This is an optimization exercise on Yosys and OpenROAD, whose aim is small area, not a production implementation.
At most, simulation tests tie the RTL to the original design; equivalence was not proved.
Some runs may be left out. An edit can pass the tests and still lose a function that they never use.
The RTL of runs 8 to 11 was laid out without a check of its function. The flow treats the clock pin as an ideal source, which a real chip does not have.

[flow/config.mk]
export PLATFORM = sky130hd
export DESIGN_NAME = top
export DESIGN_NICKNAME = top
export VERILOG_FILES = /design/flow/design.v
export SDC_FILE = /design/flow/constraint.sdc
export NUM_CORES = 4
export LEC_CHECK = 0
export CAP_MARGIN = 20
export CORE_MARGIN = 2
export CORE_UTILIZATION = 40
export SLEW_MARGIN = 20
[flow/run.sh]
#!/bin/bash
# synth_recipe.tcl (not shown) runs the flow's synth.tcl, then flattens the netlist and writes it again
# the make line also repeats each setting of config.mk as NAME=value (left out here)
make -C /OpenROAD-flow-scripts/flow DESIGN_CONFIG=/design/flow/config.mk WORK_HOME=/design/flow/orfs CLKGATE_MAP_FILE= SYNTH_SCRIPT=/design/flow/synth_recipe.tcl finish
[flow/constraint.sdc]
create_clock -name core_clock -period 4.0 [get_ports {clk}]
set_input_delay 0.8000 -clock core_clock [delete_from_list [all_inputs] [get_ports {clk}]]
set_output_delay 0.8000 -clock core_clock [all_outputs]
set_load 0.01 [all_outputs]
[flow/design.v]
module cas (
  input  [7:0] a,
  input  [7:0] b,
  output [7:0] lo,
  output [7:0] hi
);
wire [8:0] gt;
assign gt[0] = 1'b0;
genvar i;
generate
  for (i = 0; i < 8; i = i + 1) begin : rip
    assign gt[i+1] = (a[i] & ~b[i]) | (gt[i] & (a[i] | ~b[i]));
  end
endgenerate
wire swap = gt[8];
assign lo = swap ? b : a;
assign hi = swap ? a : b;
endmodule
module top #(parameter n = 16, parameter k = 8)
(
  input clk,
  input rstn,
  input  [n * k - 1 : 0] in,
  output [n * k - 1 : 0] out
);
reg [4:0] age;
always @(posedge clk or negedge rstn) begin
  if (!rstn)
    age <= 5'd0;
  else if (age != 5'd17)
    age <= age + 5'd1;
end
wire valid = (age == 5'd17);
wire [7:0] x_0 = in[7:0];
wire [7:0] x_1 = in[15:8];
wire [7:0] x_2 = in[23:16];
wire [7:0] x_3 = in[31:24];
wire [7:0] x_4 = in[39:32];
wire [7:0] x_5 = in[47:40];
wire [7:0] x_6 = in[55:48];
wire [7:0] x_7 = in[63:56];
wire [7:0] x_8 = in[71:64];
wire [7:0] x_9 = in[79:72];
wire [7:0] x_10 = in[87:80];
wire [7:0] x_11 = in[95:88];
wire [7:0] x_12 = in[103:96];
wire [7:0] x_13 = in[111:104];
wire [7:0] x_14 = in[119:112];
wire [7:0] x_15 = in[127:120];
wire [7:0] c0_lo, c0_hi;
cas u_cas0 (.a(x_0), .b(x_13), .lo(c0_lo), .hi(c0_hi));
wire [7:0] c1_lo, c1_hi;
cas u_cas1 (.a(x_1), .b(x_12), .lo(c1_lo), .hi(c1_hi));
wire [7:0] c2_lo, c2_hi;
cas u_cas2 (.a(x_2), .b(x_15), .lo(c2_lo), .hi(c2_hi));
wire [7:0] c3_lo, c3_hi;
cas u_cas3 (.a(x_3), .b(x_14), .lo(c3_lo), .hi(c3_hi));
wire [7:0] c4_lo, c4_hi;
cas u_cas4 (.a(x_4), .b(x_8), .lo(c4_lo), .hi(c4_hi));
wire [7:0] c5_lo, c5_hi;
cas u_cas5 (.a(x_5), .b(x_6), .lo(c5_lo), .hi(c5_hi));
wire [7:0] c6_lo, c6_hi;
cas u_cas6 (.a(x_7), .b(x_11), .lo(c6_lo), .hi(c6_hi));
wire [7:0] c7_lo, c7_hi;
cas u_cas7 (.a(x_9), .b(x_10), .lo(c7_lo), .hi(c7_hi));
reg [127:0] s0;
always @(posedge clk) s0 <= {c2_hi, c3_hi, c0_hi, c1_hi, c6_hi, c7_hi, c7_lo, c4_hi, c6_lo, c5_hi, c5_lo, c4_lo, c3_lo, c2_lo, c1_lo, c0_lo};
wire [7:0] s0_0 = s0[7:0];
wire [7:0] s0_1 = s0[15:8];
wire [7:0] s0_2 = s0[23:16];
wire [7:0] s0_3 = s0[31:24];
wire [7:0] s0_4 = s0[39:32];
wire [7:0] s0_5 = s0[47:40];
wire [7:0] s0_6 = s0[55:48];
wire [7:0] s0_7 = s0[63:56];
wire [7:0] s0_8 = s0[71:64];
wire [7:0] s0_9 = s0[79:72];
wire [7:0] s0_10 = s0[87:80];
wire [7:0] s0_11 = s0[95:88];
wire [7:0] s0_12 = s0[103:96];
wire [7:0] s0_13 = s0[111:104];
wire [7:0] s0_14 = s0[119:112];
wire [7:0] s0_15 = s0[127:120];
wire [7:0] c8_lo, c8_hi;
cas u_cas8 (.a(s0_0), .b(s0_5), .lo(c8_lo), .hi(c8_hi));
wire [7:0] c9_lo, c9_hi;
cas u_cas9 (.a(s0_1), .b(s0_7), .lo(c9_lo), .hi(c9_hi));
wire [7:0] c10_lo, c10_hi;
cas u_cas10 (.a(s0_2), .b(s0_9), .lo(c10_lo), .hi(c10_hi));
wire [7:0] c11_lo, c11_hi;
cas u_cas11 (.a(s0_3), .b(s0_4), .lo(c11_lo), .hi(c11_hi));
wire [7:0] c12_lo, c12_hi;
cas u_cas12 (.a(s0_6), .b(s0_13), .lo(c12_lo), .hi(c12_hi));
wire [7:0] c13_lo, c13_hi;
cas u_cas13 (.a(s0_8), .b(s0_14), .lo(c13_lo), .hi(c13_hi));
wire [7:0] c14_lo, c14_hi;
cas u_cas14 (.a(s0_10), .b(s0_15), .lo(c14_lo), .hi(c14_hi));
wire [7:0] c15_lo, c15_hi;
cas u_cas15 (.a(s0_11), .b(s0_12), .lo(c15_lo), .hi(c15_hi));
reg [127:0] s1;
always @(posedge clk) s1 <= {c14_hi, c13_hi, c12_hi, c15_hi, c15_lo, c14_lo, c10_hi, c13_lo, c9_hi, c12_lo, c8_hi, c11_hi, c11_lo, c10_lo, c9_lo, c8_lo};
wire [7:0] s1_0 = s1[7:0];
wire [7:0] s1_1 = s1[15:8];
wire [7:0] s1_2 = s1[23:16];
wire [7:0] s1_3 = s1[31:24];
wire [7:0] s1_4 = s1[39:32];
wire [7:0] s1_5 = s1[47:40];
wire [7:0] s1_6 = s1[55:48];
wire [7:0] s1_7 = s1[63:56];
wire [7:0] s1_8 = s1[71:64];
wire [7:0] s1_9 = s1[79:72];
wire [7:0] s1_10 = s1[87:80];
wire [7:0] s1_11 = s1[95:88];
wire [7:0] s1_12 = s1[103:96];
wire [7:0] s1_13 = s1[111:104];
wire [7:0] s1_14 = s1[119:112];
wire [7:0] s1_15 = s1[127:120];
wire [7:0] c16_lo, c16_hi;
cas u_cas16 (.a(s1_0), .b(s1_1), .lo(c16_lo), .hi(c16_hi));
wire [7:0] c17_lo, c17_hi;
cas u_cas17 (.a(s1_2), .b(s1_3), .lo(c17_lo), .hi(c17_hi));
wire [7:0] c18_lo, c18_hi;
cas u_cas18 (.a(s1_4), .b(s1_5), .lo(c18_lo), .hi(c18_hi));
wire [7:0] c19_lo, c19_hi;
cas u_cas19 (.a(s1_6), .b(s1_8), .lo(c19_lo), .hi(c19_hi));
wire [7:0] c20_lo, c20_hi;
cas u_cas20 (.a(s1_7), .b(s1_9), .lo(c20_lo), .hi(c20_hi));
wire [7:0] c21_lo, c21_hi;
cas u_cas21 (.a(s1_10), .b(s1_11), .lo(c21_lo), .hi(c21_hi));
wire [7:0] c22_lo, c22_hi;
cas u_cas22 (.a(s1_12), .b(s1_13), .lo(c22_lo), .hi(c22_hi));
wire [7:0] c23_lo, c23_hi;
cas u_cas23 (.a(s1_14), .b(s1_15), .lo(c23_lo), .hi(c23_hi));
reg [127:0] s2;
always @(posedge clk) s2 <= {c23_hi, c23_lo, c22_hi, c22_lo, c21_hi, c21_lo, c20_hi, c19_hi, c20_lo, c19_lo, c18_hi, c18_lo, c17_hi, c17_lo, c16_hi, c16_lo};
wire [7:0] s2_0 = s2[7:0];
wire [7:0] s2_1 = s2[15:8];
wire [7:0] s2_2 = s2[23:16];
wire [7:0] s2_3 = s2[31:24];
wire [7:0] s2_4 = s2[39:32];
wire [7:0] s2_5 = s2[47:40];
wire [7:0] s2_6 = s2[55:48];
wire [7:0] s2_7 = s2[63:56];
wire [7:0] s2_8 = s2[71:64];
wire [7:0] s2_9 = s2[79:72];
wire [7:0] s2_10 = s2[87:80];
wire [7:0] s2_11 = s2[95:88];
wire [7:0] s2_12 = s2[103:96];
wire [7:0] s2_13 = s2[111:104];
wire [7:0] s2_14 = s2[119:112];
wire [7:0] s2_15 = s2[127:120];
wire [7:0] c24_lo, c24_hi;
cas u_cas24 (.a(s2_0), .b(s2_2), .lo(c24_lo), .hi(c24_hi));
wire [7:0] c25_lo, c25_hi;
cas u_cas25 (.a(s2_1), .b(s2_3), .lo(c25_lo), .hi(c25_hi));
wire [7:0] c26_lo, c26_hi;
cas u_cas26 (.a(s2_4), .b(s2_10), .lo(c26_lo), .hi(c26_hi));
wire [7:0] c27_lo, c27_hi;
cas u_cas27 (.a(s2_5), .b(s2_11), .lo(c27_lo), .hi(c27_hi));
wire [7:0] c28_lo, c28_hi;
cas u_cas28 (.a(s2_6), .b(s2_7), .lo(c28_lo), .hi(c28_hi));
wire [7:0] c29_lo, c29_hi;
cas u_cas29 (.a(s2_8), .b(s2_9), .lo(c29_lo), .hi(c29_hi));
wire [7:0] c30_lo, c30_hi;
cas u_cas30 (.a(s2_12), .b(s2_14), .lo(c30_lo), .hi(c30_hi));
wire [7:0] c31_lo, c31_hi;
cas u_cas31 (.a(s2_13), .b(s2_15), .lo(c31_lo), .hi(c31_hi));
reg [127:0] s3;
always @(posedge clk) s3 <= {c31_hi, c30_hi, c31_lo, c30_lo, c27_hi, c26_hi, c29_hi, c29_lo, c28_hi, c28_lo, c27_lo, c26_lo, c25_hi, c24_hi, c25_lo, c24_lo};
wire [7:0] s3_0 = s3[7:0];
wire [7:0] s3_1 = s3[15:8];
wire [7:0] s3_2 = s3[23:16];
wire [7:0] s3_3 = s3[31:24];
wire [7:0] s3_4 = s3[39:32];
wire [7:0] s3_5 = s3[47:40];
wire [7:0] s3_6 = s3[55:48];
wire [7:0] s3_7 = s3[63:56];
wire [7:0] s3_8 = s3[71:64];
wire [7:0] s3_9 = s3[79:72];
wire [7:0] s3_10 = s3[87:80];
wire [7:0] s3_11 = s3[95:88];
wire [7:0] s3_12 = s3[103:96];
wire [7:0] s3_13 = s3[111:104];
wire [7:0] s3_14 = s3[119:112];
wire [7:0] s3_15 = s3[127:120];
wire [7:0] c32_lo, c32_hi;
cas u_cas32 (.a(s3_1), .b(s3_2), .lo(c32_lo), .hi(c32_hi));
wire [7:0] c33_lo, c33_hi;
cas u_cas33 (.a(s3_3), .b(s3_12), .lo(c33_lo), .hi(c33_hi));
wire [7:0] c34_lo, c34_hi;
cas u_cas34 (.a(s3_4), .b(s3_6), .lo(c34_lo), .hi(c34_hi));
wire [7:0] c35_lo, c35_hi;
cas u_cas35 (.a(s3_5), .b(s3_7), .lo(c35_lo), .hi(c35_hi));
wire [7:0] c36_lo, c36_hi;
cas u_cas36 (.a(s3_8), .b(s3_10), .lo(c36_lo), .hi(c36_hi));
wire [7:0] c37_lo, c37_hi;
cas u_cas37 (.a(s3_9), .b(s3_11), .lo(c37_lo), .hi(c37_hi));
wire [7:0] c38_lo, c38_hi;
cas u_cas38 (.a(s3_13), .b(s3_14), .lo(c38_lo), .hi(c38_hi));
reg [127:0] s4;
always @(posedge clk) s4 <= {s3_15, c38_hi, c38_lo, c33_hi, c37_hi, c36_hi, c37_lo, c36_lo, c35_hi, c34_hi, c35_lo, c34_lo, c33_lo, c32_hi, c32_lo, s3_0};
wire [7:0] s4_0 = s4[7:0];
wire [7:0] s4_1 = s4[15:8];
wire [7:0] s4_2 = s4[23:16];
wire [7:0] s4_3 = s4[31:24];
wire [7:0] s4_4 = s4[39:32];
wire [7:0] s4_5 = s4[47:40];
wire [7:0] s4_6 = s4[55:48];
wire [7:0] s4_7 = s4[63:56];
wire [7:0] s4_8 = s4[71:64];
wire [7:0] s4_9 = s4[79:72];
wire [7:0] s4_10 = s4[87:80];
wire [7:0] s4_11 = s4[95:88];
wire [7:0] s4_12 = s4[103:96];
wire [7:0] s4_13 = s4[111:104];
wire [7:0] s4_14 = s4[119:112];
wire [7:0] s4_15 = s4[127:120];
wire [7:0] c39_lo, c39_hi;
cas u_cas39 (.a(s4_1), .b(s4_4), .lo(c39_lo), .hi(c39_hi));
wire [7:0] c40_lo, c40_hi;
cas u_cas40 (.a(s4_2), .b(s4_6), .lo(c40_lo), .hi(c40_hi));
wire [7:0] c41_lo, c41_hi;
cas u_cas41 (.a(s4_5), .b(s4_8), .lo(c41_lo), .hi(c41_hi));
wire [7:0] c42_lo, c42_hi;
cas u_cas42 (.a(s4_7), .b(s4_10), .lo(c42_lo), .hi(c42_hi));
wire [7:0] c43_lo, c43_hi;
cas u_cas43 (.a(s4_9), .b(s4_13), .lo(c43_lo), .hi(c43_hi));
wire [7:0] c44_lo, c44_hi;
cas u_cas44 (.a(s4_11), .b(s4_14), .lo(c44_lo), .hi(c44_hi));
reg [127:0] s5;
always @(posedge clk) s5 <= {s4_15, c44_hi, c43_hi, s4_12, c44_lo, c42_hi, c43_lo, c41_hi, c42_lo, c40_hi, c41_lo, c39_hi, s4_3, c40_lo, c39_lo, s4_0};
wire [7:0] s5_0 = s5[7:0];
wire [7:0] s5_1 = s5[15:8];
wire [7:0] s5_2 = s5[23:16];
wire [7:0] s5_3 = s5[31:24];
wire [7:0] s5_4 = s5[39:32];
wire [7:0] s5_5 = s5[47:40];
wire [7:0] s5_6 = s5[55:48];
wire [7:0] s5_7 = s5[63:56];
wire [7:0] s5_8 = s5[71:64];
wire [7:0] s5_9 = s5[79:72];
wire [7:0] s5_10 = s5[87:80];
wire [7:0] s5_11 = s5[95:88];
wire [7:0] s5_12 = s5[103:96];
wire [7:0] s5_13 = s5[111:104];
wire [7:0] s5_14 = s5[119:112];
wire [7:0] s5_15 = s5[127:120];
wire [7:0] c45_lo, c45_hi;
cas u_cas45 (.a(s5_2), .b(s5_4), .lo(c45_lo), .hi(c45_hi));
wire [7:0] c46_lo, c46_hi;
cas u_cas46 (.a(s5_3), .b(s5_6), .lo(c46_lo), .hi(c46_hi));
wire [7:0] c47_lo, c47_hi;
cas u_cas47 (.a(s5_9), .b(s5_12), .lo(c47_lo), .hi(c47_hi));
wire [7:0] c48_lo, c48_hi;
cas u_cas48 (.a(s5_11), .b(s5_13), .lo(c48_lo), .hi(c48_hi));
reg [127:0] s6;
always @(posedge clk) s6 <= {s5_15, s5_14, c48_hi, c47_hi, c48_lo, s5_10, c47_lo, s5_8, s5_7, c46_hi, s5_5, c45_hi, c46_lo, c45_lo, s5_1, s5_0};
wire [7:0] s6_0 = s6[7:0];
wire [7:0] s6_1 = s6[15:8];
wire [7:0] s6_2 = s6[23:16];
wire [7:0] s6_3 = s6[31:24];
wire [7:0] s6_4 = s6[39:32];
wire [7:0] s6_5 = s6[47:40];
wire [7:0] s6_6 = s6[55:48];
wire [7:0] s6_7 = s6[63:56];
wire [7:0] s6_8 = s6[71:64];
wire [7:0] s6_9 = s6[79:72];
wire [7:0] s6_10 = s6[87:80];
wire [7:0] s6_11 = s6[95:88];
wire [7:0] s6_12 = s6[103:96];
wire [7:0] s6_13 = s6[111:104];
wire [7:0] s6_14 = s6[119:112];
wire [7:0] s6_15 = s6[127:120];
wire [7:0] c49_lo, c49_hi;
cas u_cas49 (.a(s6_3), .b(s6_5), .lo(c49_lo), .hi(c49_hi));
wire [7:0] c50_lo, c50_hi;
cas u_cas50 (.a(s6_6), .b(s6_8), .lo(c50_lo), .hi(c50_hi));
wire [7:0] c51_lo, c51_hi;
cas u_cas51 (.a(s6_7), .b(s6_9), .lo(c51_lo), .hi(c51_hi));
wire [7:0] c52_lo, c52_hi;
cas u_cas52 (.a(s6_10), .b(s6_12), .lo(c52_lo), .hi(c52_hi));
reg [127:0] s7;
always @(posedge clk) s7 <= {s6_15, s6_14, s6_13, c52_hi, s6_11, c52_lo, c51_hi, c50_hi, c51_lo, c50_lo, c49_hi, s6_4, c49_lo, s6_2, s6_1, s6_0};
wire [7:0] s7_0 = s7[7:0];
wire [7:0] s7_1 = s7[15:8];
wire [7:0] s7_2 = s7[23:16];
wire [7:0] s7_3 = s7[31:24];
wire [7:0] s7_4 = s7[39:32];
wire [7:0] s7_5 = s7[47:40];
wire [7:0] s7_6 = s7[55:48];
wire [7:0] s7_7 = s7[63:56];
wire [7:0] s7_8 = s7[71:64];
wire [7:0] s7_9 = s7[79:72];
wire [7:0] s7_10 = s7[87:80];
wire [7:0] s7_11 = s7[95:88];
wire [7:0] s7_12 = s7[103:96];
wire [7:0] s7_13 = s7[111:104];
wire [7:0] s7_14 = s7[119:112];
wire [7:0] s7_15 = s7[127:120];
wire [7:0] c53_lo, c53_hi;
cas u_cas53 (.a(s7_3), .b(s7_4), .lo(c53_lo), .hi(c53_hi));
wire [7:0] c54_lo, c54_hi;
cas u_cas54 (.a(s7_5), .b(s7_6), .lo(c54_lo), .hi(c54_hi));
wire [7:0] c55_lo, c55_hi;
cas u_cas55 (.a(s7_7), .b(s7_8), .lo(c55_lo), .hi(c55_hi));
wire [7:0] c56_lo, c56_hi;
cas u_cas56 (.a(s7_9), .b(s7_10), .lo(c56_lo), .hi(c56_hi));
wire [7:0] c57_lo, c57_hi;
cas u_cas57 (.a(s7_11), .b(s7_12), .lo(c57_lo), .hi(c57_hi));
reg [127:0] s8;
always @(posedge clk) s8 <= {s7_15, s7_14, s7_13, c57_hi, c57_lo, c56_hi, c56_lo, c55_hi, c55_lo, c54_hi, c54_lo, c53_hi, c53_lo, s7_2, s7_1, s7_0};
wire [7:0] s8_0 = s8[7:0];
wire [7:0] s8_1 = s8[15:8];
wire [7:0] s8_2 = s8[23:16];
wire [7:0] s8_3 = s8[31:24];
wire [7:0] s8_4 = s8[39:32];
wire [7:0] s8_5 = s8[47:40];
wire [7:0] s8_6 = s8[55:48];
wire [7:0] s8_7 = s8[63:56];
wire [7:0] s8_8 = s8[71:64];
wire [7:0] s8_9 = s8[79:72];
wire [7:0] s8_10 = s8[87:80];
wire [7:0] s8_11 = s8[95:88];
wire [7:0] s8_12 = s8[103:96];
wire [7:0] s8_13 = s8[111:104];
wire [7:0] s8_14 = s8[119:112];
wire [7:0] s8_15 = s8[127:120];
wire [7:0] c58_lo, c58_hi;
cas u_cas58 (.a(s8_6), .b(s8_7), .lo(c58_lo), .hi(c58_hi));
wire [7:0] c59_lo, c59_hi;
cas u_cas59 (.a(s8_8), .b(s8_9), .lo(c59_lo), .hi(c59_hi));
wire [95:0] low = {s8_15[5:0], s8_14[5:0], s8_13[5:0], s8_12[5:0], s8_11[5:0], s8_10[5:0], c59_hi[5:0], c59_lo[5:0], c58_hi[5:0], c58_lo[5:0], s8_5[5:0], s8_4[5:0], s8_3[5:0], s8_2[5:0], s8_1[5:0], s8_0[5:0]};
wire [15:0] z1;
assign z1[0] = (~s8_0[7] & ~s8_0[6]);
assign z1[1] = (~s8_1[7] & ~s8_1[6]);
assign z1[2] = (~s8_2[7] & ~s8_2[6]);
assign z1[3] = (~s8_3[7] & ~s8_3[6]);
assign z1[4] = (~s8_4[7] & ~s8_4[6]);
assign z1[5] = (~s8_5[7] & ~s8_5[6]);
assign z1[6] = ((~s8_6[7] & ~s8_6[6]) | (~s8_7[7] & ~s8_7[6]));
assign z1[7] = ((~s8_6[7] & ~s8_6[6]) & (~s8_7[7] & ~s8_7[6]));
assign z1[8] = ((~s8_8[7] & ~s8_8[6]) | (~s8_9[7] & ~s8_9[6]));
assign z1[9] = ((~s8_8[7] & ~s8_8[6]) & (~s8_9[7] & ~s8_9[6]));
assign z1[10] = (~s8_10[7] & ~s8_10[6]);
assign z1[11] = (~s8_11[7] & ~s8_11[6]);
assign z1[12] = (~s8_12[7] & ~s8_12[6]);
assign z1[13] = (~s8_13[7] & ~s8_13[6]);
assign z1[14] = (~s8_14[7] & ~s8_14[6]);
assign z1[15] = (~s8_15[7] & ~s8_15[6]);
wire [15:0] z2;
assign z2[0] = (~s8_0[7]);
assign z2[1] = (~s8_1[7]);
assign z2[2] = (~s8_2[7]);
assign z2[3] = (~s8_3[7]);
assign z2[4] = (~s8_4[7]);
assign z2[5] = (~s8_5[7]);
assign z2[6] = ((~s8_6[7]) | (~s8_7[7]));
assign z2[7] = ((~s8_6[7]) & (~s8_7[7]));
assign z2[8] = ((~s8_8[7]) | (~s8_9[7]));
assign z2[9] = ((~s8_8[7]) & (~s8_9[7]));
assign z2[10] = (~s8_10[7]);
assign z2[11] = (~s8_11[7]);
assign z2[12] = (~s8_12[7]);
assign z2[13] = (~s8_13[7]);
assign z2[14] = (~s8_14[7]);
assign z2[15] = (~s8_15[7]);
wire [15:0] z3;
assign z3[0] = (~(s8_0[7] & s8_0[6]));
assign z3[1] = (~(s8_1[7] & s8_1[6]));
assign z3[2] = (~(s8_2[7] & s8_2[6]));
assign z3[3] = (~(s8_3[7] & s8_3[6]));
assign z3[4] = (~(s8_4[7] & s8_4[6]));
assign z3[5] = (~(s8_5[7] & s8_5[6]));
assign z3[6] = ((~(s8_6[7] & s8_6[6])) | (~(s8_7[7] & s8_7[6])));
assign z3[7] = ((~(s8_6[7] & s8_6[6])) & (~(s8_7[7] & s8_7[6])));
assign z3[8] = ((~(s8_8[7] & s8_8[6])) | (~(s8_9[7] & s8_9[6])));
assign z3[9] = ((~(s8_8[7] & s8_8[6])) & (~(s8_9[7] & s8_9[6])));
assign z3[10] = (~(s8_10[7] & s8_10[6]));
assign z3[11] = (~(s8_11[7] & s8_11[6]));
assign z3[12] = (~(s8_12[7] & s8_12[6]));
assign z3[13] = (~(s8_13[7] & s8_13[6]));
assign z3[14] = (~(s8_14[7] & s8_14[6]));
assign z3[15] = (~(s8_15[7] & s8_15[6]));
reg [110:0] e9;
always @(posedge clk) e9 <= {therm2bin(z3), therm2bin(z2), therm2bin(z1), low};
reg [110:0] e10;
always @(posedge clk) e10 <= e9;
reg [110:0] e11;
always @(posedge clk) e11 <= e10;
reg [110:0] e12;
always @(posedge clk) e12 <= e11;
reg [110:0] e13;
always @(posedge clk) e13 <= e12;
reg [110:0] e14;
always @(posedge clk) e14 <= e13;
reg [110:0] e15;
always @(posedge clk) e15 <= e14;
reg [110:0] e16;
always @(posedge clk) e16 <= e15;
wire [4:0] cnt1 = e16[100:96];
wire [4:0] cnt2 = e16[105:101];
wire [4:0] cnt3 = e16[110:106];
genvar h;
generate
  for (h = 0; h < 16; h = h + 1) begin : expand
    wire b7 = (h >= cnt2);
    wire b6 = ((h >= cnt1) && (h < cnt2)) || (h >= cnt3);
    assign out[8*h+7 -: 8] = valid ? {b7, b6, e16[6*h+5 -: 6]} : 8'd0;
  end
endgenerate
function [4:0] therm2bin;
  input [15:0] z;
  begin
    therm2bin[4] = z[15];
    therm2bin[3] = z[7] & ~z[15];
    therm2bin[2] = (z[3] & ~z[7]) | (z[11] & ~z[15]);
    therm2bin[1] = (z[1] & ~z[3]) | (z[5] & ~z[7]) | (z[9] & ~z[11]) | (z[13] & ~z[15]);
    therm2bin[0] = (z[0] & ~z[1]) | (z[2] & ~z[3]) | (z[4] & ~z[5]) | (z[6] & ~z[7]) |
                   (z[8] & ~z[9]) | (z[10] & ~z[11]) | (z[12] & ~z[13]) | (z[14] & ~z[15]);
  end
endfunction
endmodule
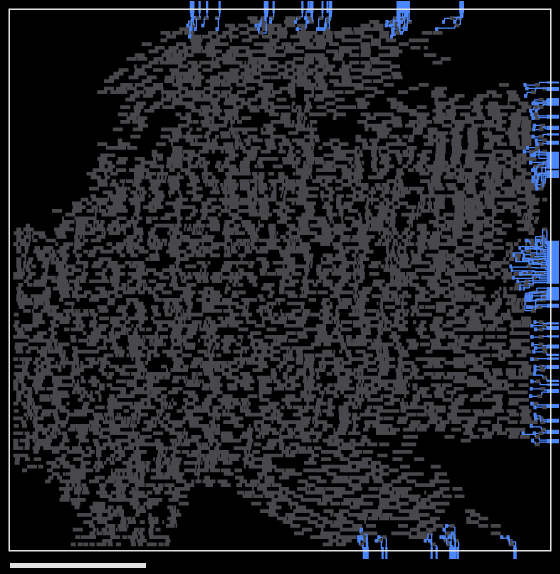
Fig. 1. Port wiring (run 1).
The bar under the picture is 100 µm long.
blue -> out  # bits 128, direction output, edge 81 east, 31 north, 16 south, end cells 128, buffers 128, wire 1770 µm

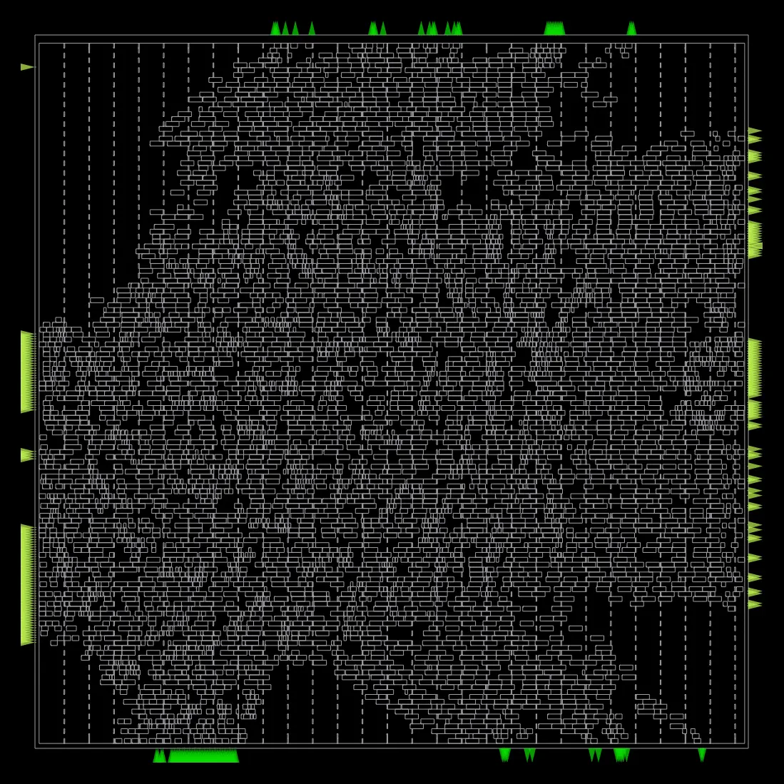
Fig. 2. Cell placement (run 1).
Rows: 143
num sequential: 2045
Layout Cells excl Fill: 7240
core area: 0.1524 mm²
tap cells: 2030

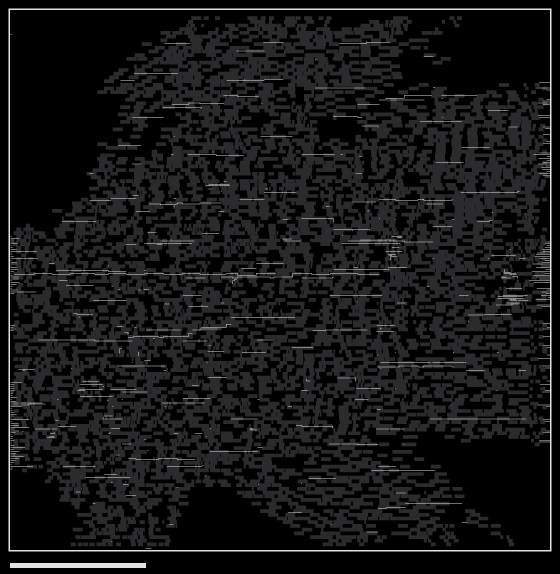
Fig. 3. Signal wires on met3 (run 1).
The bar under the picture is 100 µm long.
wire length on this layer = 4640 µm
share of all routed wire = 4.2%

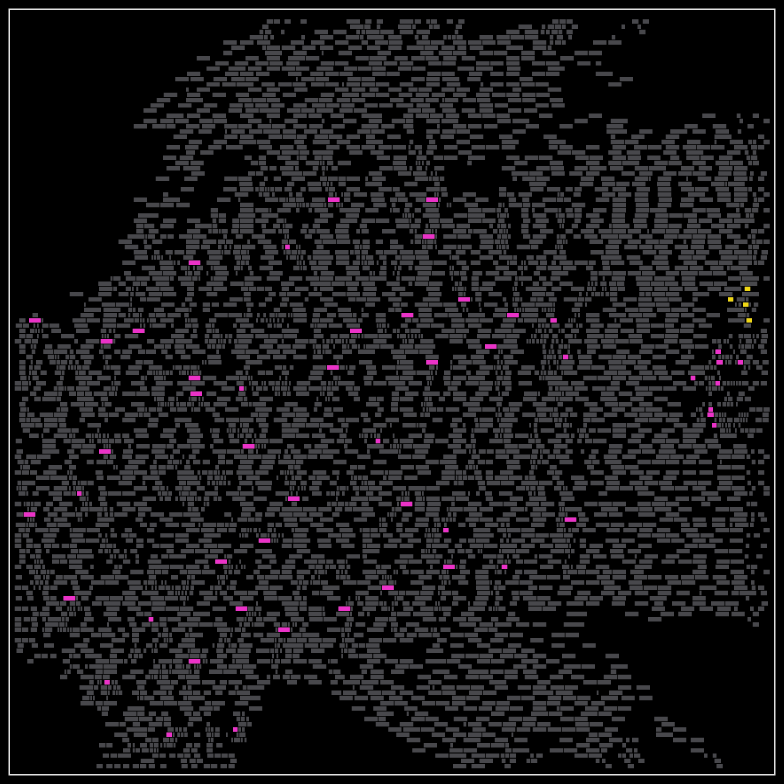
Fig. 4. Gate families picked out (run 1).
yellow -> XOR/XNOR gates  # cells 4, most used xnor2_1
magenta -> AND-OR and OR-AND gates  # cells 51, most used a22o_4

==> notes.md, run 1 <==
- Status: timing/DRC/antenna clean
- Final Setup Violations: 0
- Syn Inst Count: 4671
- Flops & latches, synth: 2045
- Synth cell types: 70
- Max Cap Viol: 0
- Clock skew: 0.05141 ns
- Hold Crit Class: input port to async pin
- Drt drc: 0
- Port bufs: 257
- Num Clock Sinks: 2045
- Routed vias: 32540
- Post-Synth XOR/XNOR Area: 0.0005692
- Signal buffers: 263
- Launching point of the worst reg2reg path: s1[76]
- Critical-path cell list: inv_1 -> ha_1 -> nand4bb_1 -> buf_6 -> or2_2 -> nor3_1 -> clkdlybuf4s50_1
- Most frequent cells after synthesis: 2040 x dfxtp_1, 488 x inv_1, 363 x mux2_2, 186 x mux2_4, 138 x mux2i_1
- Reg2reg setup slack: 1.66 ns
- Critical Path Source Type: flip-flop
- Simple-gate area share of the yosys netlist: 0.05007
- Multi-input logic area: 0.01814 mm²
- Final worst-path setup slack: 0.2526 ns
- Slew of the pin with the lowest slew margin: 1.070 ns
- Max Root-Sink Buffers: 3
- Post-Syn Nets: 4813
- Inst Count DP: 6876
- Logic inverters: 490
- Met3 wire length: 4638 µm
- Postcts setup bufs: 0
- Setup CP Type: flip-flop to primary output
- M1 GR Usage: 0.1714
- Clock Pin Slew Worst Setup and Hold Paths: 0.06 ns
- Leading area contributor after synthesis: dfxtp_1
- Post-route cell area: 0.07310 mm²
- H-tree Lvls: 4
- Crit Path Max Fanout: 26
- Largest net degree at the start of global routing: 61
- I/O Pins: 258
- Worst setup startpoint: age[1]
- Starting density of the core: 0.4037
- Die area: 0.1570 mm²
- RSZ-0062 raised after global routing: false
- Compound-Gate Fraction of Synth Area: 0.07191
- Crit path largest cell delay: 0.56 ns
- CP required: 3.20 ns
- Pre-antenna DRT Iters: 6
- Mean Syn Cell Area: 13.18 µm²
- Final Cycle Share: 0.9369
- CP Buf/Inv Count: 3
==> run 2: changes to the inputs <==
==> flow/flow/run.sh (new file) <==
#!/bin/bash
# Standard synthesis and layout, with three changes to how the layout is made:
# the ports are buffered with the smallest buffer, clock tree synthesis adds
# no dummy loads, and global routing downsizes gates that have timing slack.
set -euo pipefail
export BUFFER_PORTS_ARGS="-buffer_cell sky130_fd_sc_hd__buf_1"
export CTS_ARGS="-sink_clustering_enable -repair_clock_nets -dont_use_dummy_load"
export RECOVER_POWER=100
bash standard.sh finish > flow_make.log 2>&1
==> flow/standard.sh (new file) <==
#!/bin/bash
# synth_recipe.tcl (not shown) runs the flow's synth.tcl, then flattens the netlist and writes it again
# the make line also repeats each setting of config.mk as NAME=value (left out here)
make -C /OpenROAD-flow-scripts/flow DESIGN_CONFIG=/design/flow/config.mk WORK_HOME=/design/flow/orfs CLKGATE_MAP_FILE= SYNTH_SCRIPT=/design/flow/synth_recipe.tcl "${@:-finish}"
removed: flow/run.sh
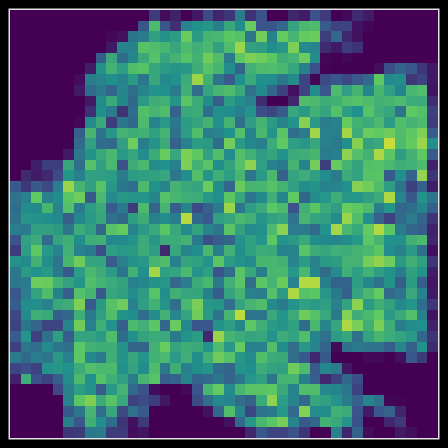
Fig. 5. Local utilization (run 2).
The die is cut into 40 by 40 equal tiles; dark purple is low, yellow is high, 0 to 100% covered.
nearly empty tiles = 16%
emptiest ninth of the die = north-west
tiles over 75% full = 5.6%
fullest tile = 92%
mean over tiles = 42%

==> notes.md, run 2 <==
- Status: complete, but fails checks
- Layout check faults: max-capacitance violations, max-slew violations
- Logic inverters: 490
- Drt drc: 0
- CP Buf/Inv Count: 3
- Final worst-path setup slack: 0.6053 ns
- Reg2reg setup slack: 1.03 ns
- Layout Cells excl Fill: 7073
- Critical Path Source Type: flip-flop
- Starting density of the core: 0.4037
- Port bufs: 257
- Max Cap Viol: 6
- Clock skew: 0.07926 ns
- Leading area contributor after synthesis: dfxtp_1
- Crit Path Max Fanout: 60
- Post-Syn Nets: 4813
- Met3 wire length: 4854 µm
- Multi-input logic area: 0.01694 mm²
- Mean Syn Cell Area: 13.18 µm²
- Routed vias: 32100
- Num sequential: 2045
- Flops & latches, synth: 2045
- M1 GR Usage: 0.1702
- Signal buffers: 264
- Num Clock Sinks: 2045
- Setup TNS: 0 ns
- Most frequent cells after synthesis: 2040 x dfxtp_1, 488 x inv_1, 363 x mux2_2, 186 x mux2_4, 138 x mux2i_1
- I/O Pins: 258
- Core area: 0.1524 mm²
- Hold Crit Class: flip-flop to flip-flop
- Wire per inst: 15.74 µm
- Syn Inst Count: 4671
- Largest family of logic cells by synthesized area: multiplexers
- Setup CP Type: flip-flop to primary output
- Synth cell types: 70
- Rows: 143
- Clock Pin Slew Worst Setup and Hold Paths: 0.06 ns
- Max Root-Sink Buffers: 3
- H-tree Lvls: 4
- Compound-Gate Fraction of Synth Area: 0.07191
- Largest net degree at the start of global routing: 61
- Final Setup Violations: 0
- RSZ-0062 raised after global routing: false
- Post-route cell area: 0.06816 mm²
- Critical-path cell list: inv_1 -> ha_1 -> nor4bb_1 -> buf_4 -> and2_0 -> buf_1
- Die area: 0.1570 mm²
- Slew of the pin with the lowest slew margin: 1.986 ns
- Pre-antenna DRT Iters: 6
- Worst setup startpoint: age[1]
- CP required: 3.20 ns
- Fin. max-slew vios: 68
- Inst Count DP: 6876
- Crit path largest cell delay: 0.46 ns
- Post-Synth XOR/XNOR Area: 0.0005692
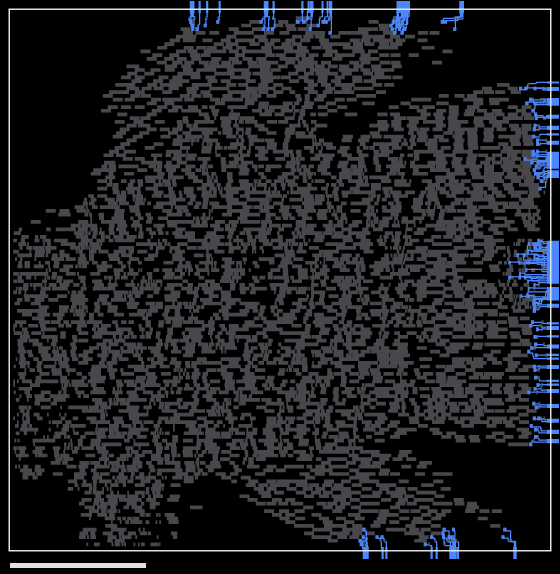
Fig. 6. Port wiring (run 2).
The bar under the picture is 100 µm long.
blue -> out  # bits 128, direction output, edge 81 east, 31 north, 16 south, end cells 128, buffers 128, wire 1660 µm

==> run 3: changes to the inputs <==
==> flow/flow/run.sh (replaced) <==
#!/bin/bash
# Standard synthesis and layout, with these changes to how the layout is made:
#  - after synthesis, 2:1 mux cells that share a select are rewritten as
#    o22a/o22ai cells with one inverter per select (muxrw.py);
#  - the ports are buffered with the smallest buffer;
#  - clock tree synthesis adds no dummy loads;
#  - after placement repair, gates with slack are downsized, then slew and
#    capacitance are repaired again (post_resize.tcl).
set -euo pipefail
F=$(pwd)/flow
R=orfs/results/sky130hd/top/base
export BUFFER_PORTS_ARGS="-buffer_cell sky130_fd_sc_hd__buf_1"
export CTS_ARGS="-sink_clustering_enable -repair_clock_nets -dont_use_dummy_load"
export POST_RESIZE_TCL=$F/post_resize.tcl
bash standard.sh synth > synth.log 2>&1
cp $R/1_2_yosys.v $R/1_2_yosys.std.v
python3 $F/muxrw.py $R/1_2_yosys.std.v $R/1_2_yosys.v > muxrw.log 2>&1
rm -f $R/1_synth.odb
bash standard.sh synth > synth_odb.log 2>&1
bash standard.sh finish > layout.log 2>&1
==> flow/flow/muxrw.py (new file) <==
#!/usr/bin/env python3
"""Rewrite 2:1 multiplexer cells of a Yosys netlist as OR-AND gates.

A select net that drives several mux2/mux2i cells gets one inverter, and each
of those cells becomes an o22a (mux2) or o22ai (mux2i) cell, which is
smaller:  S ? A1 : A0  ==  (S | A0) & (~S | A1).
Usage: muxrw.py IN.v OUT.v
"""
import re, sys, collections

src = open(sys.argv[1]).read()
inst_re = re.compile(r'(\n\s*)(sky130_fd_sc_hd__(mux2i?)_\d+)\s+(\S+)\s*\((.*?)\);', re.S)
pin_re = re.compile(r'\.(\w+)\(\s*(.*?)\s*\)\s*(?:,|$)', re.S)

def pins(body):
    # escaped identifiers keep the space that ends them
    return {m.group(1): (m.group(2) + ' ' if m.group(2).startswith('\\') else m.group(2))
            for m in pin_re.finditer(body.strip())}

muxes = []
count = None
for m in inst_re.finditer(src):
    muxes.append((m, pins(m.group(5))))


# existing inverters of a select net
inv_re = re.compile(r'sky130_fd_sc_hd__(?:inv|clkinv)_\d+\s+\S+\s*\((.*?)\);', re.S)
have_inv = {}
for m in inv_re.finditer(src):
    p = pins(m.group(1))
    if 'A' in p and 'Y' in p:
        have_inv.setdefault(p['A'], p['Y'])

# buffers: a select net is inverted at the root of its buffer tree
buf_re = re.compile(r'sky130_fd_sc_hd__(?:buf|clkbuf)_\d+\s+\S+\s*\((.*?)\);', re.S)
buf_in = {}
for m in buf_re.finditer(src):
    p = pins(m.group(1))
    if 'A' in p and 'X' in p:
        buf_in[p['X']] = p['A']
def root(s):
    while s in buf_in:
        s = buf_in[s]
    return s

count = collections.Counter(root(p['S']) for _, p in muxes)
new_inv = {}
def sel_n(s):
    r = root(s)
    if r in have_inv:
        return have_inv[r]
    if r not in new_inv:
        new_inv[r] = '\\muxrw_sn%d ' % len(new_inv)
    return new_inv[r]

out = []
pos = 0
nrw = 0
for m, p in muxes:
    s = p['S']
    if count[root(s)] < 2 and root(s) not in have_inv:
        continue
    sn = sel_n(s)
    if m.group(3) == 'mux2i':
        cell, o = 'sky130_fd_sc_hd__o22ai_1', '.Y(%s)' % p['Y']
    else:
        cell, o = 'sky130_fd_sc_hd__o22a_1', '.X(%s)' % p['X']
    out.append(src[pos:m.start()])
    out.append('%s%s %s (.A1(%s), .A2(%s), .B1(%s), .B2(%s), %s);' %
               (m.group(1), cell, m.group(4), s, p['A0'], sn, p['A1'], o))
    pos = m.end()
    nrw += 1
out.append(src[pos:])
res = ''.join(out)
decl = []
for i, (s, sn) in enumerate(new_inv.items()):
    decl.append(' wire %s;' % sn)
    decl.append(' sky130_fd_sc_hd__inv_1 \\muxrw_inv%d  (.A(%s), .Y(%s));' % (i, s, sn))
k = res.rindex('endmodule')
res = res[:k] + '\n'.join(decl) + '\n' + res[k:]
open(sys.argv[2], 'w').write(res)
print('muxrw: %d muxes rewritten, %d inverters added, %d reused' %
      (nrw, len(new_inv), len([s for s in count if s in have_inv])))
==> flow/flow/post_resize.tcl (new file) <==
# After placement-based repair: downsize gates whose paths have slack, then
# repair max slew / capacitance / fanout again.
repair_timing -recover_power 100 -verbose
repair_design_helper
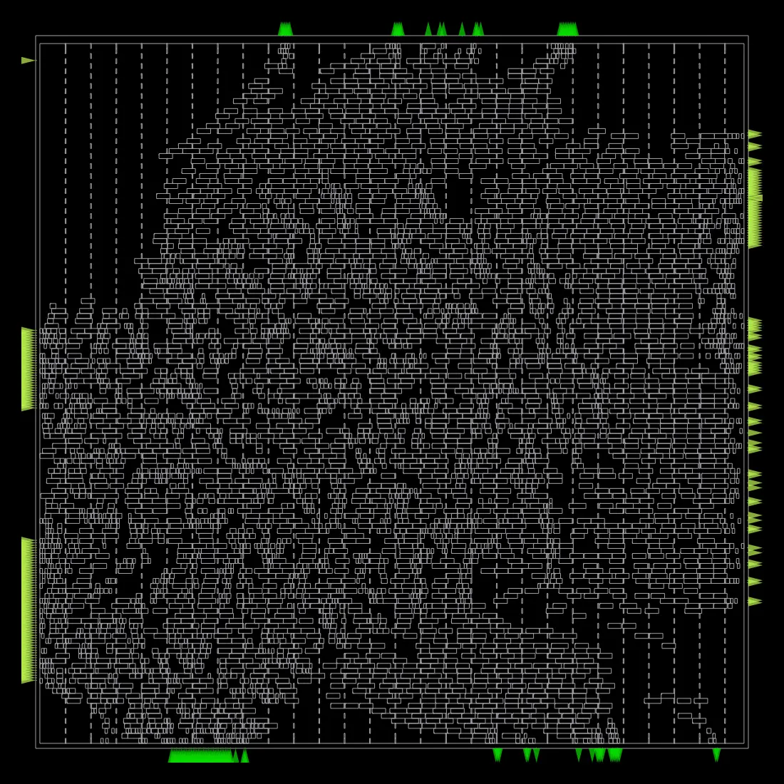
Fig. 7. Cell placement (run 3).
Rows: 140
core area: 0.1459 mm²
Layout Cells excl Fill: 7023
fraction of area in registers: 0.6196
Util after Layout: 0.4531

==> notes.md, run 3 <==
- Largest net degree at the start of global routing: 53
- Starting density of the core: 0.4039
- Crit Path Max Fanout: 52
- Routed vias: 34180
- Inst Count DP: 6828
- Multi-input logic area: 0.01479 mm²
- M1 GR Usage: 0.1844
- Clock Pin Slew Worst Setup and Hold Paths: 0.06 ns
- Final Cycle Share: 0.8840
- CP Buf/Inv Count: 4
- Num sequential: 2045
- H-tree Lvls: 4
- Hold Crit Class: flip-flop to flip-flop
- Final worst-path setup slack: 0.4642 ns
- Setup CP Type: flip-flop to primary output
- RSZ-0062 raised after global routing: false
- Worst setup startpoint: age[1]
- Max Root-Sink Buffers: 3
- Final Setup Violations: 0
- Logic inverters: 550
- Pre-antenna DRT Iters: 7
- Met3 wire length: 5374 µm
- Status: timing/DRC/antenna clean
- Slew of the pin with the lowest slew margin: 1.009 ns
- Launching point of the worst reg2reg path: s3[88]
- Wire per inst: 16.21 µm
- Die area: 0.1504 mm²
- Mean Syn Cell Area: 12.46 µm²
- I/O Pins: 258
- Signal buffers: 269
- Critical Path Source Type: flip-flop
- Fin. max-slew vios: 0
- CP required: 3.20 ns
- Syn Inst Count: 4731
- Critical-path cell list: inv_1 -> ha_1 -> nor4bb_2 -> buf_6 -> buf_12 -> and2_1 -> buf_1
- Post-route cell area: 0.06611 mm²
- Postcts setup bufs: 0
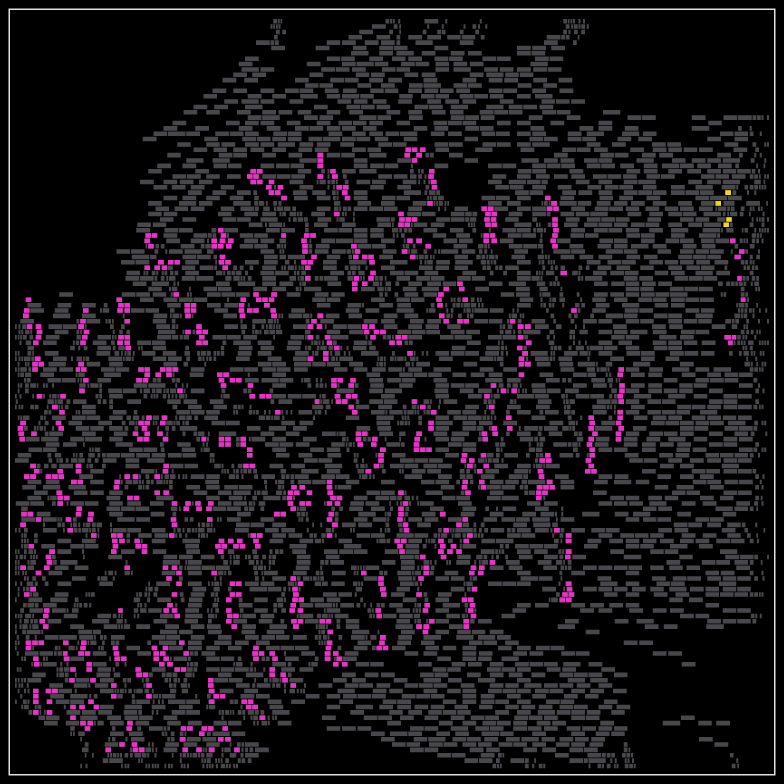
Fig. 8. Gate families picked out (run 3).
magenta -> AND-OR and OR-AND gates  # cells 699, most used o22a_1
yellow -> XOR/XNOR gates  # cells 4, most used xnor2_1, where north-east

==> run 4: changes to the inputs <==
--- a/flow/flow/run.sh
+++ b/flow/flow/run.sh
@@ -10,7 +10,7 @@
 F=$(pwd)/flow
 R=orfs/results/sky130hd/top/base
 export BUFFER_PORTS_ARGS="-buffer_cell sky130_fd_sc_hd__buf_1"
-export CTS_ARGS="-sink_clustering_enable -repair_clock_nets -dont_use_dummy_load"
+export CTS_ARGS="-sink_clustering_enable -repair_clock_nets -dont_use_dummy_load -buf_list {sky130_fd_sc_hd__clkbuf_4 sky130_fd_sc_hd__clkbuf_8}"
 export POST_RESIZE_TCL=$F/post_resize.tcl
 bash standard.sh synth > synth.log 2>&1
 cp $R/1_2_yosys.v $R/1_2_yosys.std.v
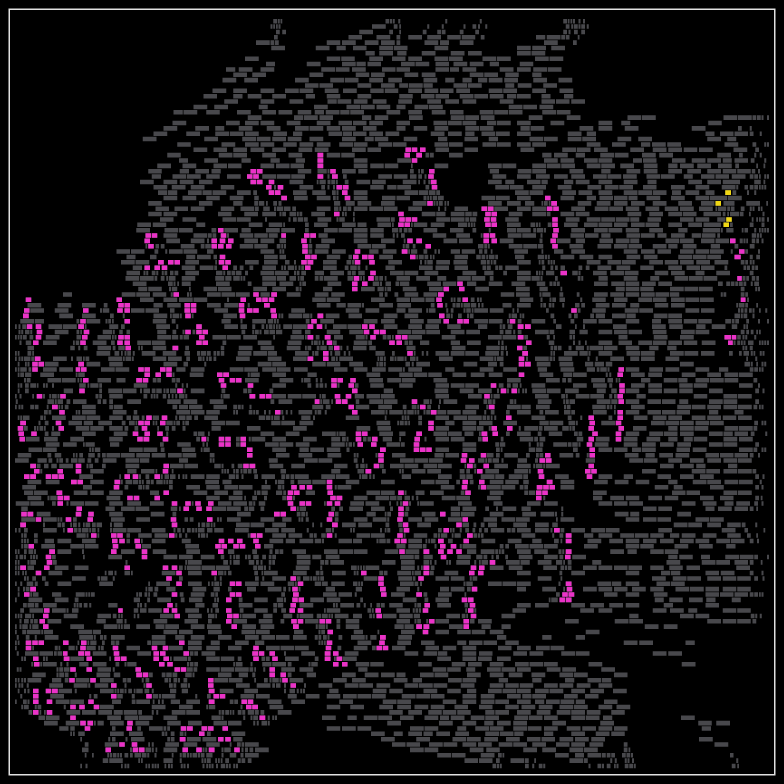
Fig. 9. Gate families picked out (run 4).
magenta -> AND-OR and OR-AND gates  # cells 699, most used o22a_1
yellow -> XOR/XNOR gates  # cells 4, most used xnor2_1, where north-east

==> notes.md, run 4 <==
- Clock skew: 0.08670 ns
- Max Root-Sink Buffers: 4
- M1 GR Usage: 0.1812
- I/O Pins: 258
- Wire per inst: 16.00 µm
- CTS Hold Bufs: 1
- Postcts setup bufs: 0
- Num sequential: 2045
- Crit Path Max Fanout: 52
- Final Setup Violations: 0
- Multi-input logic area: 0.01479 mm²
- Launching point of the worst reg2reg path: s3[88]
- Inst Count DP: 6828
- Layout Cells excl Fill: 7162
- Final worst-path setup slack: 0.2743 ns
- Final Cycle Share: 0.9314
- First-pass GRT wire length: 177500 µm
- Routed vias: 34770
- Largest net degree at the start of global routing: 53
- Slew of the pin with the lowest slew margin: 0.9928 ns
- Num Clock Sinks: 2045
- Setup TNS: 0 ns
- Hold Crit Class: input port to flip-flop
- Critical-path cell list: inv_1 -> ha_1 -> nor4bb_2 -> clkbuf_8 -> buf_12 -> and2_1 -> buf_1
- Worst setup startpoint: age[1]
- Starting density of the core: 0.4039
- Minimum clock period after layout: 3.726 ns
- Max Cap Viol: 0
- Post-Syn Nets: 4873
- Logic inverters: 550
- Port bufs: 257
- Reg2reg setup slack: 1.33 ns
- Status: timing/DRC/antenna clean
- Pre-antenna DRT Iters: 8
- Util after Layout: 0.4509
- Met3 wire length: 5037 µm
- Signal buffers: 269
- Post-route cell area: 0.06579 mm²
- Rows: 140
- H-tree Lvls: 5
- Crit path largest cell delay: 0.41 ns
- R2r endpoint: s4[89]
- Drt drc: 0
- CP required: 3.20 ns
- Fin. max-slew vios: 0
- Clock Pin Slew Worst Setup and Hold Paths: 0.06 ns
- Worst-Skew Late Latency: 1.01 ns
- Fraction of area in registers: 0.6227
- Die area: 0.1504 mm²
- Syn Inst Count: 4731
- Area Growth Syn to Fin: 11.63%
- Filler cell count in the final layout: 13400
- Critical Path Source Type: flip-flop
- Met3 Usage GRT: 0.03265
- Met2 usage: 0.2467
- Tap cells: 1917
- Fin nets: 5384
- Setup CP Type: flip-flop to primary output
- Hold Path End: s0[119]
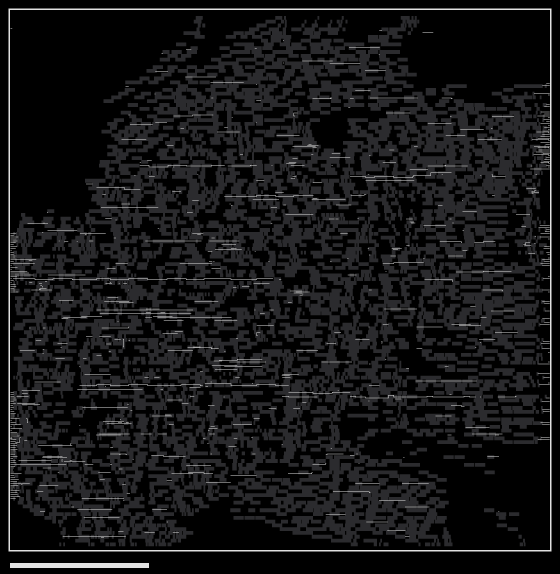
Fig. 10. Signal wires on met3 (run 4).
The bar under the picture is 100 µm long.
share of all routed wire = 4.4%
nets with wire on the layer = 390
wire length on this layer = 5040 µm
main direction = horizontal

==> run 5: changes to the inputs <==
--- a/flow/flow/run.sh
+++ b/flow/flow/run.sh
@@ -10,7 +10,7 @@
 F=$(pwd)/flow
 R=orfs/results/sky130hd/top/base
 export BUFFER_PORTS_ARGS="-buffer_cell sky130_fd_sc_hd__buf_1"
-export CTS_ARGS="-sink_clustering_enable -repair_clock_nets -dont_use_dummy_load -buf_list {sky130_fd_sc_hd__clkbuf_4 sky130_fd_sc_hd__clkbuf_8}"
+export CTS_ARGS="-sink_clustering_enable -repair_clock_nets -dont_use_dummy_load -sink_clustering_size 30 -sink_clustering_max_diameter 80 -buf_list {sky130_fd_sc_hd__clkbuf_8 sky130_fd_sc_hd__clkbuf_16}"
 export POST_RESIZE_TCL=$F/post_resize.tcl
 bash standard.sh synth > synth.log 2>&1
 cp $R/1_2_yosys.v $R/1_2_yosys.std.v
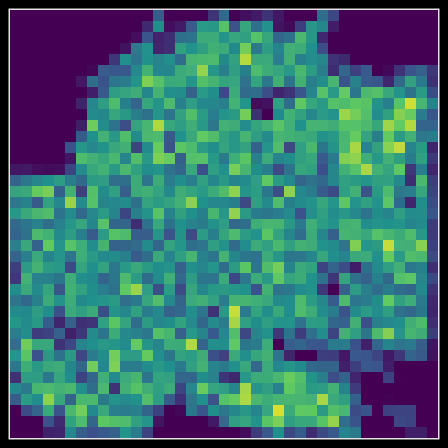
Fig. 11. Local utilization (run 5).
The die is cut into 39 by 39 equal tiles; dark purple is low, yellow is high, 0 to 100% covered.
nearly empty tiles = 15%
mean over tiles = 41%
tiles over 75% full = 4.3%
emptiest ninth of the die = north-west
fullest tile = 94%

==> notes.md, run 5 <==
- Status: timing/DRC/antenna clean
- Port bufs: 257
- Rows: 140
- Max Cap Viol: 0
- Fraction of area in multi-input gates: 0.2330
- I/O Pins: 258
- Family with the most delay on the worst path: buffers and inverters
- Setup TNS: 0 ns
- Syn Inst Count: 4731
- Wire per inst: 16.17 µm
- Critical Path Source Type: flip-flop
- Hold Crit Class: flip-flop to flip-flop
- Worst setup startpoint: age[1]
- Hold path depth: 0
- Die height: 387.8 µm
- R2r endpoint: s4[88]
- Clock skew: 0.06844 ns
- Slew of the pin with the lowest slew margin: 1.007 ns
- Crit-path slowest cell: nor4bb_1
- Worst hold slack: 0.2533 ns
- Mapped Area: 0.05893 mm²
- Hold Path End: e9[18]
- Mean Syn Cell Area: 12.46 µm²
- Multi-input logic area: 0.01478 mm²
- Highest metal used: met4
- Signal buffers: 269
- F_max: 0.2739 GHz
- Setup CP Type: flip-flop to primary output
- CP Buf/Inv Count: 4
- Total global routing overflow: 0
- Fin nets: 5144
- Util after Layout: 0.4349
- Final Cycle Share: 0.9127
- Launching point of the worst reg2reg path: s3[88]
- Routed vias: 33390
- Crit Path Max Fanout: 52
- Area Growth Syn to Fin: 7.669%
- Top cell category: registers
- Crit path largest cell delay: 0.46 ns
- Met3 Usage GRT: 0.02188
- Die width: 387.8 µm
- Register area: 0.04096 mm²
- M1 GR Usage: 0.1839
- Num sequential: 2045
- Met2 usage: 0.2444
- Crit path capture type: primary output
- Die area: 0.1504 mm²
- Drt drc: 0
- ANT nets after route: 0
- Reg2reg setup slack: 1.28 ns
- Final Setup Violations: 0
- Final worst-path setup slack: 0.3491 ns
- CP required: 3.20 ns
- Root buffer cell: clkbuf_16
- Logic inverters: 550
- Worst-Skew Late Latency: 0.72 ns
- CP arrival: 2.85 ns
- Fin. Hold Viols: 0
- Postcts setup bufs: 0
- Core area: 0.1459 mm²
- Fin. max-slew vios: 0
- Met3 wire length: 4626 µm
- Starting density of the core: 0.4039
- Post-route cell area: 0.06345 mm²
- Max Root-Sink Buffers: 3
- CTS Hold Bufs: 1
- H-tree Lvls: 3
- First-pass GRT wire length: 172300 µm
- Num Clock Sinks: 2045
- Syn. warnings: 1
- Critical-path cell list: inv_1 -> ha_1 -> nor4bb_1 -> buf_4 -> buf_12 -> and2_1 -> buf_1
- Largest net degree at the start of global routing: 53
- RSZ-0062 raised after global routing: false
- Minimum clock period after layout: 3.651 ns
- Clock Pin Slew Worst Setup and Hold Paths: 0.10 ns
- Final WL: 111800 µm
- CTS tree: done
- Post-Syn Nets: 4873
- Pre-antenna DRT Iters: 8
- Layout cells sized above 1: 0.02640
- Most common cell after layout, fill and taps aside: dfxtp_1
- Antenna cells: 0
- Buffer share of cell area: 0.01637
- DP HPWL: 83310 µm
- Inst Count DP: 6828
- Filler cell count in the final layout: 13470
- Starting DRT DRC Count: 2106
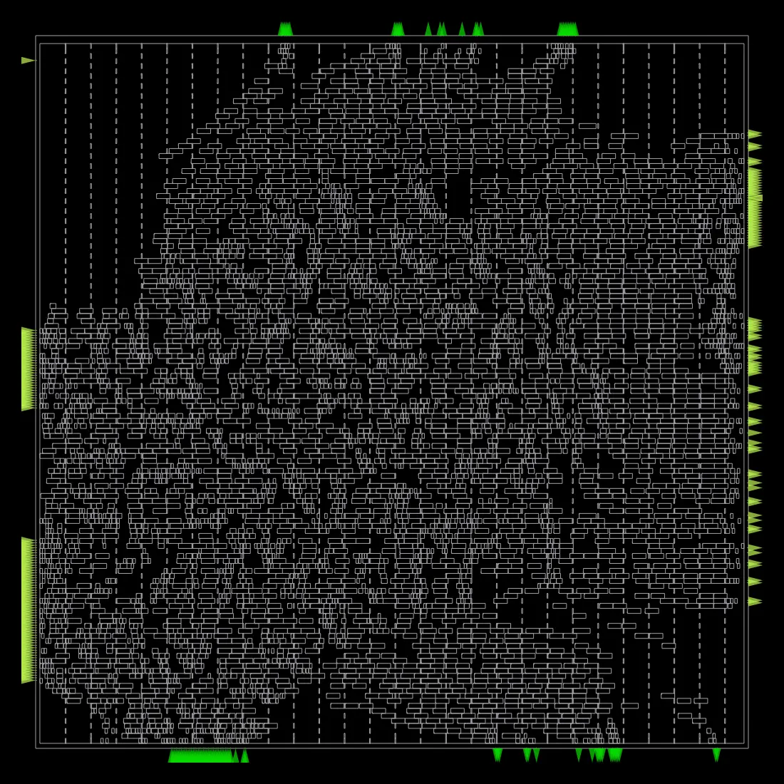
Fig. 12. Cell placement (run 5).
Layout Cells excl Fill: 6917
tap cells: 1917
fraction of area in registers: 0.6456

==> run 6: changes to the inputs <==
--- a/flow/flow/run.sh
+++ b/flow/flow/run.sh
@@ -10,7 +10,7 @@
 F=$(pwd)/flow
 R=orfs/results/sky130hd/top/base
 export BUFFER_PORTS_ARGS="-buffer_cell sky130_fd_sc_hd__buf_1"
-export CTS_ARGS="-sink_clustering_enable -repair_clock_nets -dont_use_dummy_load -sink_clustering_size 30 -sink_clustering_max_diameter 80 -buf_list {sky130_fd_sc_hd__clkbuf_8 sky130_fd_sc_hd__clkbuf_16}"
+export CTS_ARGS="-sink_clustering_enable -repair_clock_nets -dont_use_dummy_load -sink_clustering_size 34 -sink_clustering_max_diameter 80 -buf_list {sky130_fd_sc_hd__clkbuf_16}"
 export POST_RESIZE_TCL=$F/post_resize.tcl
 bash standard.sh synth > synth.log 2>&1
 cp $R/1_2_yosys.v $R/1_2_yosys.std.v
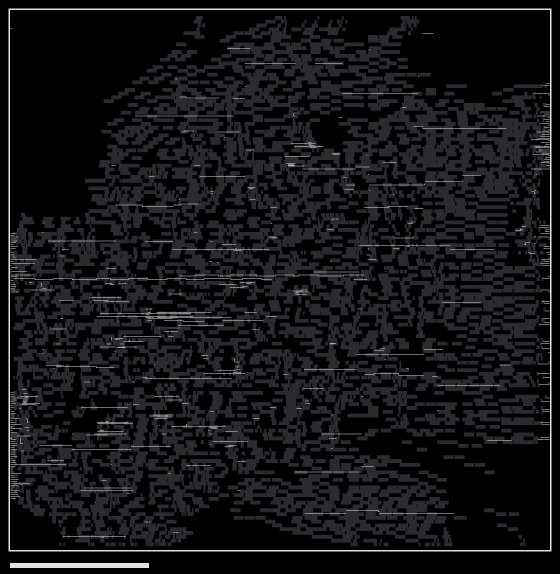
Fig. 13. Signal wires on met3 (run 6).
The bar under the picture is 100 µm long.
nets with wire on the layer = 371
share of all routed wire = 3.9%
longest straight run = 70.6 µm
main direction = horizontal

==> notes.md, run 6 <==
- Status: timing/DRC/antenna clean
- Setup crit end: out[20]
- Starting DRT DRC Count: 2162
- Hold Path End: s7[38]
- Fin. Hold Viols: 0
- Final WL: 111400 µm
- Syn Inst Count: 4731
- Mapped Area: 0.05893 mm²
- Post-Syn Nets: 4873
- Met3 Usage GRT: 0.02098
- Util after Layout: 0.4347
- Largest net degree at the start of global routing: 53
- Met2 usage: 0.2438
- Die area: 0.1504 mm²
- Post-route cell area: 0.06343 mm²
- Clock Pin Slew Worst Setup and Hold Paths: 0.11 ns
- CTS tree: done
- Layout cells sized above 1: 0.02621
- Crit path largest cell delay: 0.52 ns
- Hold Crit Class: flip-flop to flip-flop
- Worst setup startpoint: age[1]
- Rows: 140
- ANT nets after route: 0
- Max Root-Sink Buffers: 3
- Fraction of area in multi-input gates: 0.2331
- CP arrival: 2.82 ns
- Worst-Skew Late Latency: 0.73 ns
- Crit path capture type: primary output
- DP HPWL: 83310 µm
- H-tree Lvls: 3
- Signal buffers: 269
- Minimum clock period after layout: 3.622 ns
- Clock skew: 0.07966 ns
- Highest metal used: met4
- Drt drc: 0
- M1 GR Usage: 0.1844
- Core area: 0.1459 mm²
- Wire per inst: 16.11 µm
- Port bufs: 257
- Hold path depth: 0
- Multi-input logic area: 0.01478 mm²
- Setup TNS: 0 ns
- Max Cap Viol: 0
- Reg2reg setup slack: 1.26 ns
- F_max: 0.2761 GHz
- Worst hold slack: 0.2585 ns
- Fin nets: 5143
- Total global routing overflow: 0
- Fraction of area in registers: 0.6458
- Num sequential: 2045
- Syn. warnings: 1
- Filler cell count in the final layout: 13480
- Buffer share of cell area: 0.01643
- Mean Syn Cell Area: 12.46 µm²
- Inst Count DP: 6828
- CTS Hold Bufs: 1
- First-pass GRT wire length: 172000 µm
- Fin. max-slew vios: 0
- Setup CP Type: flip-flop to primary output
- Root buffer cell: clkbuf_16
- Crit Path Max Fanout: 52
- Final Setup Violations: 0
- Reg2reg path depth: 7
- Register area: 0.04096 mm²
- Top cell category: registers
- Post-DP Area: 0.06123 mm²
- Slew of the pin with the lowest slew margin: 1.007 ns
- Layout clock buffer count: 87
- Area Growth Syn to Fin: 7.632%
- Crit-path slowest cell: nor4bb_1
- Critical-path cell list: inv_1 -> ha_1 -> nor4bb_1 -> buf_6 -> buf_12 -> and2_1 -> buf_1
- CP required: 3.20 ns
- Layout Cells excl Fill: 6916
- Final Cycle Share: 0.9054
- Starting density of the core: 0.4039
- Most common cell after layout, fill and taps aside: dfxtp_1
- Die width: 387.8 µm
- Routed vias: 33500
- I/O Pins: 258
- Die height: 387.8 µm
- Launching point of the worst reg2reg path: s3[88]
- Tap cells: 1917
- Final worst-path setup slack: 0.3785 ns
- CP Buf/Inv Count: 4
- Num Clock Sinks: 2045
- Critical Path Source Type: flip-flop
- RSZ-0062 raised after global routing: false
- Met3 wire length: 4352 µm
- Logic inverters: 550
- Pre-antenna DRT Iters: 6
- Antenna cells: 0
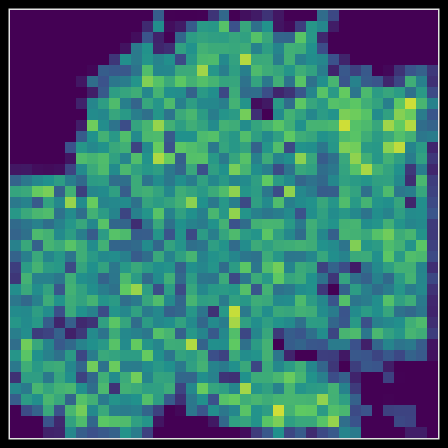
Fig. 14. Local utilization (run 6).
The die is cut into 39 by 39 equal tiles; dark purple is low, yellow is high, 0 to 100% covered.
fullest tile = 93%
mean over tiles = 41%
tiles over 75% full = 3.8%
emptiest ninth of the die = north-west
nearly empty tiles = 15%

==> run 7: changes to the inputs <==
--- a/flow/flow/run.sh
+++ b/flow/flow/run.sh
@@ -10,7 +10,7 @@
 F=$(pwd)/flow
 R=orfs/results/sky130hd/top/base
 export BUFFER_PORTS_ARGS="-buffer_cell sky130_fd_sc_hd__buf_1"
-export CTS_ARGS="-sink_clustering_enable -repair_clock_nets -dont_use_dummy_load -sink_clustering_size 34 -sink_clustering_max_diameter 80 -buf_list {sky130_fd_sc_hd__clkbuf_16}"
+export CTS_ARGS="-sink_clustering_enable -repair_clock_nets -dont_use_dummy_load -sink_clustering_size 32 -sink_clustering_max_diameter 60 -buf_list {sky130_fd_sc_hd__clkbuf_16}"
 export POST_RESIZE_TCL=$F/post_resize.tcl
 bash standard.sh synth > synth.log 2>&1
 cp $R/1_2_yosys.v $R/1_2_yosys.std.v
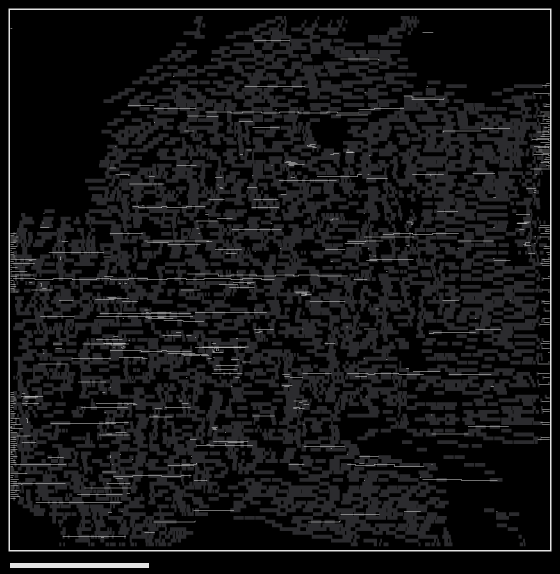
Fig. 15. Signal wires on met3 (run 7).
The bar under the picture is 100 µm long.
wire length on this layer = 4930 µm
longest straight run = 69.0 µm
nets with wire on the layer = 369
main direction = horizontal

==> notes.md, run 7 <==
- Status: timing/DRC/antenna clean
- Hold path depth: 0
- CP required: 3.20 ns
- Most common cell after layout, fill and taps aside: dfxtp_1
- First-pass GRT wire length: 173500 µm
- Crit path largest cell delay: 0.53 ns
- CTS tree: done
- Pre-antenna DRT Iters: 6
- Fin. max-slew vios: 0
- Layout clock buffer count: 131
- Crit-path slowest cell: nor4bb_1
- Layout cells sized above 1: 0.03470
- Met2 usage: 0.2457
- Inst Count DP: 6828
- Fin nets: 5187
- Max Root-Sink Buffers: 3
- I/O Pins: 258
- Num Clock Sinks: 2045
- Met3 wire length: 4928 µm
- Tap cells: 1917
- Highest metal used: met4
- F_max: 0.2728 GHz
- Logic inverters: 550
- Crit Path Max Fanout: 52
- Wire per inst: 16.18 µm
- Launching point of the worst reg2reg path: s0[112]
- Mapped Area: 0.05893 mm²
- Top cell category: registers
- Syn. warnings: 1
- Layout Cells excl Fill: 6960
- RSZ-0062 raised after global routing: false
- Multi-input logic area: 0.01478 mm²
- Die area: 0.1504 mm²
- Post-Syn Nets: 4873
- Max Cap Viol: 0
- Critical-path cell list: inv_1 -> ha_1 -> nor4bb_1 -> buf_6 -> buf_12 -> and2_1 -> buf_1
- Postcts setup bufs: 0
- Starting DRT DRC Count: 2146
- Die width: 387.8 µm
- Clock Pin Slew Worst Setup and Hold Paths: 0.10 ns
- Mean Syn Cell Area: 12.46 µm²
- Fraction of area in registers: 0.6348
- Port bufs: 257
- DP HPWL: 83310 µm
- Post-DP Area: 0.06123 mm²
- M1 GR Usage: 0.1839
- Final Setup Violations: 0
- Worst-Skew Late Latency: 0.78 ns
- ANT nets after route: 0
- Reg2reg path depth: 7
- Hold Path End: e12[97]
- Setup TNS: 0 ns
- Worst setup startpoint: age[1]
- Final worst-path setup slack: 0.3339 ns
- Root buffer cell: clkbuf_16
- Total global routing overflow: 0
- Starting density of the core: 0.4039
- Rows: 140
- Largest net degree at the start of global routing: 53
- Register area: 0.04096 mm²
- Family with the most delay on the worst path: buffers and inverters
- Final Cycle Share: 0.9165
- Signal buffers: 269
- Final WL: 112600 µm
- Die height: 387.8 µm
- Fraction of area in multi-input gates: 0.2291
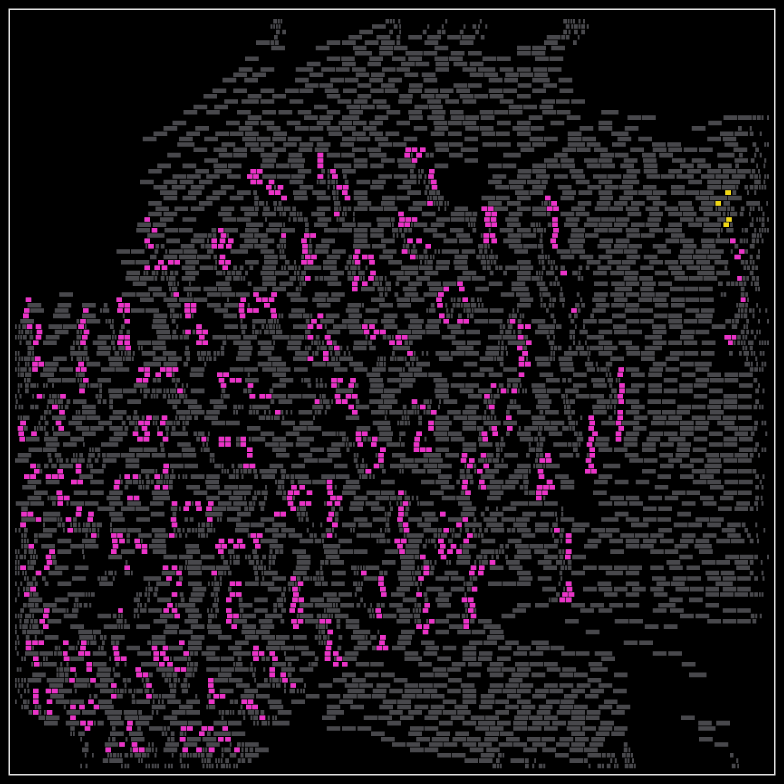
Fig. 16. Gate families picked out (run 7).
magenta -> AND-OR and OR-AND gates  # cells 699, most used o22a_1
yellow -> XOR/XNOR gates  # cells 4, most used xnor2_1, where north-east

==> run 8: changes to the inputs <==
--- a/flow/design.v
+++ b/flow/design.v
@@ -381,31 +381,34 @@
 assign z3[13] = (~(s8_13[7] & s8_13[6]));
 assign z3[14] = (~(s8_14[7] & s8_14[6]));
 assign z3[15] = (~(s8_15[7] & s8_15[6]));
-reg [110:0] e9;
-always @(posedge clk) e9 <= {therm2bin(z3), therm2bin(z2), therm2bin(z1), low};
-reg [110:0] e10;
+wire [4:0] n1 = therm2bin(z1), n2 = therm2bin(z2), n3 = therm2bin(z3);
+wire [1:0] full = {n2[4], n3[4] & ~n2[4] | n1[4]};
+reg [109:0] e9;
+always @(posedge clk) e9 <= {full, n3[3:0], n2[3:0], n1[3:0], ~low};
+reg [109:0] e10;
 always @(posedge clk) e10 <= e9;
-reg [110:0] e11;
+reg [109:0] e11;
 always @(posedge clk) e11 <= e10;
-reg [110:0] e12;
+reg [109:0] e12;
 always @(posedge clk) e12 <= e11;
-reg [110:0] e13;
+reg [109:0] e13;
 always @(posedge clk) e13 <= e12;
-reg [110:0] e14;
+reg [109:0] e14;
 always @(posedge clk) e14 <= e13;
-reg [110:0] e15;
+reg [109:0] e15;
 always @(posedge clk) e15 <= e14;
-reg [110:0] e16;
+reg [109:0] e16;
 always @(posedge clk) e16 <= e15;
-wire [4:0] cnt1 = e16[100:96];
-wire [4:0] cnt2 = e16[105:101];
-wire [4:0] cnt3 = e16[110:106];
+wire [1:0] nfull = e16[109:108];
+wire [4:0] cnt1 = {nfull == 2'd3, e16[99:96]};
+wire [4:0] cnt2 = {nfull[1], e16[103:100]};
+wire [4:0] cnt3 = {nfull != 2'd0, e16[107:104]};
 genvar h;
 generate
   for (h = 0; h < 16; h = h + 1) begin : expand
     wire b7 = (h >= cnt2);
     wire b6 = ((h >= cnt1) && (h < cnt2)) || (h >= cnt3);
-    assign out[8*h+7 -: 8] = valid ? {b7, b6, e16[6*h+5 -: 6]} : 8'd0;
+    assign out[8*h+7 -: 8] = valid ? {b7, b6, ~e16[6*h+5 -: 6]} : 8'd0;
   end
 endgenerate
 function [4:0] therm2bin;
--- a/flow/flow/run.sh
+++ b/flow/flow/run.sh
@@ -10,7 +10,7 @@
 F=$(pwd)/flow
 R=orfs/results/sky130hd/top/base
 export BUFFER_PORTS_ARGS="-buffer_cell sky130_fd_sc_hd__buf_1"
-export CTS_ARGS="-sink_clustering_enable -repair_clock_nets -dont_use_dummy_load -sink_clustering_size 32 -sink_clustering_max_diameter 60 -buf_list {sky130_fd_sc_hd__clkbuf_16}"
+export CTS_ARGS="-sink_clustering_enable -repair_clock_nets -dont_use_dummy_load -sink_clustering_size 30 -sink_clustering_max_diameter 80 -buf_list {sky130_fd_sc_hd__clkbuf_8 sky130_fd_sc_hd__clkbuf_16}"
 export POST_RESIZE_TCL=$F/post_resize.tcl
 bash standard.sh synth > synth.log 2>&1
 cp $R/1_2_yosys.v $R/1_2_yosys.std.v
--- a/flow/config.mk
+++ b/flow/config.mk
@@ -7,5 +7,5 @@
 export LEC_CHECK = 0
 export CAP_MARGIN = 20
 export CORE_MARGIN = 2
-export CORE_UTILIZATION = 40
+export CORE_UTILIZATION = 60
 export SLEW_MARGIN = 20
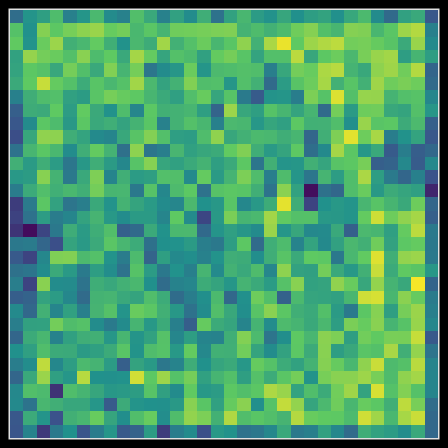
Fig. 17. Local utilization (run 8).
The die is cut into 32 by 32 equal tiles; dark purple is low, yellow is high, 0 to 100% covered.
mean over tiles = 61%
fullest tile = 99%
tiles over 75% full = 21%

==> notes.md, run 8 <==
- Num Clock Sinks: 2037
- Critical Path Source Type: flip-flop
- Util after Layout: 0.6471
- Wire per inst: 16.89 µm
- Root buffer cell: clkbuf_16
- Setup CP Type: flip-flop to primary output
- Family with the most delay on the worst path: buffers and inverters
- Setup TNS: 0 ns
- DP HPWL: 79920 µm
- Max Cap Viol: 0
- Filler cell count in the final layout: 7530
- M1 GR Usage: 0.2695
- Fraction of area in registers: 0.6549
- Register area: 0.04080 mm²
- Clock Pin Slew Worst Setup and Hold Paths: 0.11 ns
- Hold Path End: s7[114]
- CP Buf/Inv Count: 4
- Most common cell after layout, fill and taps aside: dfxtp_1
- Final Cycle Share: 0.8169
- Syn Inst Count: 4809
- Layout cells sized above 1: 0.02502
- Fin. max-slew vios: 0
- Top cell category: registers
- CTS tree: done
- Met3 Usage GRT: 0.02908
- Area Growth Syn to Fin: 7.347%
- Die height: 315.0 µm
- Multi-input logic area: 0.01450 mm²
- Status: timing/DRC/antenna clean
- Mapped Area: 0.05804 mm²
- Layout Cells excl Fill: 6353
- I/O Pins: 258
- Max Root-Sink Buffers: 3
- Hold Crit Class: flip-flop to flip-flop
- Post-route cell area: 0.06230 mm²
- Final worst-path setup slack: 0.7325 ns
- Crit path largest cell delay: 0.42 ns
- H-tree Lvls: 3
- Critical-path cell list: inv_1 -> ha_1 -> nand4bb_4 -> clkbuf_2 -> buf_12 -> nor2_1 -> buf_1
- Die area: 0.09923 mm²
- R2r endpoint: s1[16]
- Crit path capture type: primary output
- Fin nets: 5220
- Postcts setup bufs: 0
- Total global routing overflow: 0
- Worst setup startpoint: age[1]
- Slew of the pin with the lowest slew margin: 0.9666 ns
- Fraction of area in multi-input gates: 0.2327
- Post-Syn Nets: 4951
- Reg2reg path depth: 5
- Pre-antenna DRT Iters: 6
- CTS Hold Bufs: 1
- CP arrival: 2.47 ns
- Post-DP Area: 0.06028 mm²
- Core area: 0.09628 mm²
- Num sequential: 2037
- Worst-Skew Late Latency: 0.66 ns
- Setup crit end: out[19]
- Met2 usage: 0.3709
- Clk cell area share: 0.03213
- CP required: 3.20 ns
- Starting DRT DRC Count: 2191
- Hold path depth: 0
- Signal buffers: 274
- Logic inverters: 624
- Final Setup Violations: 0
- Layout clock buffer count: 80
- Met3 wire length: 4102 µm
- Reg2reg setup slack: 1.44 ns
- Antenna cells: 1
- Highest metal used: met5
- RSZ-0062 raised after global routing: false
- Routed vias: 33890
- Clock skew: 0.05508 ns
- #MultiIn Comb: 2061
- Final WL: 107300 µm
- Inst Count DP: 6271
- Worst hold slack: 0.3217 ns
- Met1 WL: 48380 µm
- Crit-path slowest cell: dfrtp_1
- Mean Syn Cell Area: 12.07 µm²
- ANT nets after route: 0
- Port bufs: 257
- Launching point of the worst reg2reg path: s0[22]
- Die width: 315.0 µm
- Minimum clock period after layout: 3.268 ns
- First-pass GRT wire length: 166600 µm
- F_max: 0.3060 GHz
- Crit Path Max Fanout: 40
- Starting density of the core: 0.6028
- Syn. warnings: 1
- Rows: 114
- Tap cells: 1276
- Buffer share of cell area: 0.01701
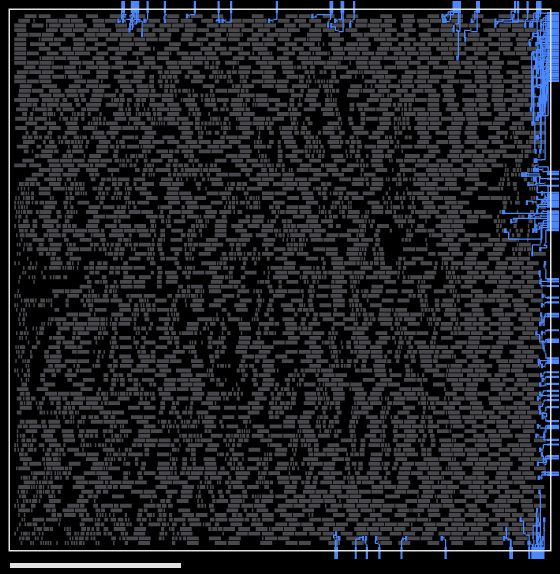
Fig. 18. Port wiring (run 8).
The bar under the picture is 100 µm long.
blue -> out  # bits 128, direction output, edge 79 east, 31 north, 18 south, end cells 128, buffers 128, wire 1970 µm

==> run 9: changes to the inputs <==
--- a/flow/config.mk
+++ b/flow/config.mk
@@ -7,5 +7,5 @@
 export LEC_CHECK = 0
 export CAP_MARGIN = 20
 export CORE_MARGIN = 2
-export CORE_UTILIZATION = 60
+export CORE_UTILIZATION = 40
 export SLEW_MARGIN = 20
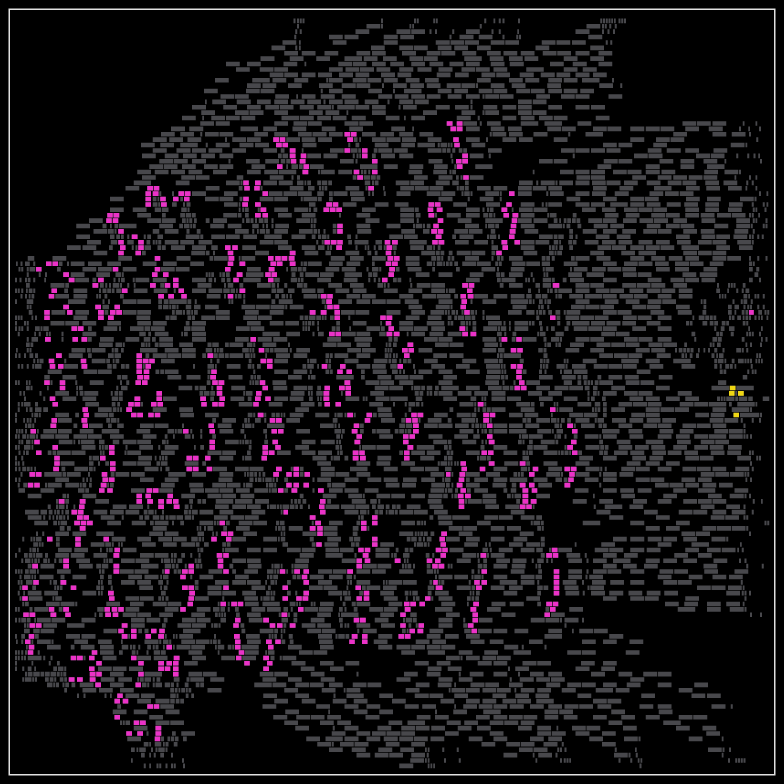
Fig. 19. Gate families picked out (run 9).
magenta -> AND-OR and OR-AND gates  # cells 667, most used o22a_1
yellow -> XOR/XNOR gates  # cells 4, most used xnor2_1, where east

==> notes.md, run 9 <==
- Status: timing/DRC/antenna clean
- Layout cells sized above 1: 0.02637
- Antenna cells: 0
- Clock Pin Slew Worst Setup and Hold Paths: 0.10 ns
- Setup CP Type: flip-flop to primary output
- Worst hold slack: 0.2818 ns
- Hold path depth: 0
- Max Root-Sink Buffers: 3
- RSZ-0062 raised after global routing: false
- I/O Pins: 258
- Launching point of the worst reg2reg path: s0[77]
- Final Cycle Share: 0.8311
- Commonest non-fill, non-tap cells in the layout: 2032 x dfxtp_1, 622 x o22a_1, 610 x inv_1
- Highest metal used: met4
- Crit path capture type: primary output
- Worst-Skew Late Latency: 0.72 ns
- CP Buf/Inv Count: 3
- F_max: 0.3008 GHz
- Fin nets: 5225
- Multi-input logic area: 0.01449 mm²
- Postcts setup bufs: 0
- CTS Hold Bufs: 1
- Die height: 384.9 µm
- Fin. Hold Viols: 0
- Wire per inst: 15.90 µm
- First-pass GRT wire length: 173300 µm
- Final Setup Violations: 0
- Syn. warnings: 1
- Die area: 0.1482 mm²
- Post-Syn Nets: 4951
- Routed vias: 34280
- Most common cell after layout, fill and taps aside: dfxtp_1
- Num sequential: 2037
- Final worst-path setup slack: 0.6758 ns
- Family with the most delay on the worst path: buffers and inverters
- Setup crit end: out[94]
- R2r endpoint: s1[18]
- Inst Count DP: 6894
- Logic inverters: 624
- Critical Path Source Type: flip-flop
- Port bufs: 257
- Root buffer cell: clkbuf_16
- Worst setup startpoint: age[1]
- Largest net degree at the start of global routing: 67
- Pre-antenna DRT Iters: 6
- Crit-path slowest cell: clkbuf_4
- Mapped Area: 0.05804 mm²
- Reg2reg setup slack: 1.36 ns
- Fin. max-slew vios: 0
- Starting density of the core: 0.4035
- Met3 wire length: 4674 µm
- Critical-path cell list: inv_1 -> ha_1 -> nand4bb_4 -> clkbuf_4 -> a21oi_1 -> buf_1
- Filler cell count in the final layout: 13350
- #MultiIn Comb: 2061
- Layout clock buffer count: 89
- Gr usage total: 0.1461
- Tap cells: 1903
- Layout Cells excl Fill: 6984
- Drt drc: 0
- Crit Path Max Fanout: 66
- Signal buffers: 270
- CP arrival: 2.52 ns
- Crit path largest cell delay: 0.43 ns
- Minimum clock period after layout: 3.324 ns
- Setup TNS: 0 ns
- Hold Path End: s4[123]
- Area Growth Syn to Fin: 9.022%
- Register area: 0.04080 mm²
- CP required: 3.20 ns
- Fraction of area in multi-input gates: 0.2290
- CTS tree: done
- Die width: 384.9 µm
- Max Cap Viol: 0
- Buffer share of cell area: 0.01629
- H-tree Lvls: 3
- Syn Inst Count: 4809
- Total global routing overflow: 0
- Rows: 139
- DP HPWL: 82400 µm
- Starting DRT DRC Count: 2147
- Top cell category: registers
- Num Clock Sinks: 2037
- Met3 Usage GRT: 0.01986
- Slew of the pin with the lowest slew margin: 0.9995 ns
- Post-route cell area: 0.06327 mm²
- Core area: 0.1438 mm²
- M1 GR Usage: 0.1887
- Reg2reg path depth: 6
- Hold Crit Class: flip-flop to flip-flop
- Final WL: 111100 µm
- Mean Syn Cell Area: 12.07 µm²
- ANT nets after route: 0
- Clock skew: 0.07659 ns
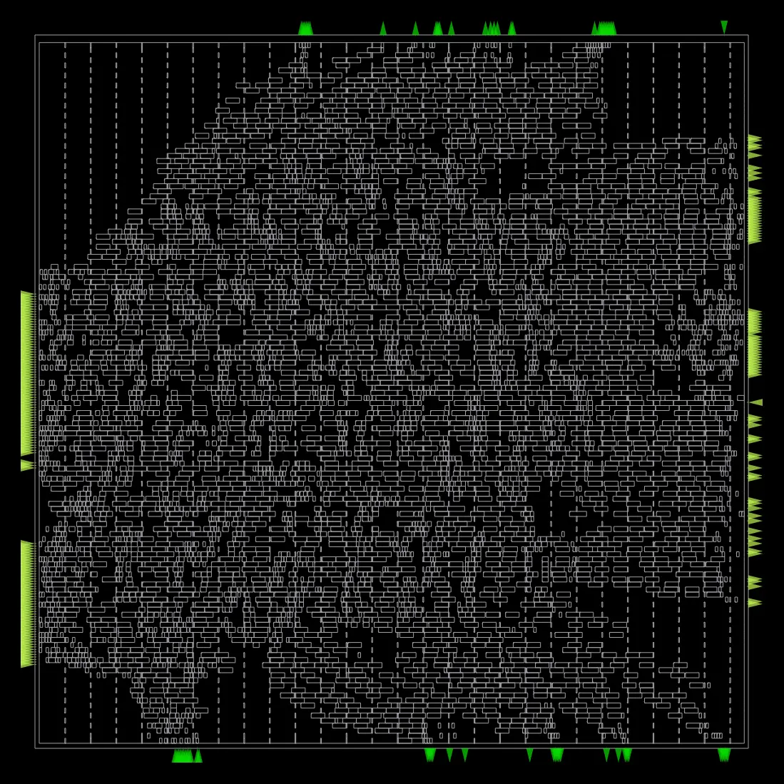
Fig. 20. Cell placement (run 9).
fraction of area in registers: 0.6449
Util after Layout: 0.4399

==> run 10: changes to the inputs <==
--- a/flow/design.v
+++ b/flow/design.v
@@ -64,23 +64,23 @@
 wire [7:0] c7_lo, c7_hi;
 cas u_cas7 (.a(x_9), .b(x_10), .lo(c7_lo), .hi(c7_hi));
 reg [127:0] s0;
-always @(posedge clk) s0 <= {c2_hi, c3_hi, c0_hi, c1_hi, c6_hi, c7_hi, c7_lo, c4_hi, c6_lo, c5_hi, c5_lo, c4_lo, c3_lo, c2_lo, c1_lo, c0_lo};
-wire [7:0] s0_0 = s0[7:0];
-wire [7:0] s0_1 = s0[15:8];
-wire [7:0] s0_2 = s0[23:16];
-wire [7:0] s0_3 = s0[31:24];
-wire [7:0] s0_4 = s0[39:32];
-wire [7:0] s0_5 = s0[47:40];
-wire [7:0] s0_6 = s0[55:48];
-wire [7:0] s0_7 = s0[63:56];
-wire [7:0] s0_8 = s0[71:64];
-wire [7:0] s0_9 = s0[79:72];
-wire [7:0] s0_10 = s0[87:80];
-wire [7:0] s0_11 = s0[95:88];
-wire [7:0] s0_12 = s0[103:96];
-wire [7:0] s0_13 = s0[111:104];
-wire [7:0] s0_14 = s0[119:112];
-wire [7:0] s0_15 = s0[127:120];
+always @(posedge clk) s0 <= {~c2_hi, ~c3_hi, ~c0_hi, ~c1_hi, ~c6_hi, ~c7_hi, ~c7_lo, ~c4_hi, ~c6_lo, ~c5_hi, ~c5_lo, ~c4_lo, ~c3_lo, ~c2_lo, ~c1_lo, ~c0_lo};
+wire [7:0] s0_0 = ~s0[7:0];
+wire [7:0] s0_1 = ~s0[15:8];
+wire [7:0] s0_2 = ~s0[23:16];
+wire [7:0] s0_3 = ~s0[31:24];
+wire [7:0] s0_4 = ~s0[39:32];
+wire [7:0] s0_5 = ~s0[47:40];
+wire [7:0] s0_6 = ~s0[55:48];
+wire [7:0] s0_7 = ~s0[63:56];
+wire [7:0] s0_8 = ~s0[71:64];
+wire [7:0] s0_9 = ~s0[79:72];
+wire [7:0] s0_10 = ~s0[87:80];
+wire [7:0] s0_11 = ~s0[95:88];
+wire [7:0] s0_12 = ~s0[103:96];
+wire [7:0] s0_13 = ~s0[111:104];
+wire [7:0] s0_14 = ~s0[119:112];
+wire [7:0] s0_15 = ~s0[127:120];
 wire [7:0] c8_lo, c8_hi;
 cas u_cas8 (.a(s0_0), .b(s0_5), .lo(c8_lo), .hi(c8_hi));
 wire [7:0] c9_lo, c9_hi;
@@ -132,23 +132,23 @@
 wire [7:0] c23_lo, c23_hi;
 cas u_cas23 (.a(s1_14), .b(s1_15), .lo(c23_lo), .hi(c23_hi));
 reg [127:0] s2;
-always @(posedge clk) s2 <= {c23_hi, c23_lo, c22_hi, c22_lo, c21_hi, c21_lo, c20_hi, c19_hi, c20_lo, c19_lo, c18_hi, c18_lo, c17_hi, c17_lo, c16_hi, c16_lo};
-wire [7:0] s2_0 = s2[7:0];
-wire [7:0] s2_1 = s2[15:8];
-wire [7:0] s2_2 = s2[23:16];
-wire [7:0] s2_3 = s2[31:24];
-wire [7:0] s2_4 = s2[39:32];
-wire [7:0] s2_5 = s2[47:40];
-wire [7:0] s2_6 = s2[55:48];
-wire [7:0] s2_7 = s2[63:56];
-wire [7:0] s2_8 = s2[71:64];
-wire [7:0] s2_9 = s2[79:72];
-wire [7:0] s2_10 = s2[87:80];
-wire [7:0] s2_11 = s2[95:88];
-wire [7:0] s2_12 = s2[103:96];
-wire [7:0] s2_13 = s2[111:104];
-wire [7:0] s2_14 = s2[119:112];
-wire [7:0] s2_15 = s2[127:120];
+always @(posedge clk) s2 <= {~c23_hi, ~c23_lo, ~c22_hi, ~c22_lo, ~c21_hi, ~c21_lo, ~c20_hi, ~c19_hi, ~c20_lo, ~c19_lo, ~c18_hi, ~c18_lo, ~c17_hi, ~c17_lo, ~c16_hi, ~c16_lo};
+wire [7:0] s2_0 = ~s2[7:0];
+wire [7:0] s2_1 = ~s2[15:8];
+wire [7:0] s2_2 = ~s2[23:16];
+wire [7:0] s2_3 = ~s2[31:24];
+wire [7:0] s2_4 = ~s2[39:32];
+wire [7:0] s2_5 = ~s2[47:40];
+wire [7:0] s2_6 = ~s2[55:48];
+wire [7:0] s2_7 = ~s2[63:56];
+wire [7:0] s2_8 = ~s2[71:64];
+wire [7:0] s2_9 = ~s2[79:72];
+wire [7:0] s2_10 = ~s2[87:80];
+wire [7:0] s2_11 = ~s2[95:88];
+wire [7:0] s2_12 = ~s2[103:96];
+wire [7:0] s2_13 = ~s2[111:104];
+wire [7:0] s2_14 = ~s2[119:112];
+wire [7:0] s2_15 = ~s2[127:120];
 wire [7:0] c24_lo, c24_hi;
 cas u_cas24 (.a(s2_0), .b(s2_2), .lo(c24_lo), .hi(c24_hi));
 wire [7:0] c25_lo, c25_hi;
@@ -198,22 +198,22 @@
 wire [7:0] c38_lo, c38_hi;
 cas u_cas38 (.a(s3_13), .b(s3_14), .lo(c38_lo), .hi(c38_hi));
 reg [127:0] s4;
-always @(posedge clk) s4 <= {s3_15, c38_hi, c38_lo, c33_hi, c37_hi, c36_hi, c37_lo, c36_lo, c35_hi, c34_hi, c35_lo, c34_lo, c33_lo, c32_hi, c32_lo, s3_0};
+always @(posedge clk) s4 <= {s3_15, ~c38_hi, ~c38_lo, ~c33_hi, ~c37_hi, ~c36_hi, ~c37_lo, ~c36_lo, ~c35_hi, ~c34_hi, ~c35_lo, ~c34_lo, ~c33_lo, ~c32_hi, ~c32_lo, s3_0};
 wire [7:0] s4_0 = s4[7:0];
-wire [7:0] s4_1 = s4[15:8];
-wire [7:0] s4_2 = s4[23:16];
-wire [7:0] s4_3 = s4[31:24];
-wire [7:0] s4_4 = s4[39:32];
-wire [7:0] s4_5 = s4[47:40];
-wire [7:0] s4_6 = s4[55:48];
-wire [7:0] s4_7 = s4[63:56];
-wire [7:0] s4_8 = s4[71:64];
-wire [7:0] s4_9 = s4[79:72];
-wire [7:0] s4_10 = s4[87:80];
-wire [7:0] s4_11 = s4[95:88];
-wire [7:0] s4_12 = s4[103:96];
-wire [7:0] s4_13 = s4[111:104];
-wire [7:0] s4_14 = s4[119:112];
+wire [7:0] s4_1 = ~s4[15:8];
+wire [7:0] s4_2 = ~s4[23:16];
+wire [7:0] s4_3 = ~s4[31:24];
+wire [7:0] s4_4 = ~s4[39:32];
+wire [7:0] s4_5 = ~s4[47:40];
+wire [7:0] s4_6 = ~s4[55:48];
+wire [7:0] s4_7 = ~s4[63:56];
+wire [7:0] s4_8 = ~s4[71:64];
+wire [7:0] s4_9 = ~s4[79:72];
+wire [7:0] s4_10 = ~s4[87:80];
+wire [7:0] s4_11 = ~s4[95:88];
+wire [7:0] s4_12 = ~s4[103:96];
+wire [7:0] s4_13 = ~s4[111:104];
+wire [7:0] s4_14 = ~s4[119:112];
 wire [7:0] s4_15 = s4[127:120];
 wire [7:0] c39_lo, c39_hi;
 cas u_cas39 (.a(s4_1), .b(s4_4), .lo(c39_lo), .hi(c39_hi));
@@ -228,11 +228,11 @@
 wire [7:0] c44_lo, c44_hi;
 cas u_cas44 (.a(s4_11), .b(s4_14), .lo(c44_lo), .hi(c44_hi));
 reg [127:0] s5;
-always @(posedge clk) s5 <= {s4_15, c44_hi, c43_hi, s4_12, c44_lo, c42_hi, c43_lo, c41_hi, c42_lo, c40_hi, c41_lo, c39_hi, s4_3, c40_lo, c39_lo, s4_0};
+always @(posedge clk) s5 <= {s4_15, c44_hi, c43_hi, ~s4_12, c44_lo, c42_hi, c43_lo, c41_hi, c42_lo, c40_hi, c41_lo, c39_hi, ~s4_3, c40_lo, c39_lo, s4_0};
 wire [7:0] s5_0 = s5[7:0];
 wire [7:0] s5_1 = s5[15:8];
 wire [7:0] s5_2 = s5[23:16];
-wire [7:0] s5_3 = s5[31:24];
+wire [7:0] s5_3 = ~s5[31:24];
 wire [7:0] s5_4 = s5[39:32];
 wire [7:0] s5_5 = s5[47:40];
 wire [7:0] s5_6 = s5[55:48];
@@ -241,7 +241,7 @@
 wire [7:0] s5_9 = s5[79:72];
 wire [7:0] s5_10 = s5[87:80];
 wire [7:0] s5_11 = s5[95:88];
-wire [7:0] s5_12 = s5[103:96];
+wire [7:0] s5_12 = ~s5[103:96];
 wire [7:0] s5_13 = s5[111:104];
 wire [7:0] s5_14 = s5[119:112];
 wire [7:0] s5_15 = s5[127:120];
@@ -254,21 +254,21 @@
 wire [7:0] c48_lo, c48_hi;
 cas u_cas48 (.a(s5_11), .b(s5_13), .lo(c48_lo), .hi(c48_hi));
 reg [127:0] s6;
-always @(posedge clk) s6 <= {s5_15, s5_14, c48_hi, c47_hi, c48_lo, s5_10, c47_lo, s5_8, s5_7, c46_hi, s5_5, c45_hi, c46_lo, c45_lo, s5_1, s5_0};
+always @(posedge clk) s6 <= {s5_15, s5_14, ~c48_hi, ~c47_hi, ~c48_lo, s5_10, ~c47_lo, s5_8, s5_7, c46_hi, s5_5, ~c45_hi, c46_lo, ~c45_lo, s5_1, s5_0};
 wire [7:0] s6_0 = s6[7:0];
 wire [7:0] s6_1 = s6[15:8];
-wire [7:0] s6_2 = s6[23:16];
+wire [7:0] s6_2 = ~s6[23:16];
 wire [7:0] s6_3 = s6[31:24];
-wire [7:0] s6_4 = s6[39:32];
+wire [7:0] s6_4 = ~s6[39:32];
 wire [7:0] s6_5 = s6[47:40];
 wire [7:0] s6_6 = s6[55:48];
 wire [7:0] s6_7 = s6[63:56];
 wire [7:0] s6_8 = s6[71:64];
-wire [7:0] s6_9 = s6[79:72];
+wire [7:0] s6_9 = ~s6[79:72];
 wire [7:0] s6_10 = s6[87:80];
-wire [7:0] s6_11 = s6[95:88];
-wire [7:0] s6_12 = s6[103:96];
-wire [7:0] s6_13 = s6[111:104];
+wire [7:0] s6_11 = ~s6[95:88];
+wire [7:0] s6_12 = ~s6[103:96];
+wire [7:0] s6_13 = ~s6[111:104];
 wire [7:0] s6_14 = s6[119:112];
 wire [7:0] s6_15 = s6[127:120];
 wire [7:0] c49_lo, c49_hi;
@@ -280,21 +280,21 @@
 wire [7:0] c52_lo, c52_hi;
 cas u_cas52 (.a(s6_10), .b(s6_12), .lo(c52_lo), .hi(c52_hi));
 reg [127:0] s7;
-always @(posedge clk) s7 <= {s6_15, s6_14, s6_13, c52_hi, s6_11, c52_lo, c51_hi, c50_hi, c51_lo, c50_lo, c49_hi, s6_4, c49_lo, s6_2, s6_1, s6_0};
+always @(posedge clk) s7 <= {s6_15, s6_14, ~s6_13, ~c52_hi, ~s6_11, ~c52_lo, ~c51_hi, ~c50_hi, ~c51_lo, ~c50_lo, ~c49_hi, ~s6_4, ~c49_lo, ~s6_2, s6_1, s6_0};
 wire [7:0] s7_0 = s7[7:0];
 wire [7:0] s7_1 = s7[15:8];
-wire [7:0] s7_2 = s7[23:16];
-wire [7:0] s7_3 = s7[31:24];
-wire [7:0] s7_4 = s7[39:32];
-wire [7:0] s7_5 = s7[47:40];
-wire [7:0] s7_6 = s7[55:48];
-wire [7:0] s7_7 = s7[63:56];
-wire [7:0] s7_8 = s7[71:64];
-wire [7:0] s7_9 = s7[79:72];
-wire [7:0] s7_10 = s7[87:80];
-wire [7:0] s7_11 = s7[95:88];
-wire [7:0] s7_12 = s7[103:96];
-wire [7:0] s7_13 = s7[111:104];
+wire [7:0] s7_2 = ~s7[23:16];
+wire [7:0] s7_3 = ~s7[31:24];
+wire [7:0] s7_4 = ~s7[39:32];
+wire [7:0] s7_5 = ~s7[47:40];
+wire [7:0] s7_6 = ~s7[55:48];
+wire [7:0] s7_7 = ~s7[63:56];
+wire [7:0] s7_8 = ~s7[71:64];
+wire [7:0] s7_9 = ~s7[79:72];
+wire [7:0] s7_10 = ~s7[87:80];
+wire [7:0] s7_11 = ~s7[95:88];
+wire [7:0] s7_12 = ~s7[103:96];
+wire [7:0] s7_13 = ~s7[111:104];
 wire [7:0] s7_14 = s7[119:112];
 wire [7:0] s7_15 = s7[127:120];
 wire [7:0] c53_lo, c53_hi;
@@ -308,10 +308,10 @@
 wire [7:0] c57_lo, c57_hi;
 cas u_cas57 (.a(s7_11), .b(s7_12), .lo(c57_lo), .hi(c57_hi));
 reg [127:0] s8;
-always @(posedge clk) s8 <= {s7_15, s7_14, s7_13, c57_hi, c57_lo, c56_hi, c56_lo, c55_hi, c55_lo, c54_hi, c54_lo, c53_hi, c53_lo, s7_2, s7_1, s7_0};
+always @(posedge clk) s8 <= {s7_15, s7_14, ~s7_13, c57_hi, c57_lo, c56_hi, c56_lo, c55_hi, c55_lo, c54_hi, c54_lo, c53_hi, c53_lo, ~s7_2, s7_1, s7_0};
 wire [7:0] s8_0 = s8[7:0];
 wire [7:0] s8_1 = s8[15:8];
-wire [7:0] s8_2 = s8[23:16];
+wire [7:0] s8_2 = ~s8[23:16];
 wire [7:0] s8_3 = s8[31:24];
 wire [7:0] s8_4 = s8[39:32];
 wire [7:0] s8_5 = s8[47:40];
@@ -322,14 +322,14 @@
 wire [7:0] s8_10 = s8[87:80];
 wire [7:0] s8_11 = s8[95:88];
 wire [7:0] s8_12 = s8[103:96];
-wire [7:0] s8_13 = s8[111:104];
+wire [7:0] s8_13 = ~s8[111:104];
 wire [7:0] s8_14 = s8[119:112];
 wire [7:0] s8_15 = s8[127:120];
 wire [7:0] c58_lo, c58_hi;
 cas u_cas58 (.a(s8_6), .b(s8_7), .lo(c58_lo), .hi(c58_hi));
 wire [7:0] c59_lo, c59_hi;
 cas u_cas59 (.a(s8_8), .b(s8_9), .lo(c59_lo), .hi(c59_hi));
-wire [95:0] low = {s8_15[5:0], s8_14[5:0], s8_13[5:0], s8_12[5:0], s8_11[5:0], s8_10[5:0], c59_hi[5:0], c59_lo[5:0], c58_hi[5:0], c58_lo[5:0], s8_5[5:0], s8_4[5:0], s8_3[5:0], s8_2[5:0], s8_1[5:0], s8_0[5:0]};
+wire [95:0] low = {s8_15[5:0], s8_14[5:0], ~s8_13[5:0], s8_12[5:0], s8_11[5:0], s8_10[5:0], ~c59_hi[5:0], ~c59_lo[5:0], ~c58_hi[5:0], ~c58_lo[5:0], s8_5[5:0], s8_4[5:0], s8_3[5:0], ~s8_2[5:0], s8_1[5:0], s8_0[5:0]};
 wire [15:0] z1;
 assign z1[0] = (~s8_0[7] & ~s8_0[6]);
 assign z1[1] = (~s8_1[7] & ~s8_1[6]);
@@ -384,7 +384,7 @@
 wire [4:0] n1 = therm2bin(z1), n2 = therm2bin(z2), n3 = therm2bin(z3);
 wire [1:0] full = {n2[4], n3[4] & ~n2[4] | n1[4]};
 reg [109:0] e9;
-always @(posedge clk) e9 <= {full, n3[3:0], n2[3:0], n1[3:0], ~low};
+always @(posedge clk) e9 <= {full, n3[3:0], n2[3:0], n1[3:0], low};
 reg [109:0] e10;
 always @(posedge clk) e10 <= e9;
 reg [109:0] e11;
@@ -400,6 +400,7 @@
 reg [109:0] e16;
 always @(posedge clk) e16 <= e15;
 wire [1:0] nfull = e16[109:108];
+localparam [15:0] lowpol = 16'b0010001111000100;
 wire [4:0] cnt1 = {nfull == 2'd3, e16[99:96]};
 wire [4:0] cnt2 = {nfull[1], e16[103:100]};
 wire [4:0] cnt3 = {nfull != 2'd0, e16[107:104]};
@@ -408,7 +409,7 @@
   for (h = 0; h < 16; h = h + 1) begin : expand
     wire b7 = (h >= cnt2);
     wire b6 = ((h >= cnt1) && (h < cnt2)) || (h >= cnt3);
-    assign out[8*h+7 -: 8] = valid ? {b7, b6, ~e16[6*h+5 -: 6]} : 8'd0;
+    assign out[8*h+7 -: 8] = valid ? {b7, b6, e16[6*h+5 -: 6] ^ {6{lowpol[h]}}} : 8'd0;
   end
 endgenerate
 function [4:0] therm2bin;
--- a/flow/flow/run.sh
+++ b/flow/flow/run.sh
@@ -10,7 +10,7 @@
 F=$(pwd)/flow
 R=orfs/results/sky130hd/top/base
 export BUFFER_PORTS_ARGS="-buffer_cell sky130_fd_sc_hd__buf_1"
-export CTS_ARGS="-sink_clustering_enable -repair_clock_nets -dont_use_dummy_load -sink_clustering_size 30 -sink_clustering_max_diameter 80 -buf_list {sky130_fd_sc_hd__clkbuf_8 sky130_fd_sc_hd__clkbuf_16}"
+export CTS_ARGS="-sink_clustering_enable -repair_clock_nets -dont_use_dummy_load"
 export POST_RESIZE_TCL=$F/post_resize.tcl
 bash standard.sh synth > synth.log 2>&1
 cp $R/1_2_yosys.v $R/1_2_yosys.std.v
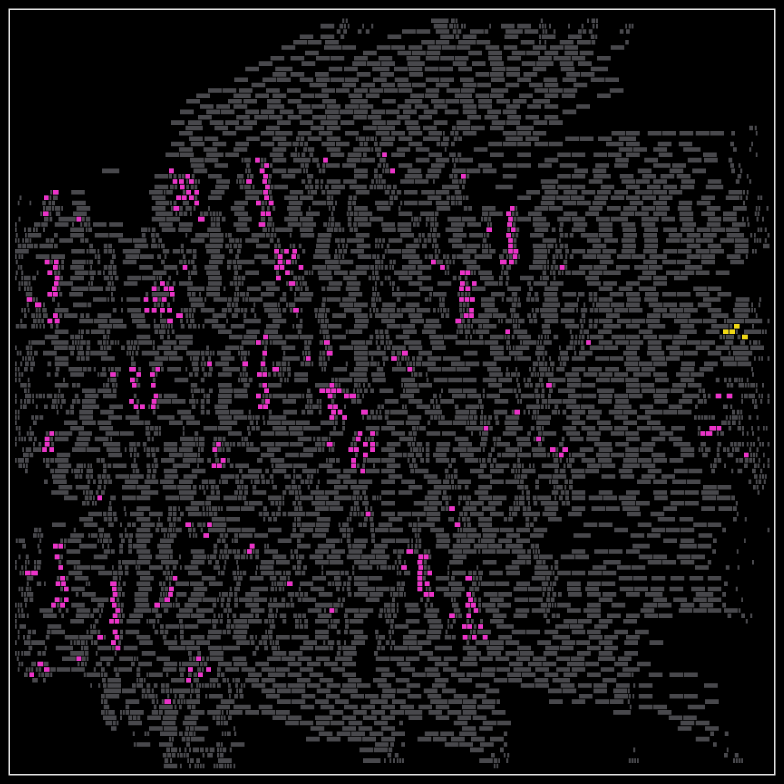
Fig. 21. Gate families picked out (run 10).
magenta -> AND-OR and OR-AND gates  # cells 280, most used o21a_1
yellow -> XOR/XNOR gates  # cells 4, most used xnor2_1, where east

==> notes.md, run 10 <==
- Crit path largest cell delay: 0.41 ns
- Final worst-path setup slack: 0.3847 ns
- Postcts setup bufs: 0
- Max Root-Sink Buffers: 3
- Met2 usage: 0.2572
- Critical-path cell list: inv_1 -> ha_1 -> nor4bb_4 -> buf_4 -> buf_4 -> and2_1 -> buf_1
- Gr usage total: 0.1522
- RSZ-0062 raised after global routing: false
- Mapped Area: 0.05886 mm²
- Crit path capture type: primary output
- Clk cell area share: 0.07181
- Met3 Usage GRT: 0.03056
- Die height: 387.6 µm
- Total global routing overflow: 0
- Routed vias: 36090
- Post-Syn Nets: 5237
- CP required: 3.20 ns
- Met1 WL: 51700 µm
- I/O Pins: 258
- M1 GR Usage: 0.1862
- Register area: 0.04080 mm²
- Commonest non-fill, non-tap cells in the layout: 2032 x dfxtp_1, 554 x o22ai_1, 428 x inv_1
- Multi-input logic area: 0.01590 mm²
- Num Clock Sinks: 2037
- Setup crit end: out[89]
- CTS tree: done
- Pre-antenna DRT Iters: 5
- DP HPWL: 86700 µm
- Root buffer cell: clkbuf_16
- Wire per inst: 15.80 µm
- Hold path depth: 2
- Status: timing/DRC/antenna clean
- Starting DRT DRC Count: 2044
- Fin. max-slew vios: 0
- Top cell category: registers
- Post-DP Area: 0.06175 mm²
- Antenna cells: 1
- Port bufs: 257
- Filler cell count in the final layout: 13340
- Util after Layout: 0.4561
- Fin nets: 5637
- Worst-Skew Late Latency: 0.81 ns
- Hold Path End: s0[69]
- First-pass GRT wire length: 183900 µm
- Worst hold slack: 0.2054 ns
- CP Buf/Inv Count: 4
- Signal buffers: 278
- Met3 wire length: 5441 µm
- Layout clock buffer count: 191
- Highest metal used: met4
- #MultiIn Comb: 2559
- Layout cells sized above 1: 0.04042
- Hold Crit Class: input port to flip-flop
- Core area: 0.1459 mm²
- Die width: 387.6 µm
- Reg2reg path depth: 8
- Layout Cells excl Fill: 7411
- Setup TNS: 0 ns
- Buffer share of cell area: 0.01594
- Setup CP Type: flip-flop to primary output
- Fin. Hold Viols: 0
- CP arrival: 2.82 ns
- Fraction of area in registers: 0.6131
- Family with the most delay on the worst path: buffers and inverters
- Launching point of the worst reg2reg path: s1[112]
- Clock Pin Slew Worst Setup and Hold Paths: 0.06 ns
- Critical Path Source Type: flip-flop
- Crit-path slowest cell: dfrtp_1
- Mean Syn Cell Area: 11.55 µm²
- Die area: 0.1502 mm²
- Final Setup Violations: 0
- Reg2reg setup slack: 0.74 ns
- Crit Path Max Fanout: 34
- Syn. warnings: 1
- Tap cells: 1917
- Worst setup startpoint: age[1]
- Num sequential: 2037
- H-tree Lvls: 4
- Minimum clock period after layout: 3.615 ns
- Starting density of the core: 0.4034
- F_max: 0.2766 GHz
- Area Growth Syn to Fin: 13.07%
- ANT nets after route: 0
- Post-route cell area: 0.06656 mm²
- Fraction of area in multi-input gates: 0.2389
- Final WL: 117100 µm
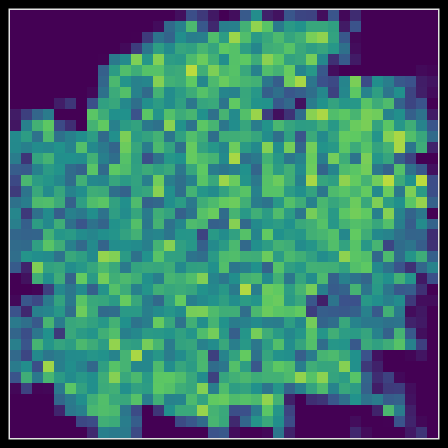
Fig. 22. Local utilization (run 10).
The die is cut into 39 by 39 equal tiles; dark purple is low, yellow is high, 0 to 100% covered.
nearly empty tiles = 15%
emptiest ninth of the die = north-west
mean over tiles = 43%
fullest tile = 90%

## Run 11: large edit since run 10, in outline
flow/design.v: 426 -> 83 lines; modules unchanged: 0
  odd_even_sort: new, 53 lines
  top: edited, 408 -> 30 lines
  removed: cas
==> module odd_even_sort as of run 11 <==
module odd_even_sort #(parameter n = 8, parameter k = 8, parameter ODD_PHASE = 1)
(
  input  clk, 
  input  rstn,
  input  [n * k - 1 : 0] in,
  output [n * k - 1 : 0] out
);
reg [n * k - 1 : 0] out_reg;
genvar i;
generate
  if (ODD_PHASE) begin : odd
    for (i = 1; i < n/2; i = i + 1) begin
      always @(posedge clk or negedge rstn) begin
        if (rstn == 1'b0) begin
          out_reg[((2*i + 1)*k - 1)-: 2*k] <= 0;
        end else begin
          if (in[((2*i + 0)*k - 1)-: k] >= in[((2*i + 1)*k - 1)-: k]) begin
            out_reg[((2*i + 0)*k - 1)-: k] <= in[((2*i + 1)*k - 1)-: k];
            out_reg[((2*i + 1)*k - 1)-: k] <= in[((2*i + 0)*k - 1)-: k];
          end else begin
            out_reg[((2*i + 1)*k -1)-: 2*k] <= in[((2*i + 1)*k -1)-: 2*k];
          end 
        end 
      end
    end
    always @(posedge clk or negedge rstn) begin
      if (rstn == 1'b0) begin
        out_reg[k - 1 : 0] <= 0;
        out_reg[((n*k) - 1)-: k] <= 0;
      end else begin
        out_reg[k - 1 : 0]  <= in[k - 1 : 0];
        out_reg[((n*k) - 1)-: k] <= in[((n*k) - 1)-: k];
      end 
    end 
  end else begin : even
    for (i = 0; i < n/2; i = i + 1) begin
      always @(posedge clk or negedge rstn) begin
        if (rstn == 1'b0)
          out_reg[((2*i + 2)*k -1)-: 2*k] <= 0; 
        else begin
          if (in[((2*i + 1)*k - 1)-: k] >= in[((2*i + 2)*k - 1)-: k]) begin
            out_reg[((2*i + 1)*k - 1)-: k] <= in[((2*i + 2)*k - 1)-: k];
            out_reg[((2*i + 2)*k - 1)-: k] <= in[((2*i + 1)*k - 1)-: k];
          end else begin
            out_reg[((2*i + 2)*k -1)-: 2*k] <= in[((2*i + 2)*k -1)-: 2*k];
          end
        end 
      end
    end
  end
endgenerate
assign out = out_reg;
endmodule
==> module top as of run 11 <==
module top #(parameter n = 16, parameter k = 8)
(
  input clk, 
  input rstn,
  input  [n * k - 1 : 0] in,
  output [n * k - 1 : 0] out
);
reg [n * k - 1 : 0] inp_reg;
always @(posedge clk or negedge rstn) begin
  if (!rstn)
    inp_reg <= 0;
  else 
    inp_reg <= in;
end
wire [(n*k -1) : 0] stage[n:0];
assign stage[0] = inp_reg;
genvar i;
generate 
  for (i = 0; i < n; i = i + 1) begin
    odd_even_sort #(.n(n), .k(k), .ODD_PHASE(i & 1'b1)) u_odd_even_sort
    (
      .clk  (clk),
      .rstn (rstn),
      .in (stage[i]),
      .out (stage[i + 1])
    );
  end
endgenerate
assign out = stage[n];
endmodule
==> flow/run.sh (new file) <==
#!/bin/bash
# synth_recipe.tcl (not shown) runs the flow's synth.tcl, then flattens the netlist and writes it again
# the make line also repeats each setting of config.mk as NAME=value (left out here)
make -C /OpenROAD-flow-scripts/flow DESIGN_CONFIG=/design/flow/config.mk WORK_HOME=/design/flow/orfs CLKGATE_MAP_FILE= SYNTH_SCRIPT=/design/flow/synth_recipe.tcl finish
removed: flow/flow/run.sh
removed: flow/flow/muxrw.py
removed: flow/flow/post_resize.tcl
removed: flow/standard.sh
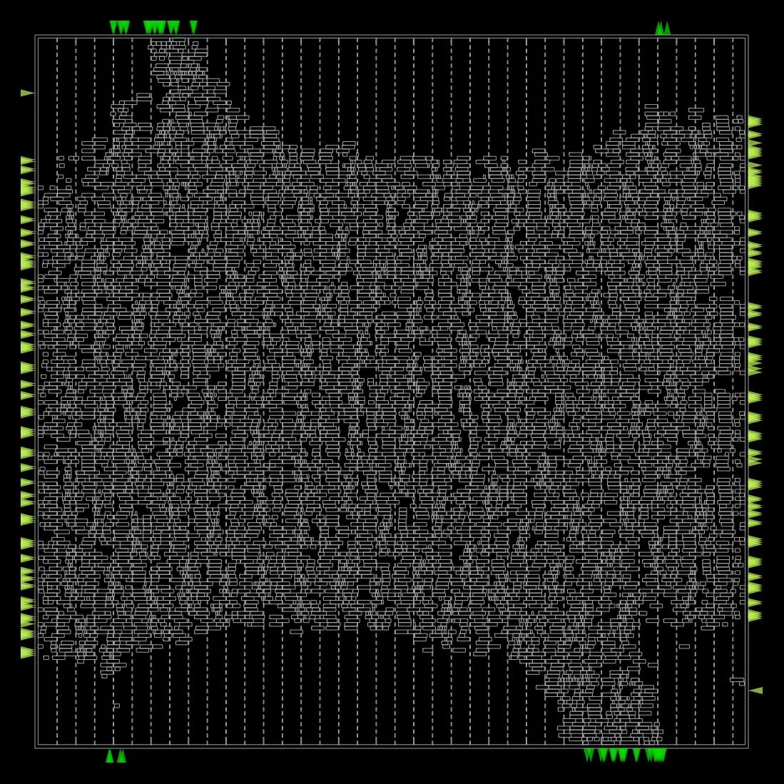
Fig. 23. Cell placement (run 11).
core area: 0.2700 mm²
filler cell count in the final layout: 23800

==> notes.md, run 11 <==
- Clock skew: 0.04349 ns
- Layout Cells excl Fill: 11520
- R2r endpoint: genblk1[15].u_odd_even_sort.out_reg[10]
- Crit Path Max Fanout: 16
- CP arrival: 3.46 ns
- Met3 Usage GRT: 0.01973
- Rows: 191
- Met2 usage: 0.2306
- Buffer share of cell area: 0.02697
- Routed vias: 54820
- Reg2reg path depth: 6
- Final worst-path setup slack: 1.291 ns
- Wire per inst: 15.62 µm
- CTS tree: done
- Largest family of logic cells by synthesized area: multiplexers
- Largest net degree at the start of global routing: 125
- Minimum clock period after layout: 2.709 ns
- Family with the most delay on the worst path: compound AO/OA/AOI/OAI gates
- Fin. max-slew vios: 0
- Crit-path slowest cell: a211oi_4
- Worst-Skew Late Latency: 0.88 ns
- Final Setup Violations: 0
- Most common cell after layout, fill and taps aside: dfrtp_1
- Met1 WL: 81210 µm
- Register area: 0.05445 mm²
- Total global routing overflow: 0
- Post-Syn Nets: 8426
- Status: timing/DRC/antenna clean
- Util after Layout: 0.4518
- Signal buffers: 310
- Worst hold slack: 0.3429 ns
- Logic inverters: 1080
- Port bufs: 257
- Reg2reg setup slack: 1.29 ns
- ANT nets after route: 0
- Inst Count DP: 11100
- Mean Syn Cell Area: 14.77 µm²
- Drt drc: 0
- Post-Synth XOR/XNOR Area: 0
- Mapped Area: 0.1084 mm²
- Antenna cells: 1
- F_max: 0.3691 GHz
- Hold Path End: genblk1[5].u_odd_even_sort.out_reg[0]
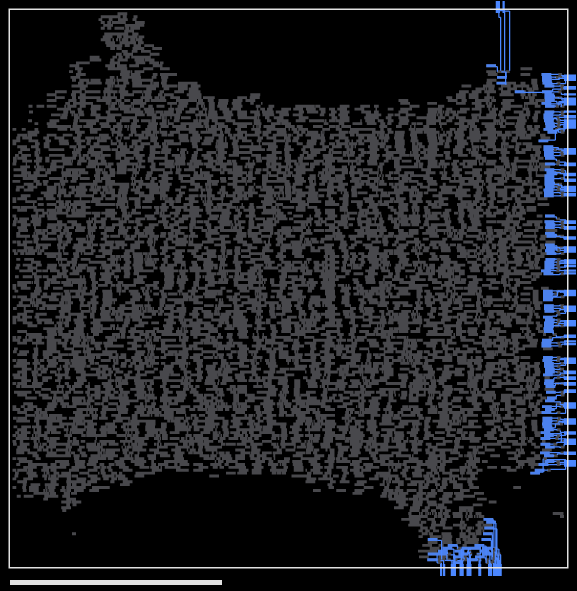
Fig. 24. Port wiring (run 11).
The bar under the picture is 200 µm long.
blue -> out  # bits 128, direction output, edge 101 east, 24 south, 3 north, end cells 128, buffers 128, wire 1910 µm


## Gallery

Local utilization.
picture 1
The die is cut into 40 by 40 equal tiles; dark purple is low, yellow is high, 0 to 100% covered.
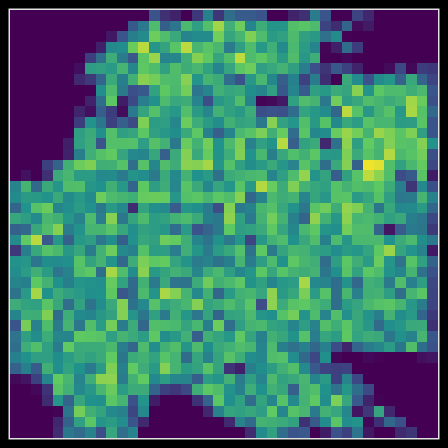
picture 2
The die is cut into 26 by 26 equal tiles; dark purple is low, yellow is high, 0 to 100% covered.
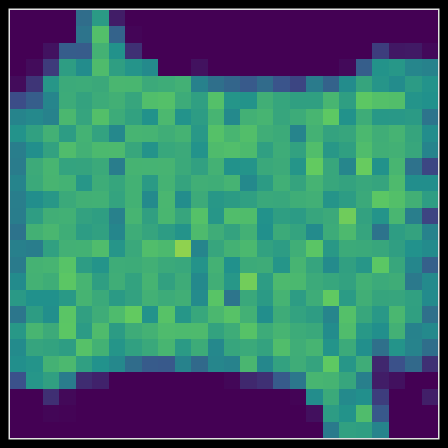
picture 2: run 11
picture 1: run 1

afterwards: timing with drivers on the ports:
How much do the figures lean on ideal ports? The routed layouts below were timed once more, with nothing changed but the port constraints. Step 1 sets driving cells, clkbuf_16 on the clock port and buf_2 on the other inputs (assumed; they add their load-dependent delay and slew). Step 2 moves the port delays by t, midway between the first and last clock arrival at a register: inputs arrive t later, outputs are due t later. That takes back most of the time a late clock gives input paths. Slacks: no drivers / after step 1 / after step 2; pairs: no drivers / after step 1.
run | t, ns | setup slack, ns | hold slack, ns | clock arrival spread, ns | cell pins on the clock port's net
run 1 | 0.879 | 0.253 / 0.177 / 1.057 | 0.200 / 0.163 / 0.305 | 0.052 / 0.051 | 1
run 2 | 0.864 | 0.605 / 0.526 / 1.033 | 0.251 / 0.205 / 0.251 | 0.118 / 0.119 | 1
run 3 | 0.843 | 0.464 / 0.390 / 0.877 | 0.247 / 0.242 / 0.247 | 0.098 / 0.097 | 1
run 4 | 1.025 | 0.274 / 0.202 / 0.856 | 0.110 / 0.081 / 0.263 | 0.122 / 0.122 | 1
run 5 | 0.759 | 0.349 / 0.272 / 0.903 | 0.253 / 0.253 / 0.253 | 0.096 / 0.096 | 1
run 6 | 0.750 | 0.378 / 0.303 / 0.872 | 0.258 / 0.258 / 0.258 | 0.108 / 0.108 | 1
run 7 | 0.820 | 0.334 / 0.258 / 0.882 | 0.274 / 0.258 / 0.274 | 0.073 / 0.073 | 1
run 8 | 0.714 | 0.732 / 0.663 / 1.013 | 0.322 / 0.322 / 0.322 | 0.074 / 0.074 | 1
run 9 | 0.762 | 0.676 / 0.597 / 0.860 | 0.282 / 0.282 / 0.282 | 0.082 / 0.082 | 1
run 10 | 0.843 | 0.385 / 0.305 / 0.502 | 0.205 / 0.154 / 0.247 | 0.115 / 0.115 | 1
run 11 | 0.950 | 1.291 / 1.291 / 1.274 | 0.343 / 0.287 / 0.343 | 0.049 / 0.049 | 1
For run 11, which loses most, drivers alone change the setup slack by 0.000 ns; drivers and shift together by -0.017 ns. Setup slack includes reset recovery checks.
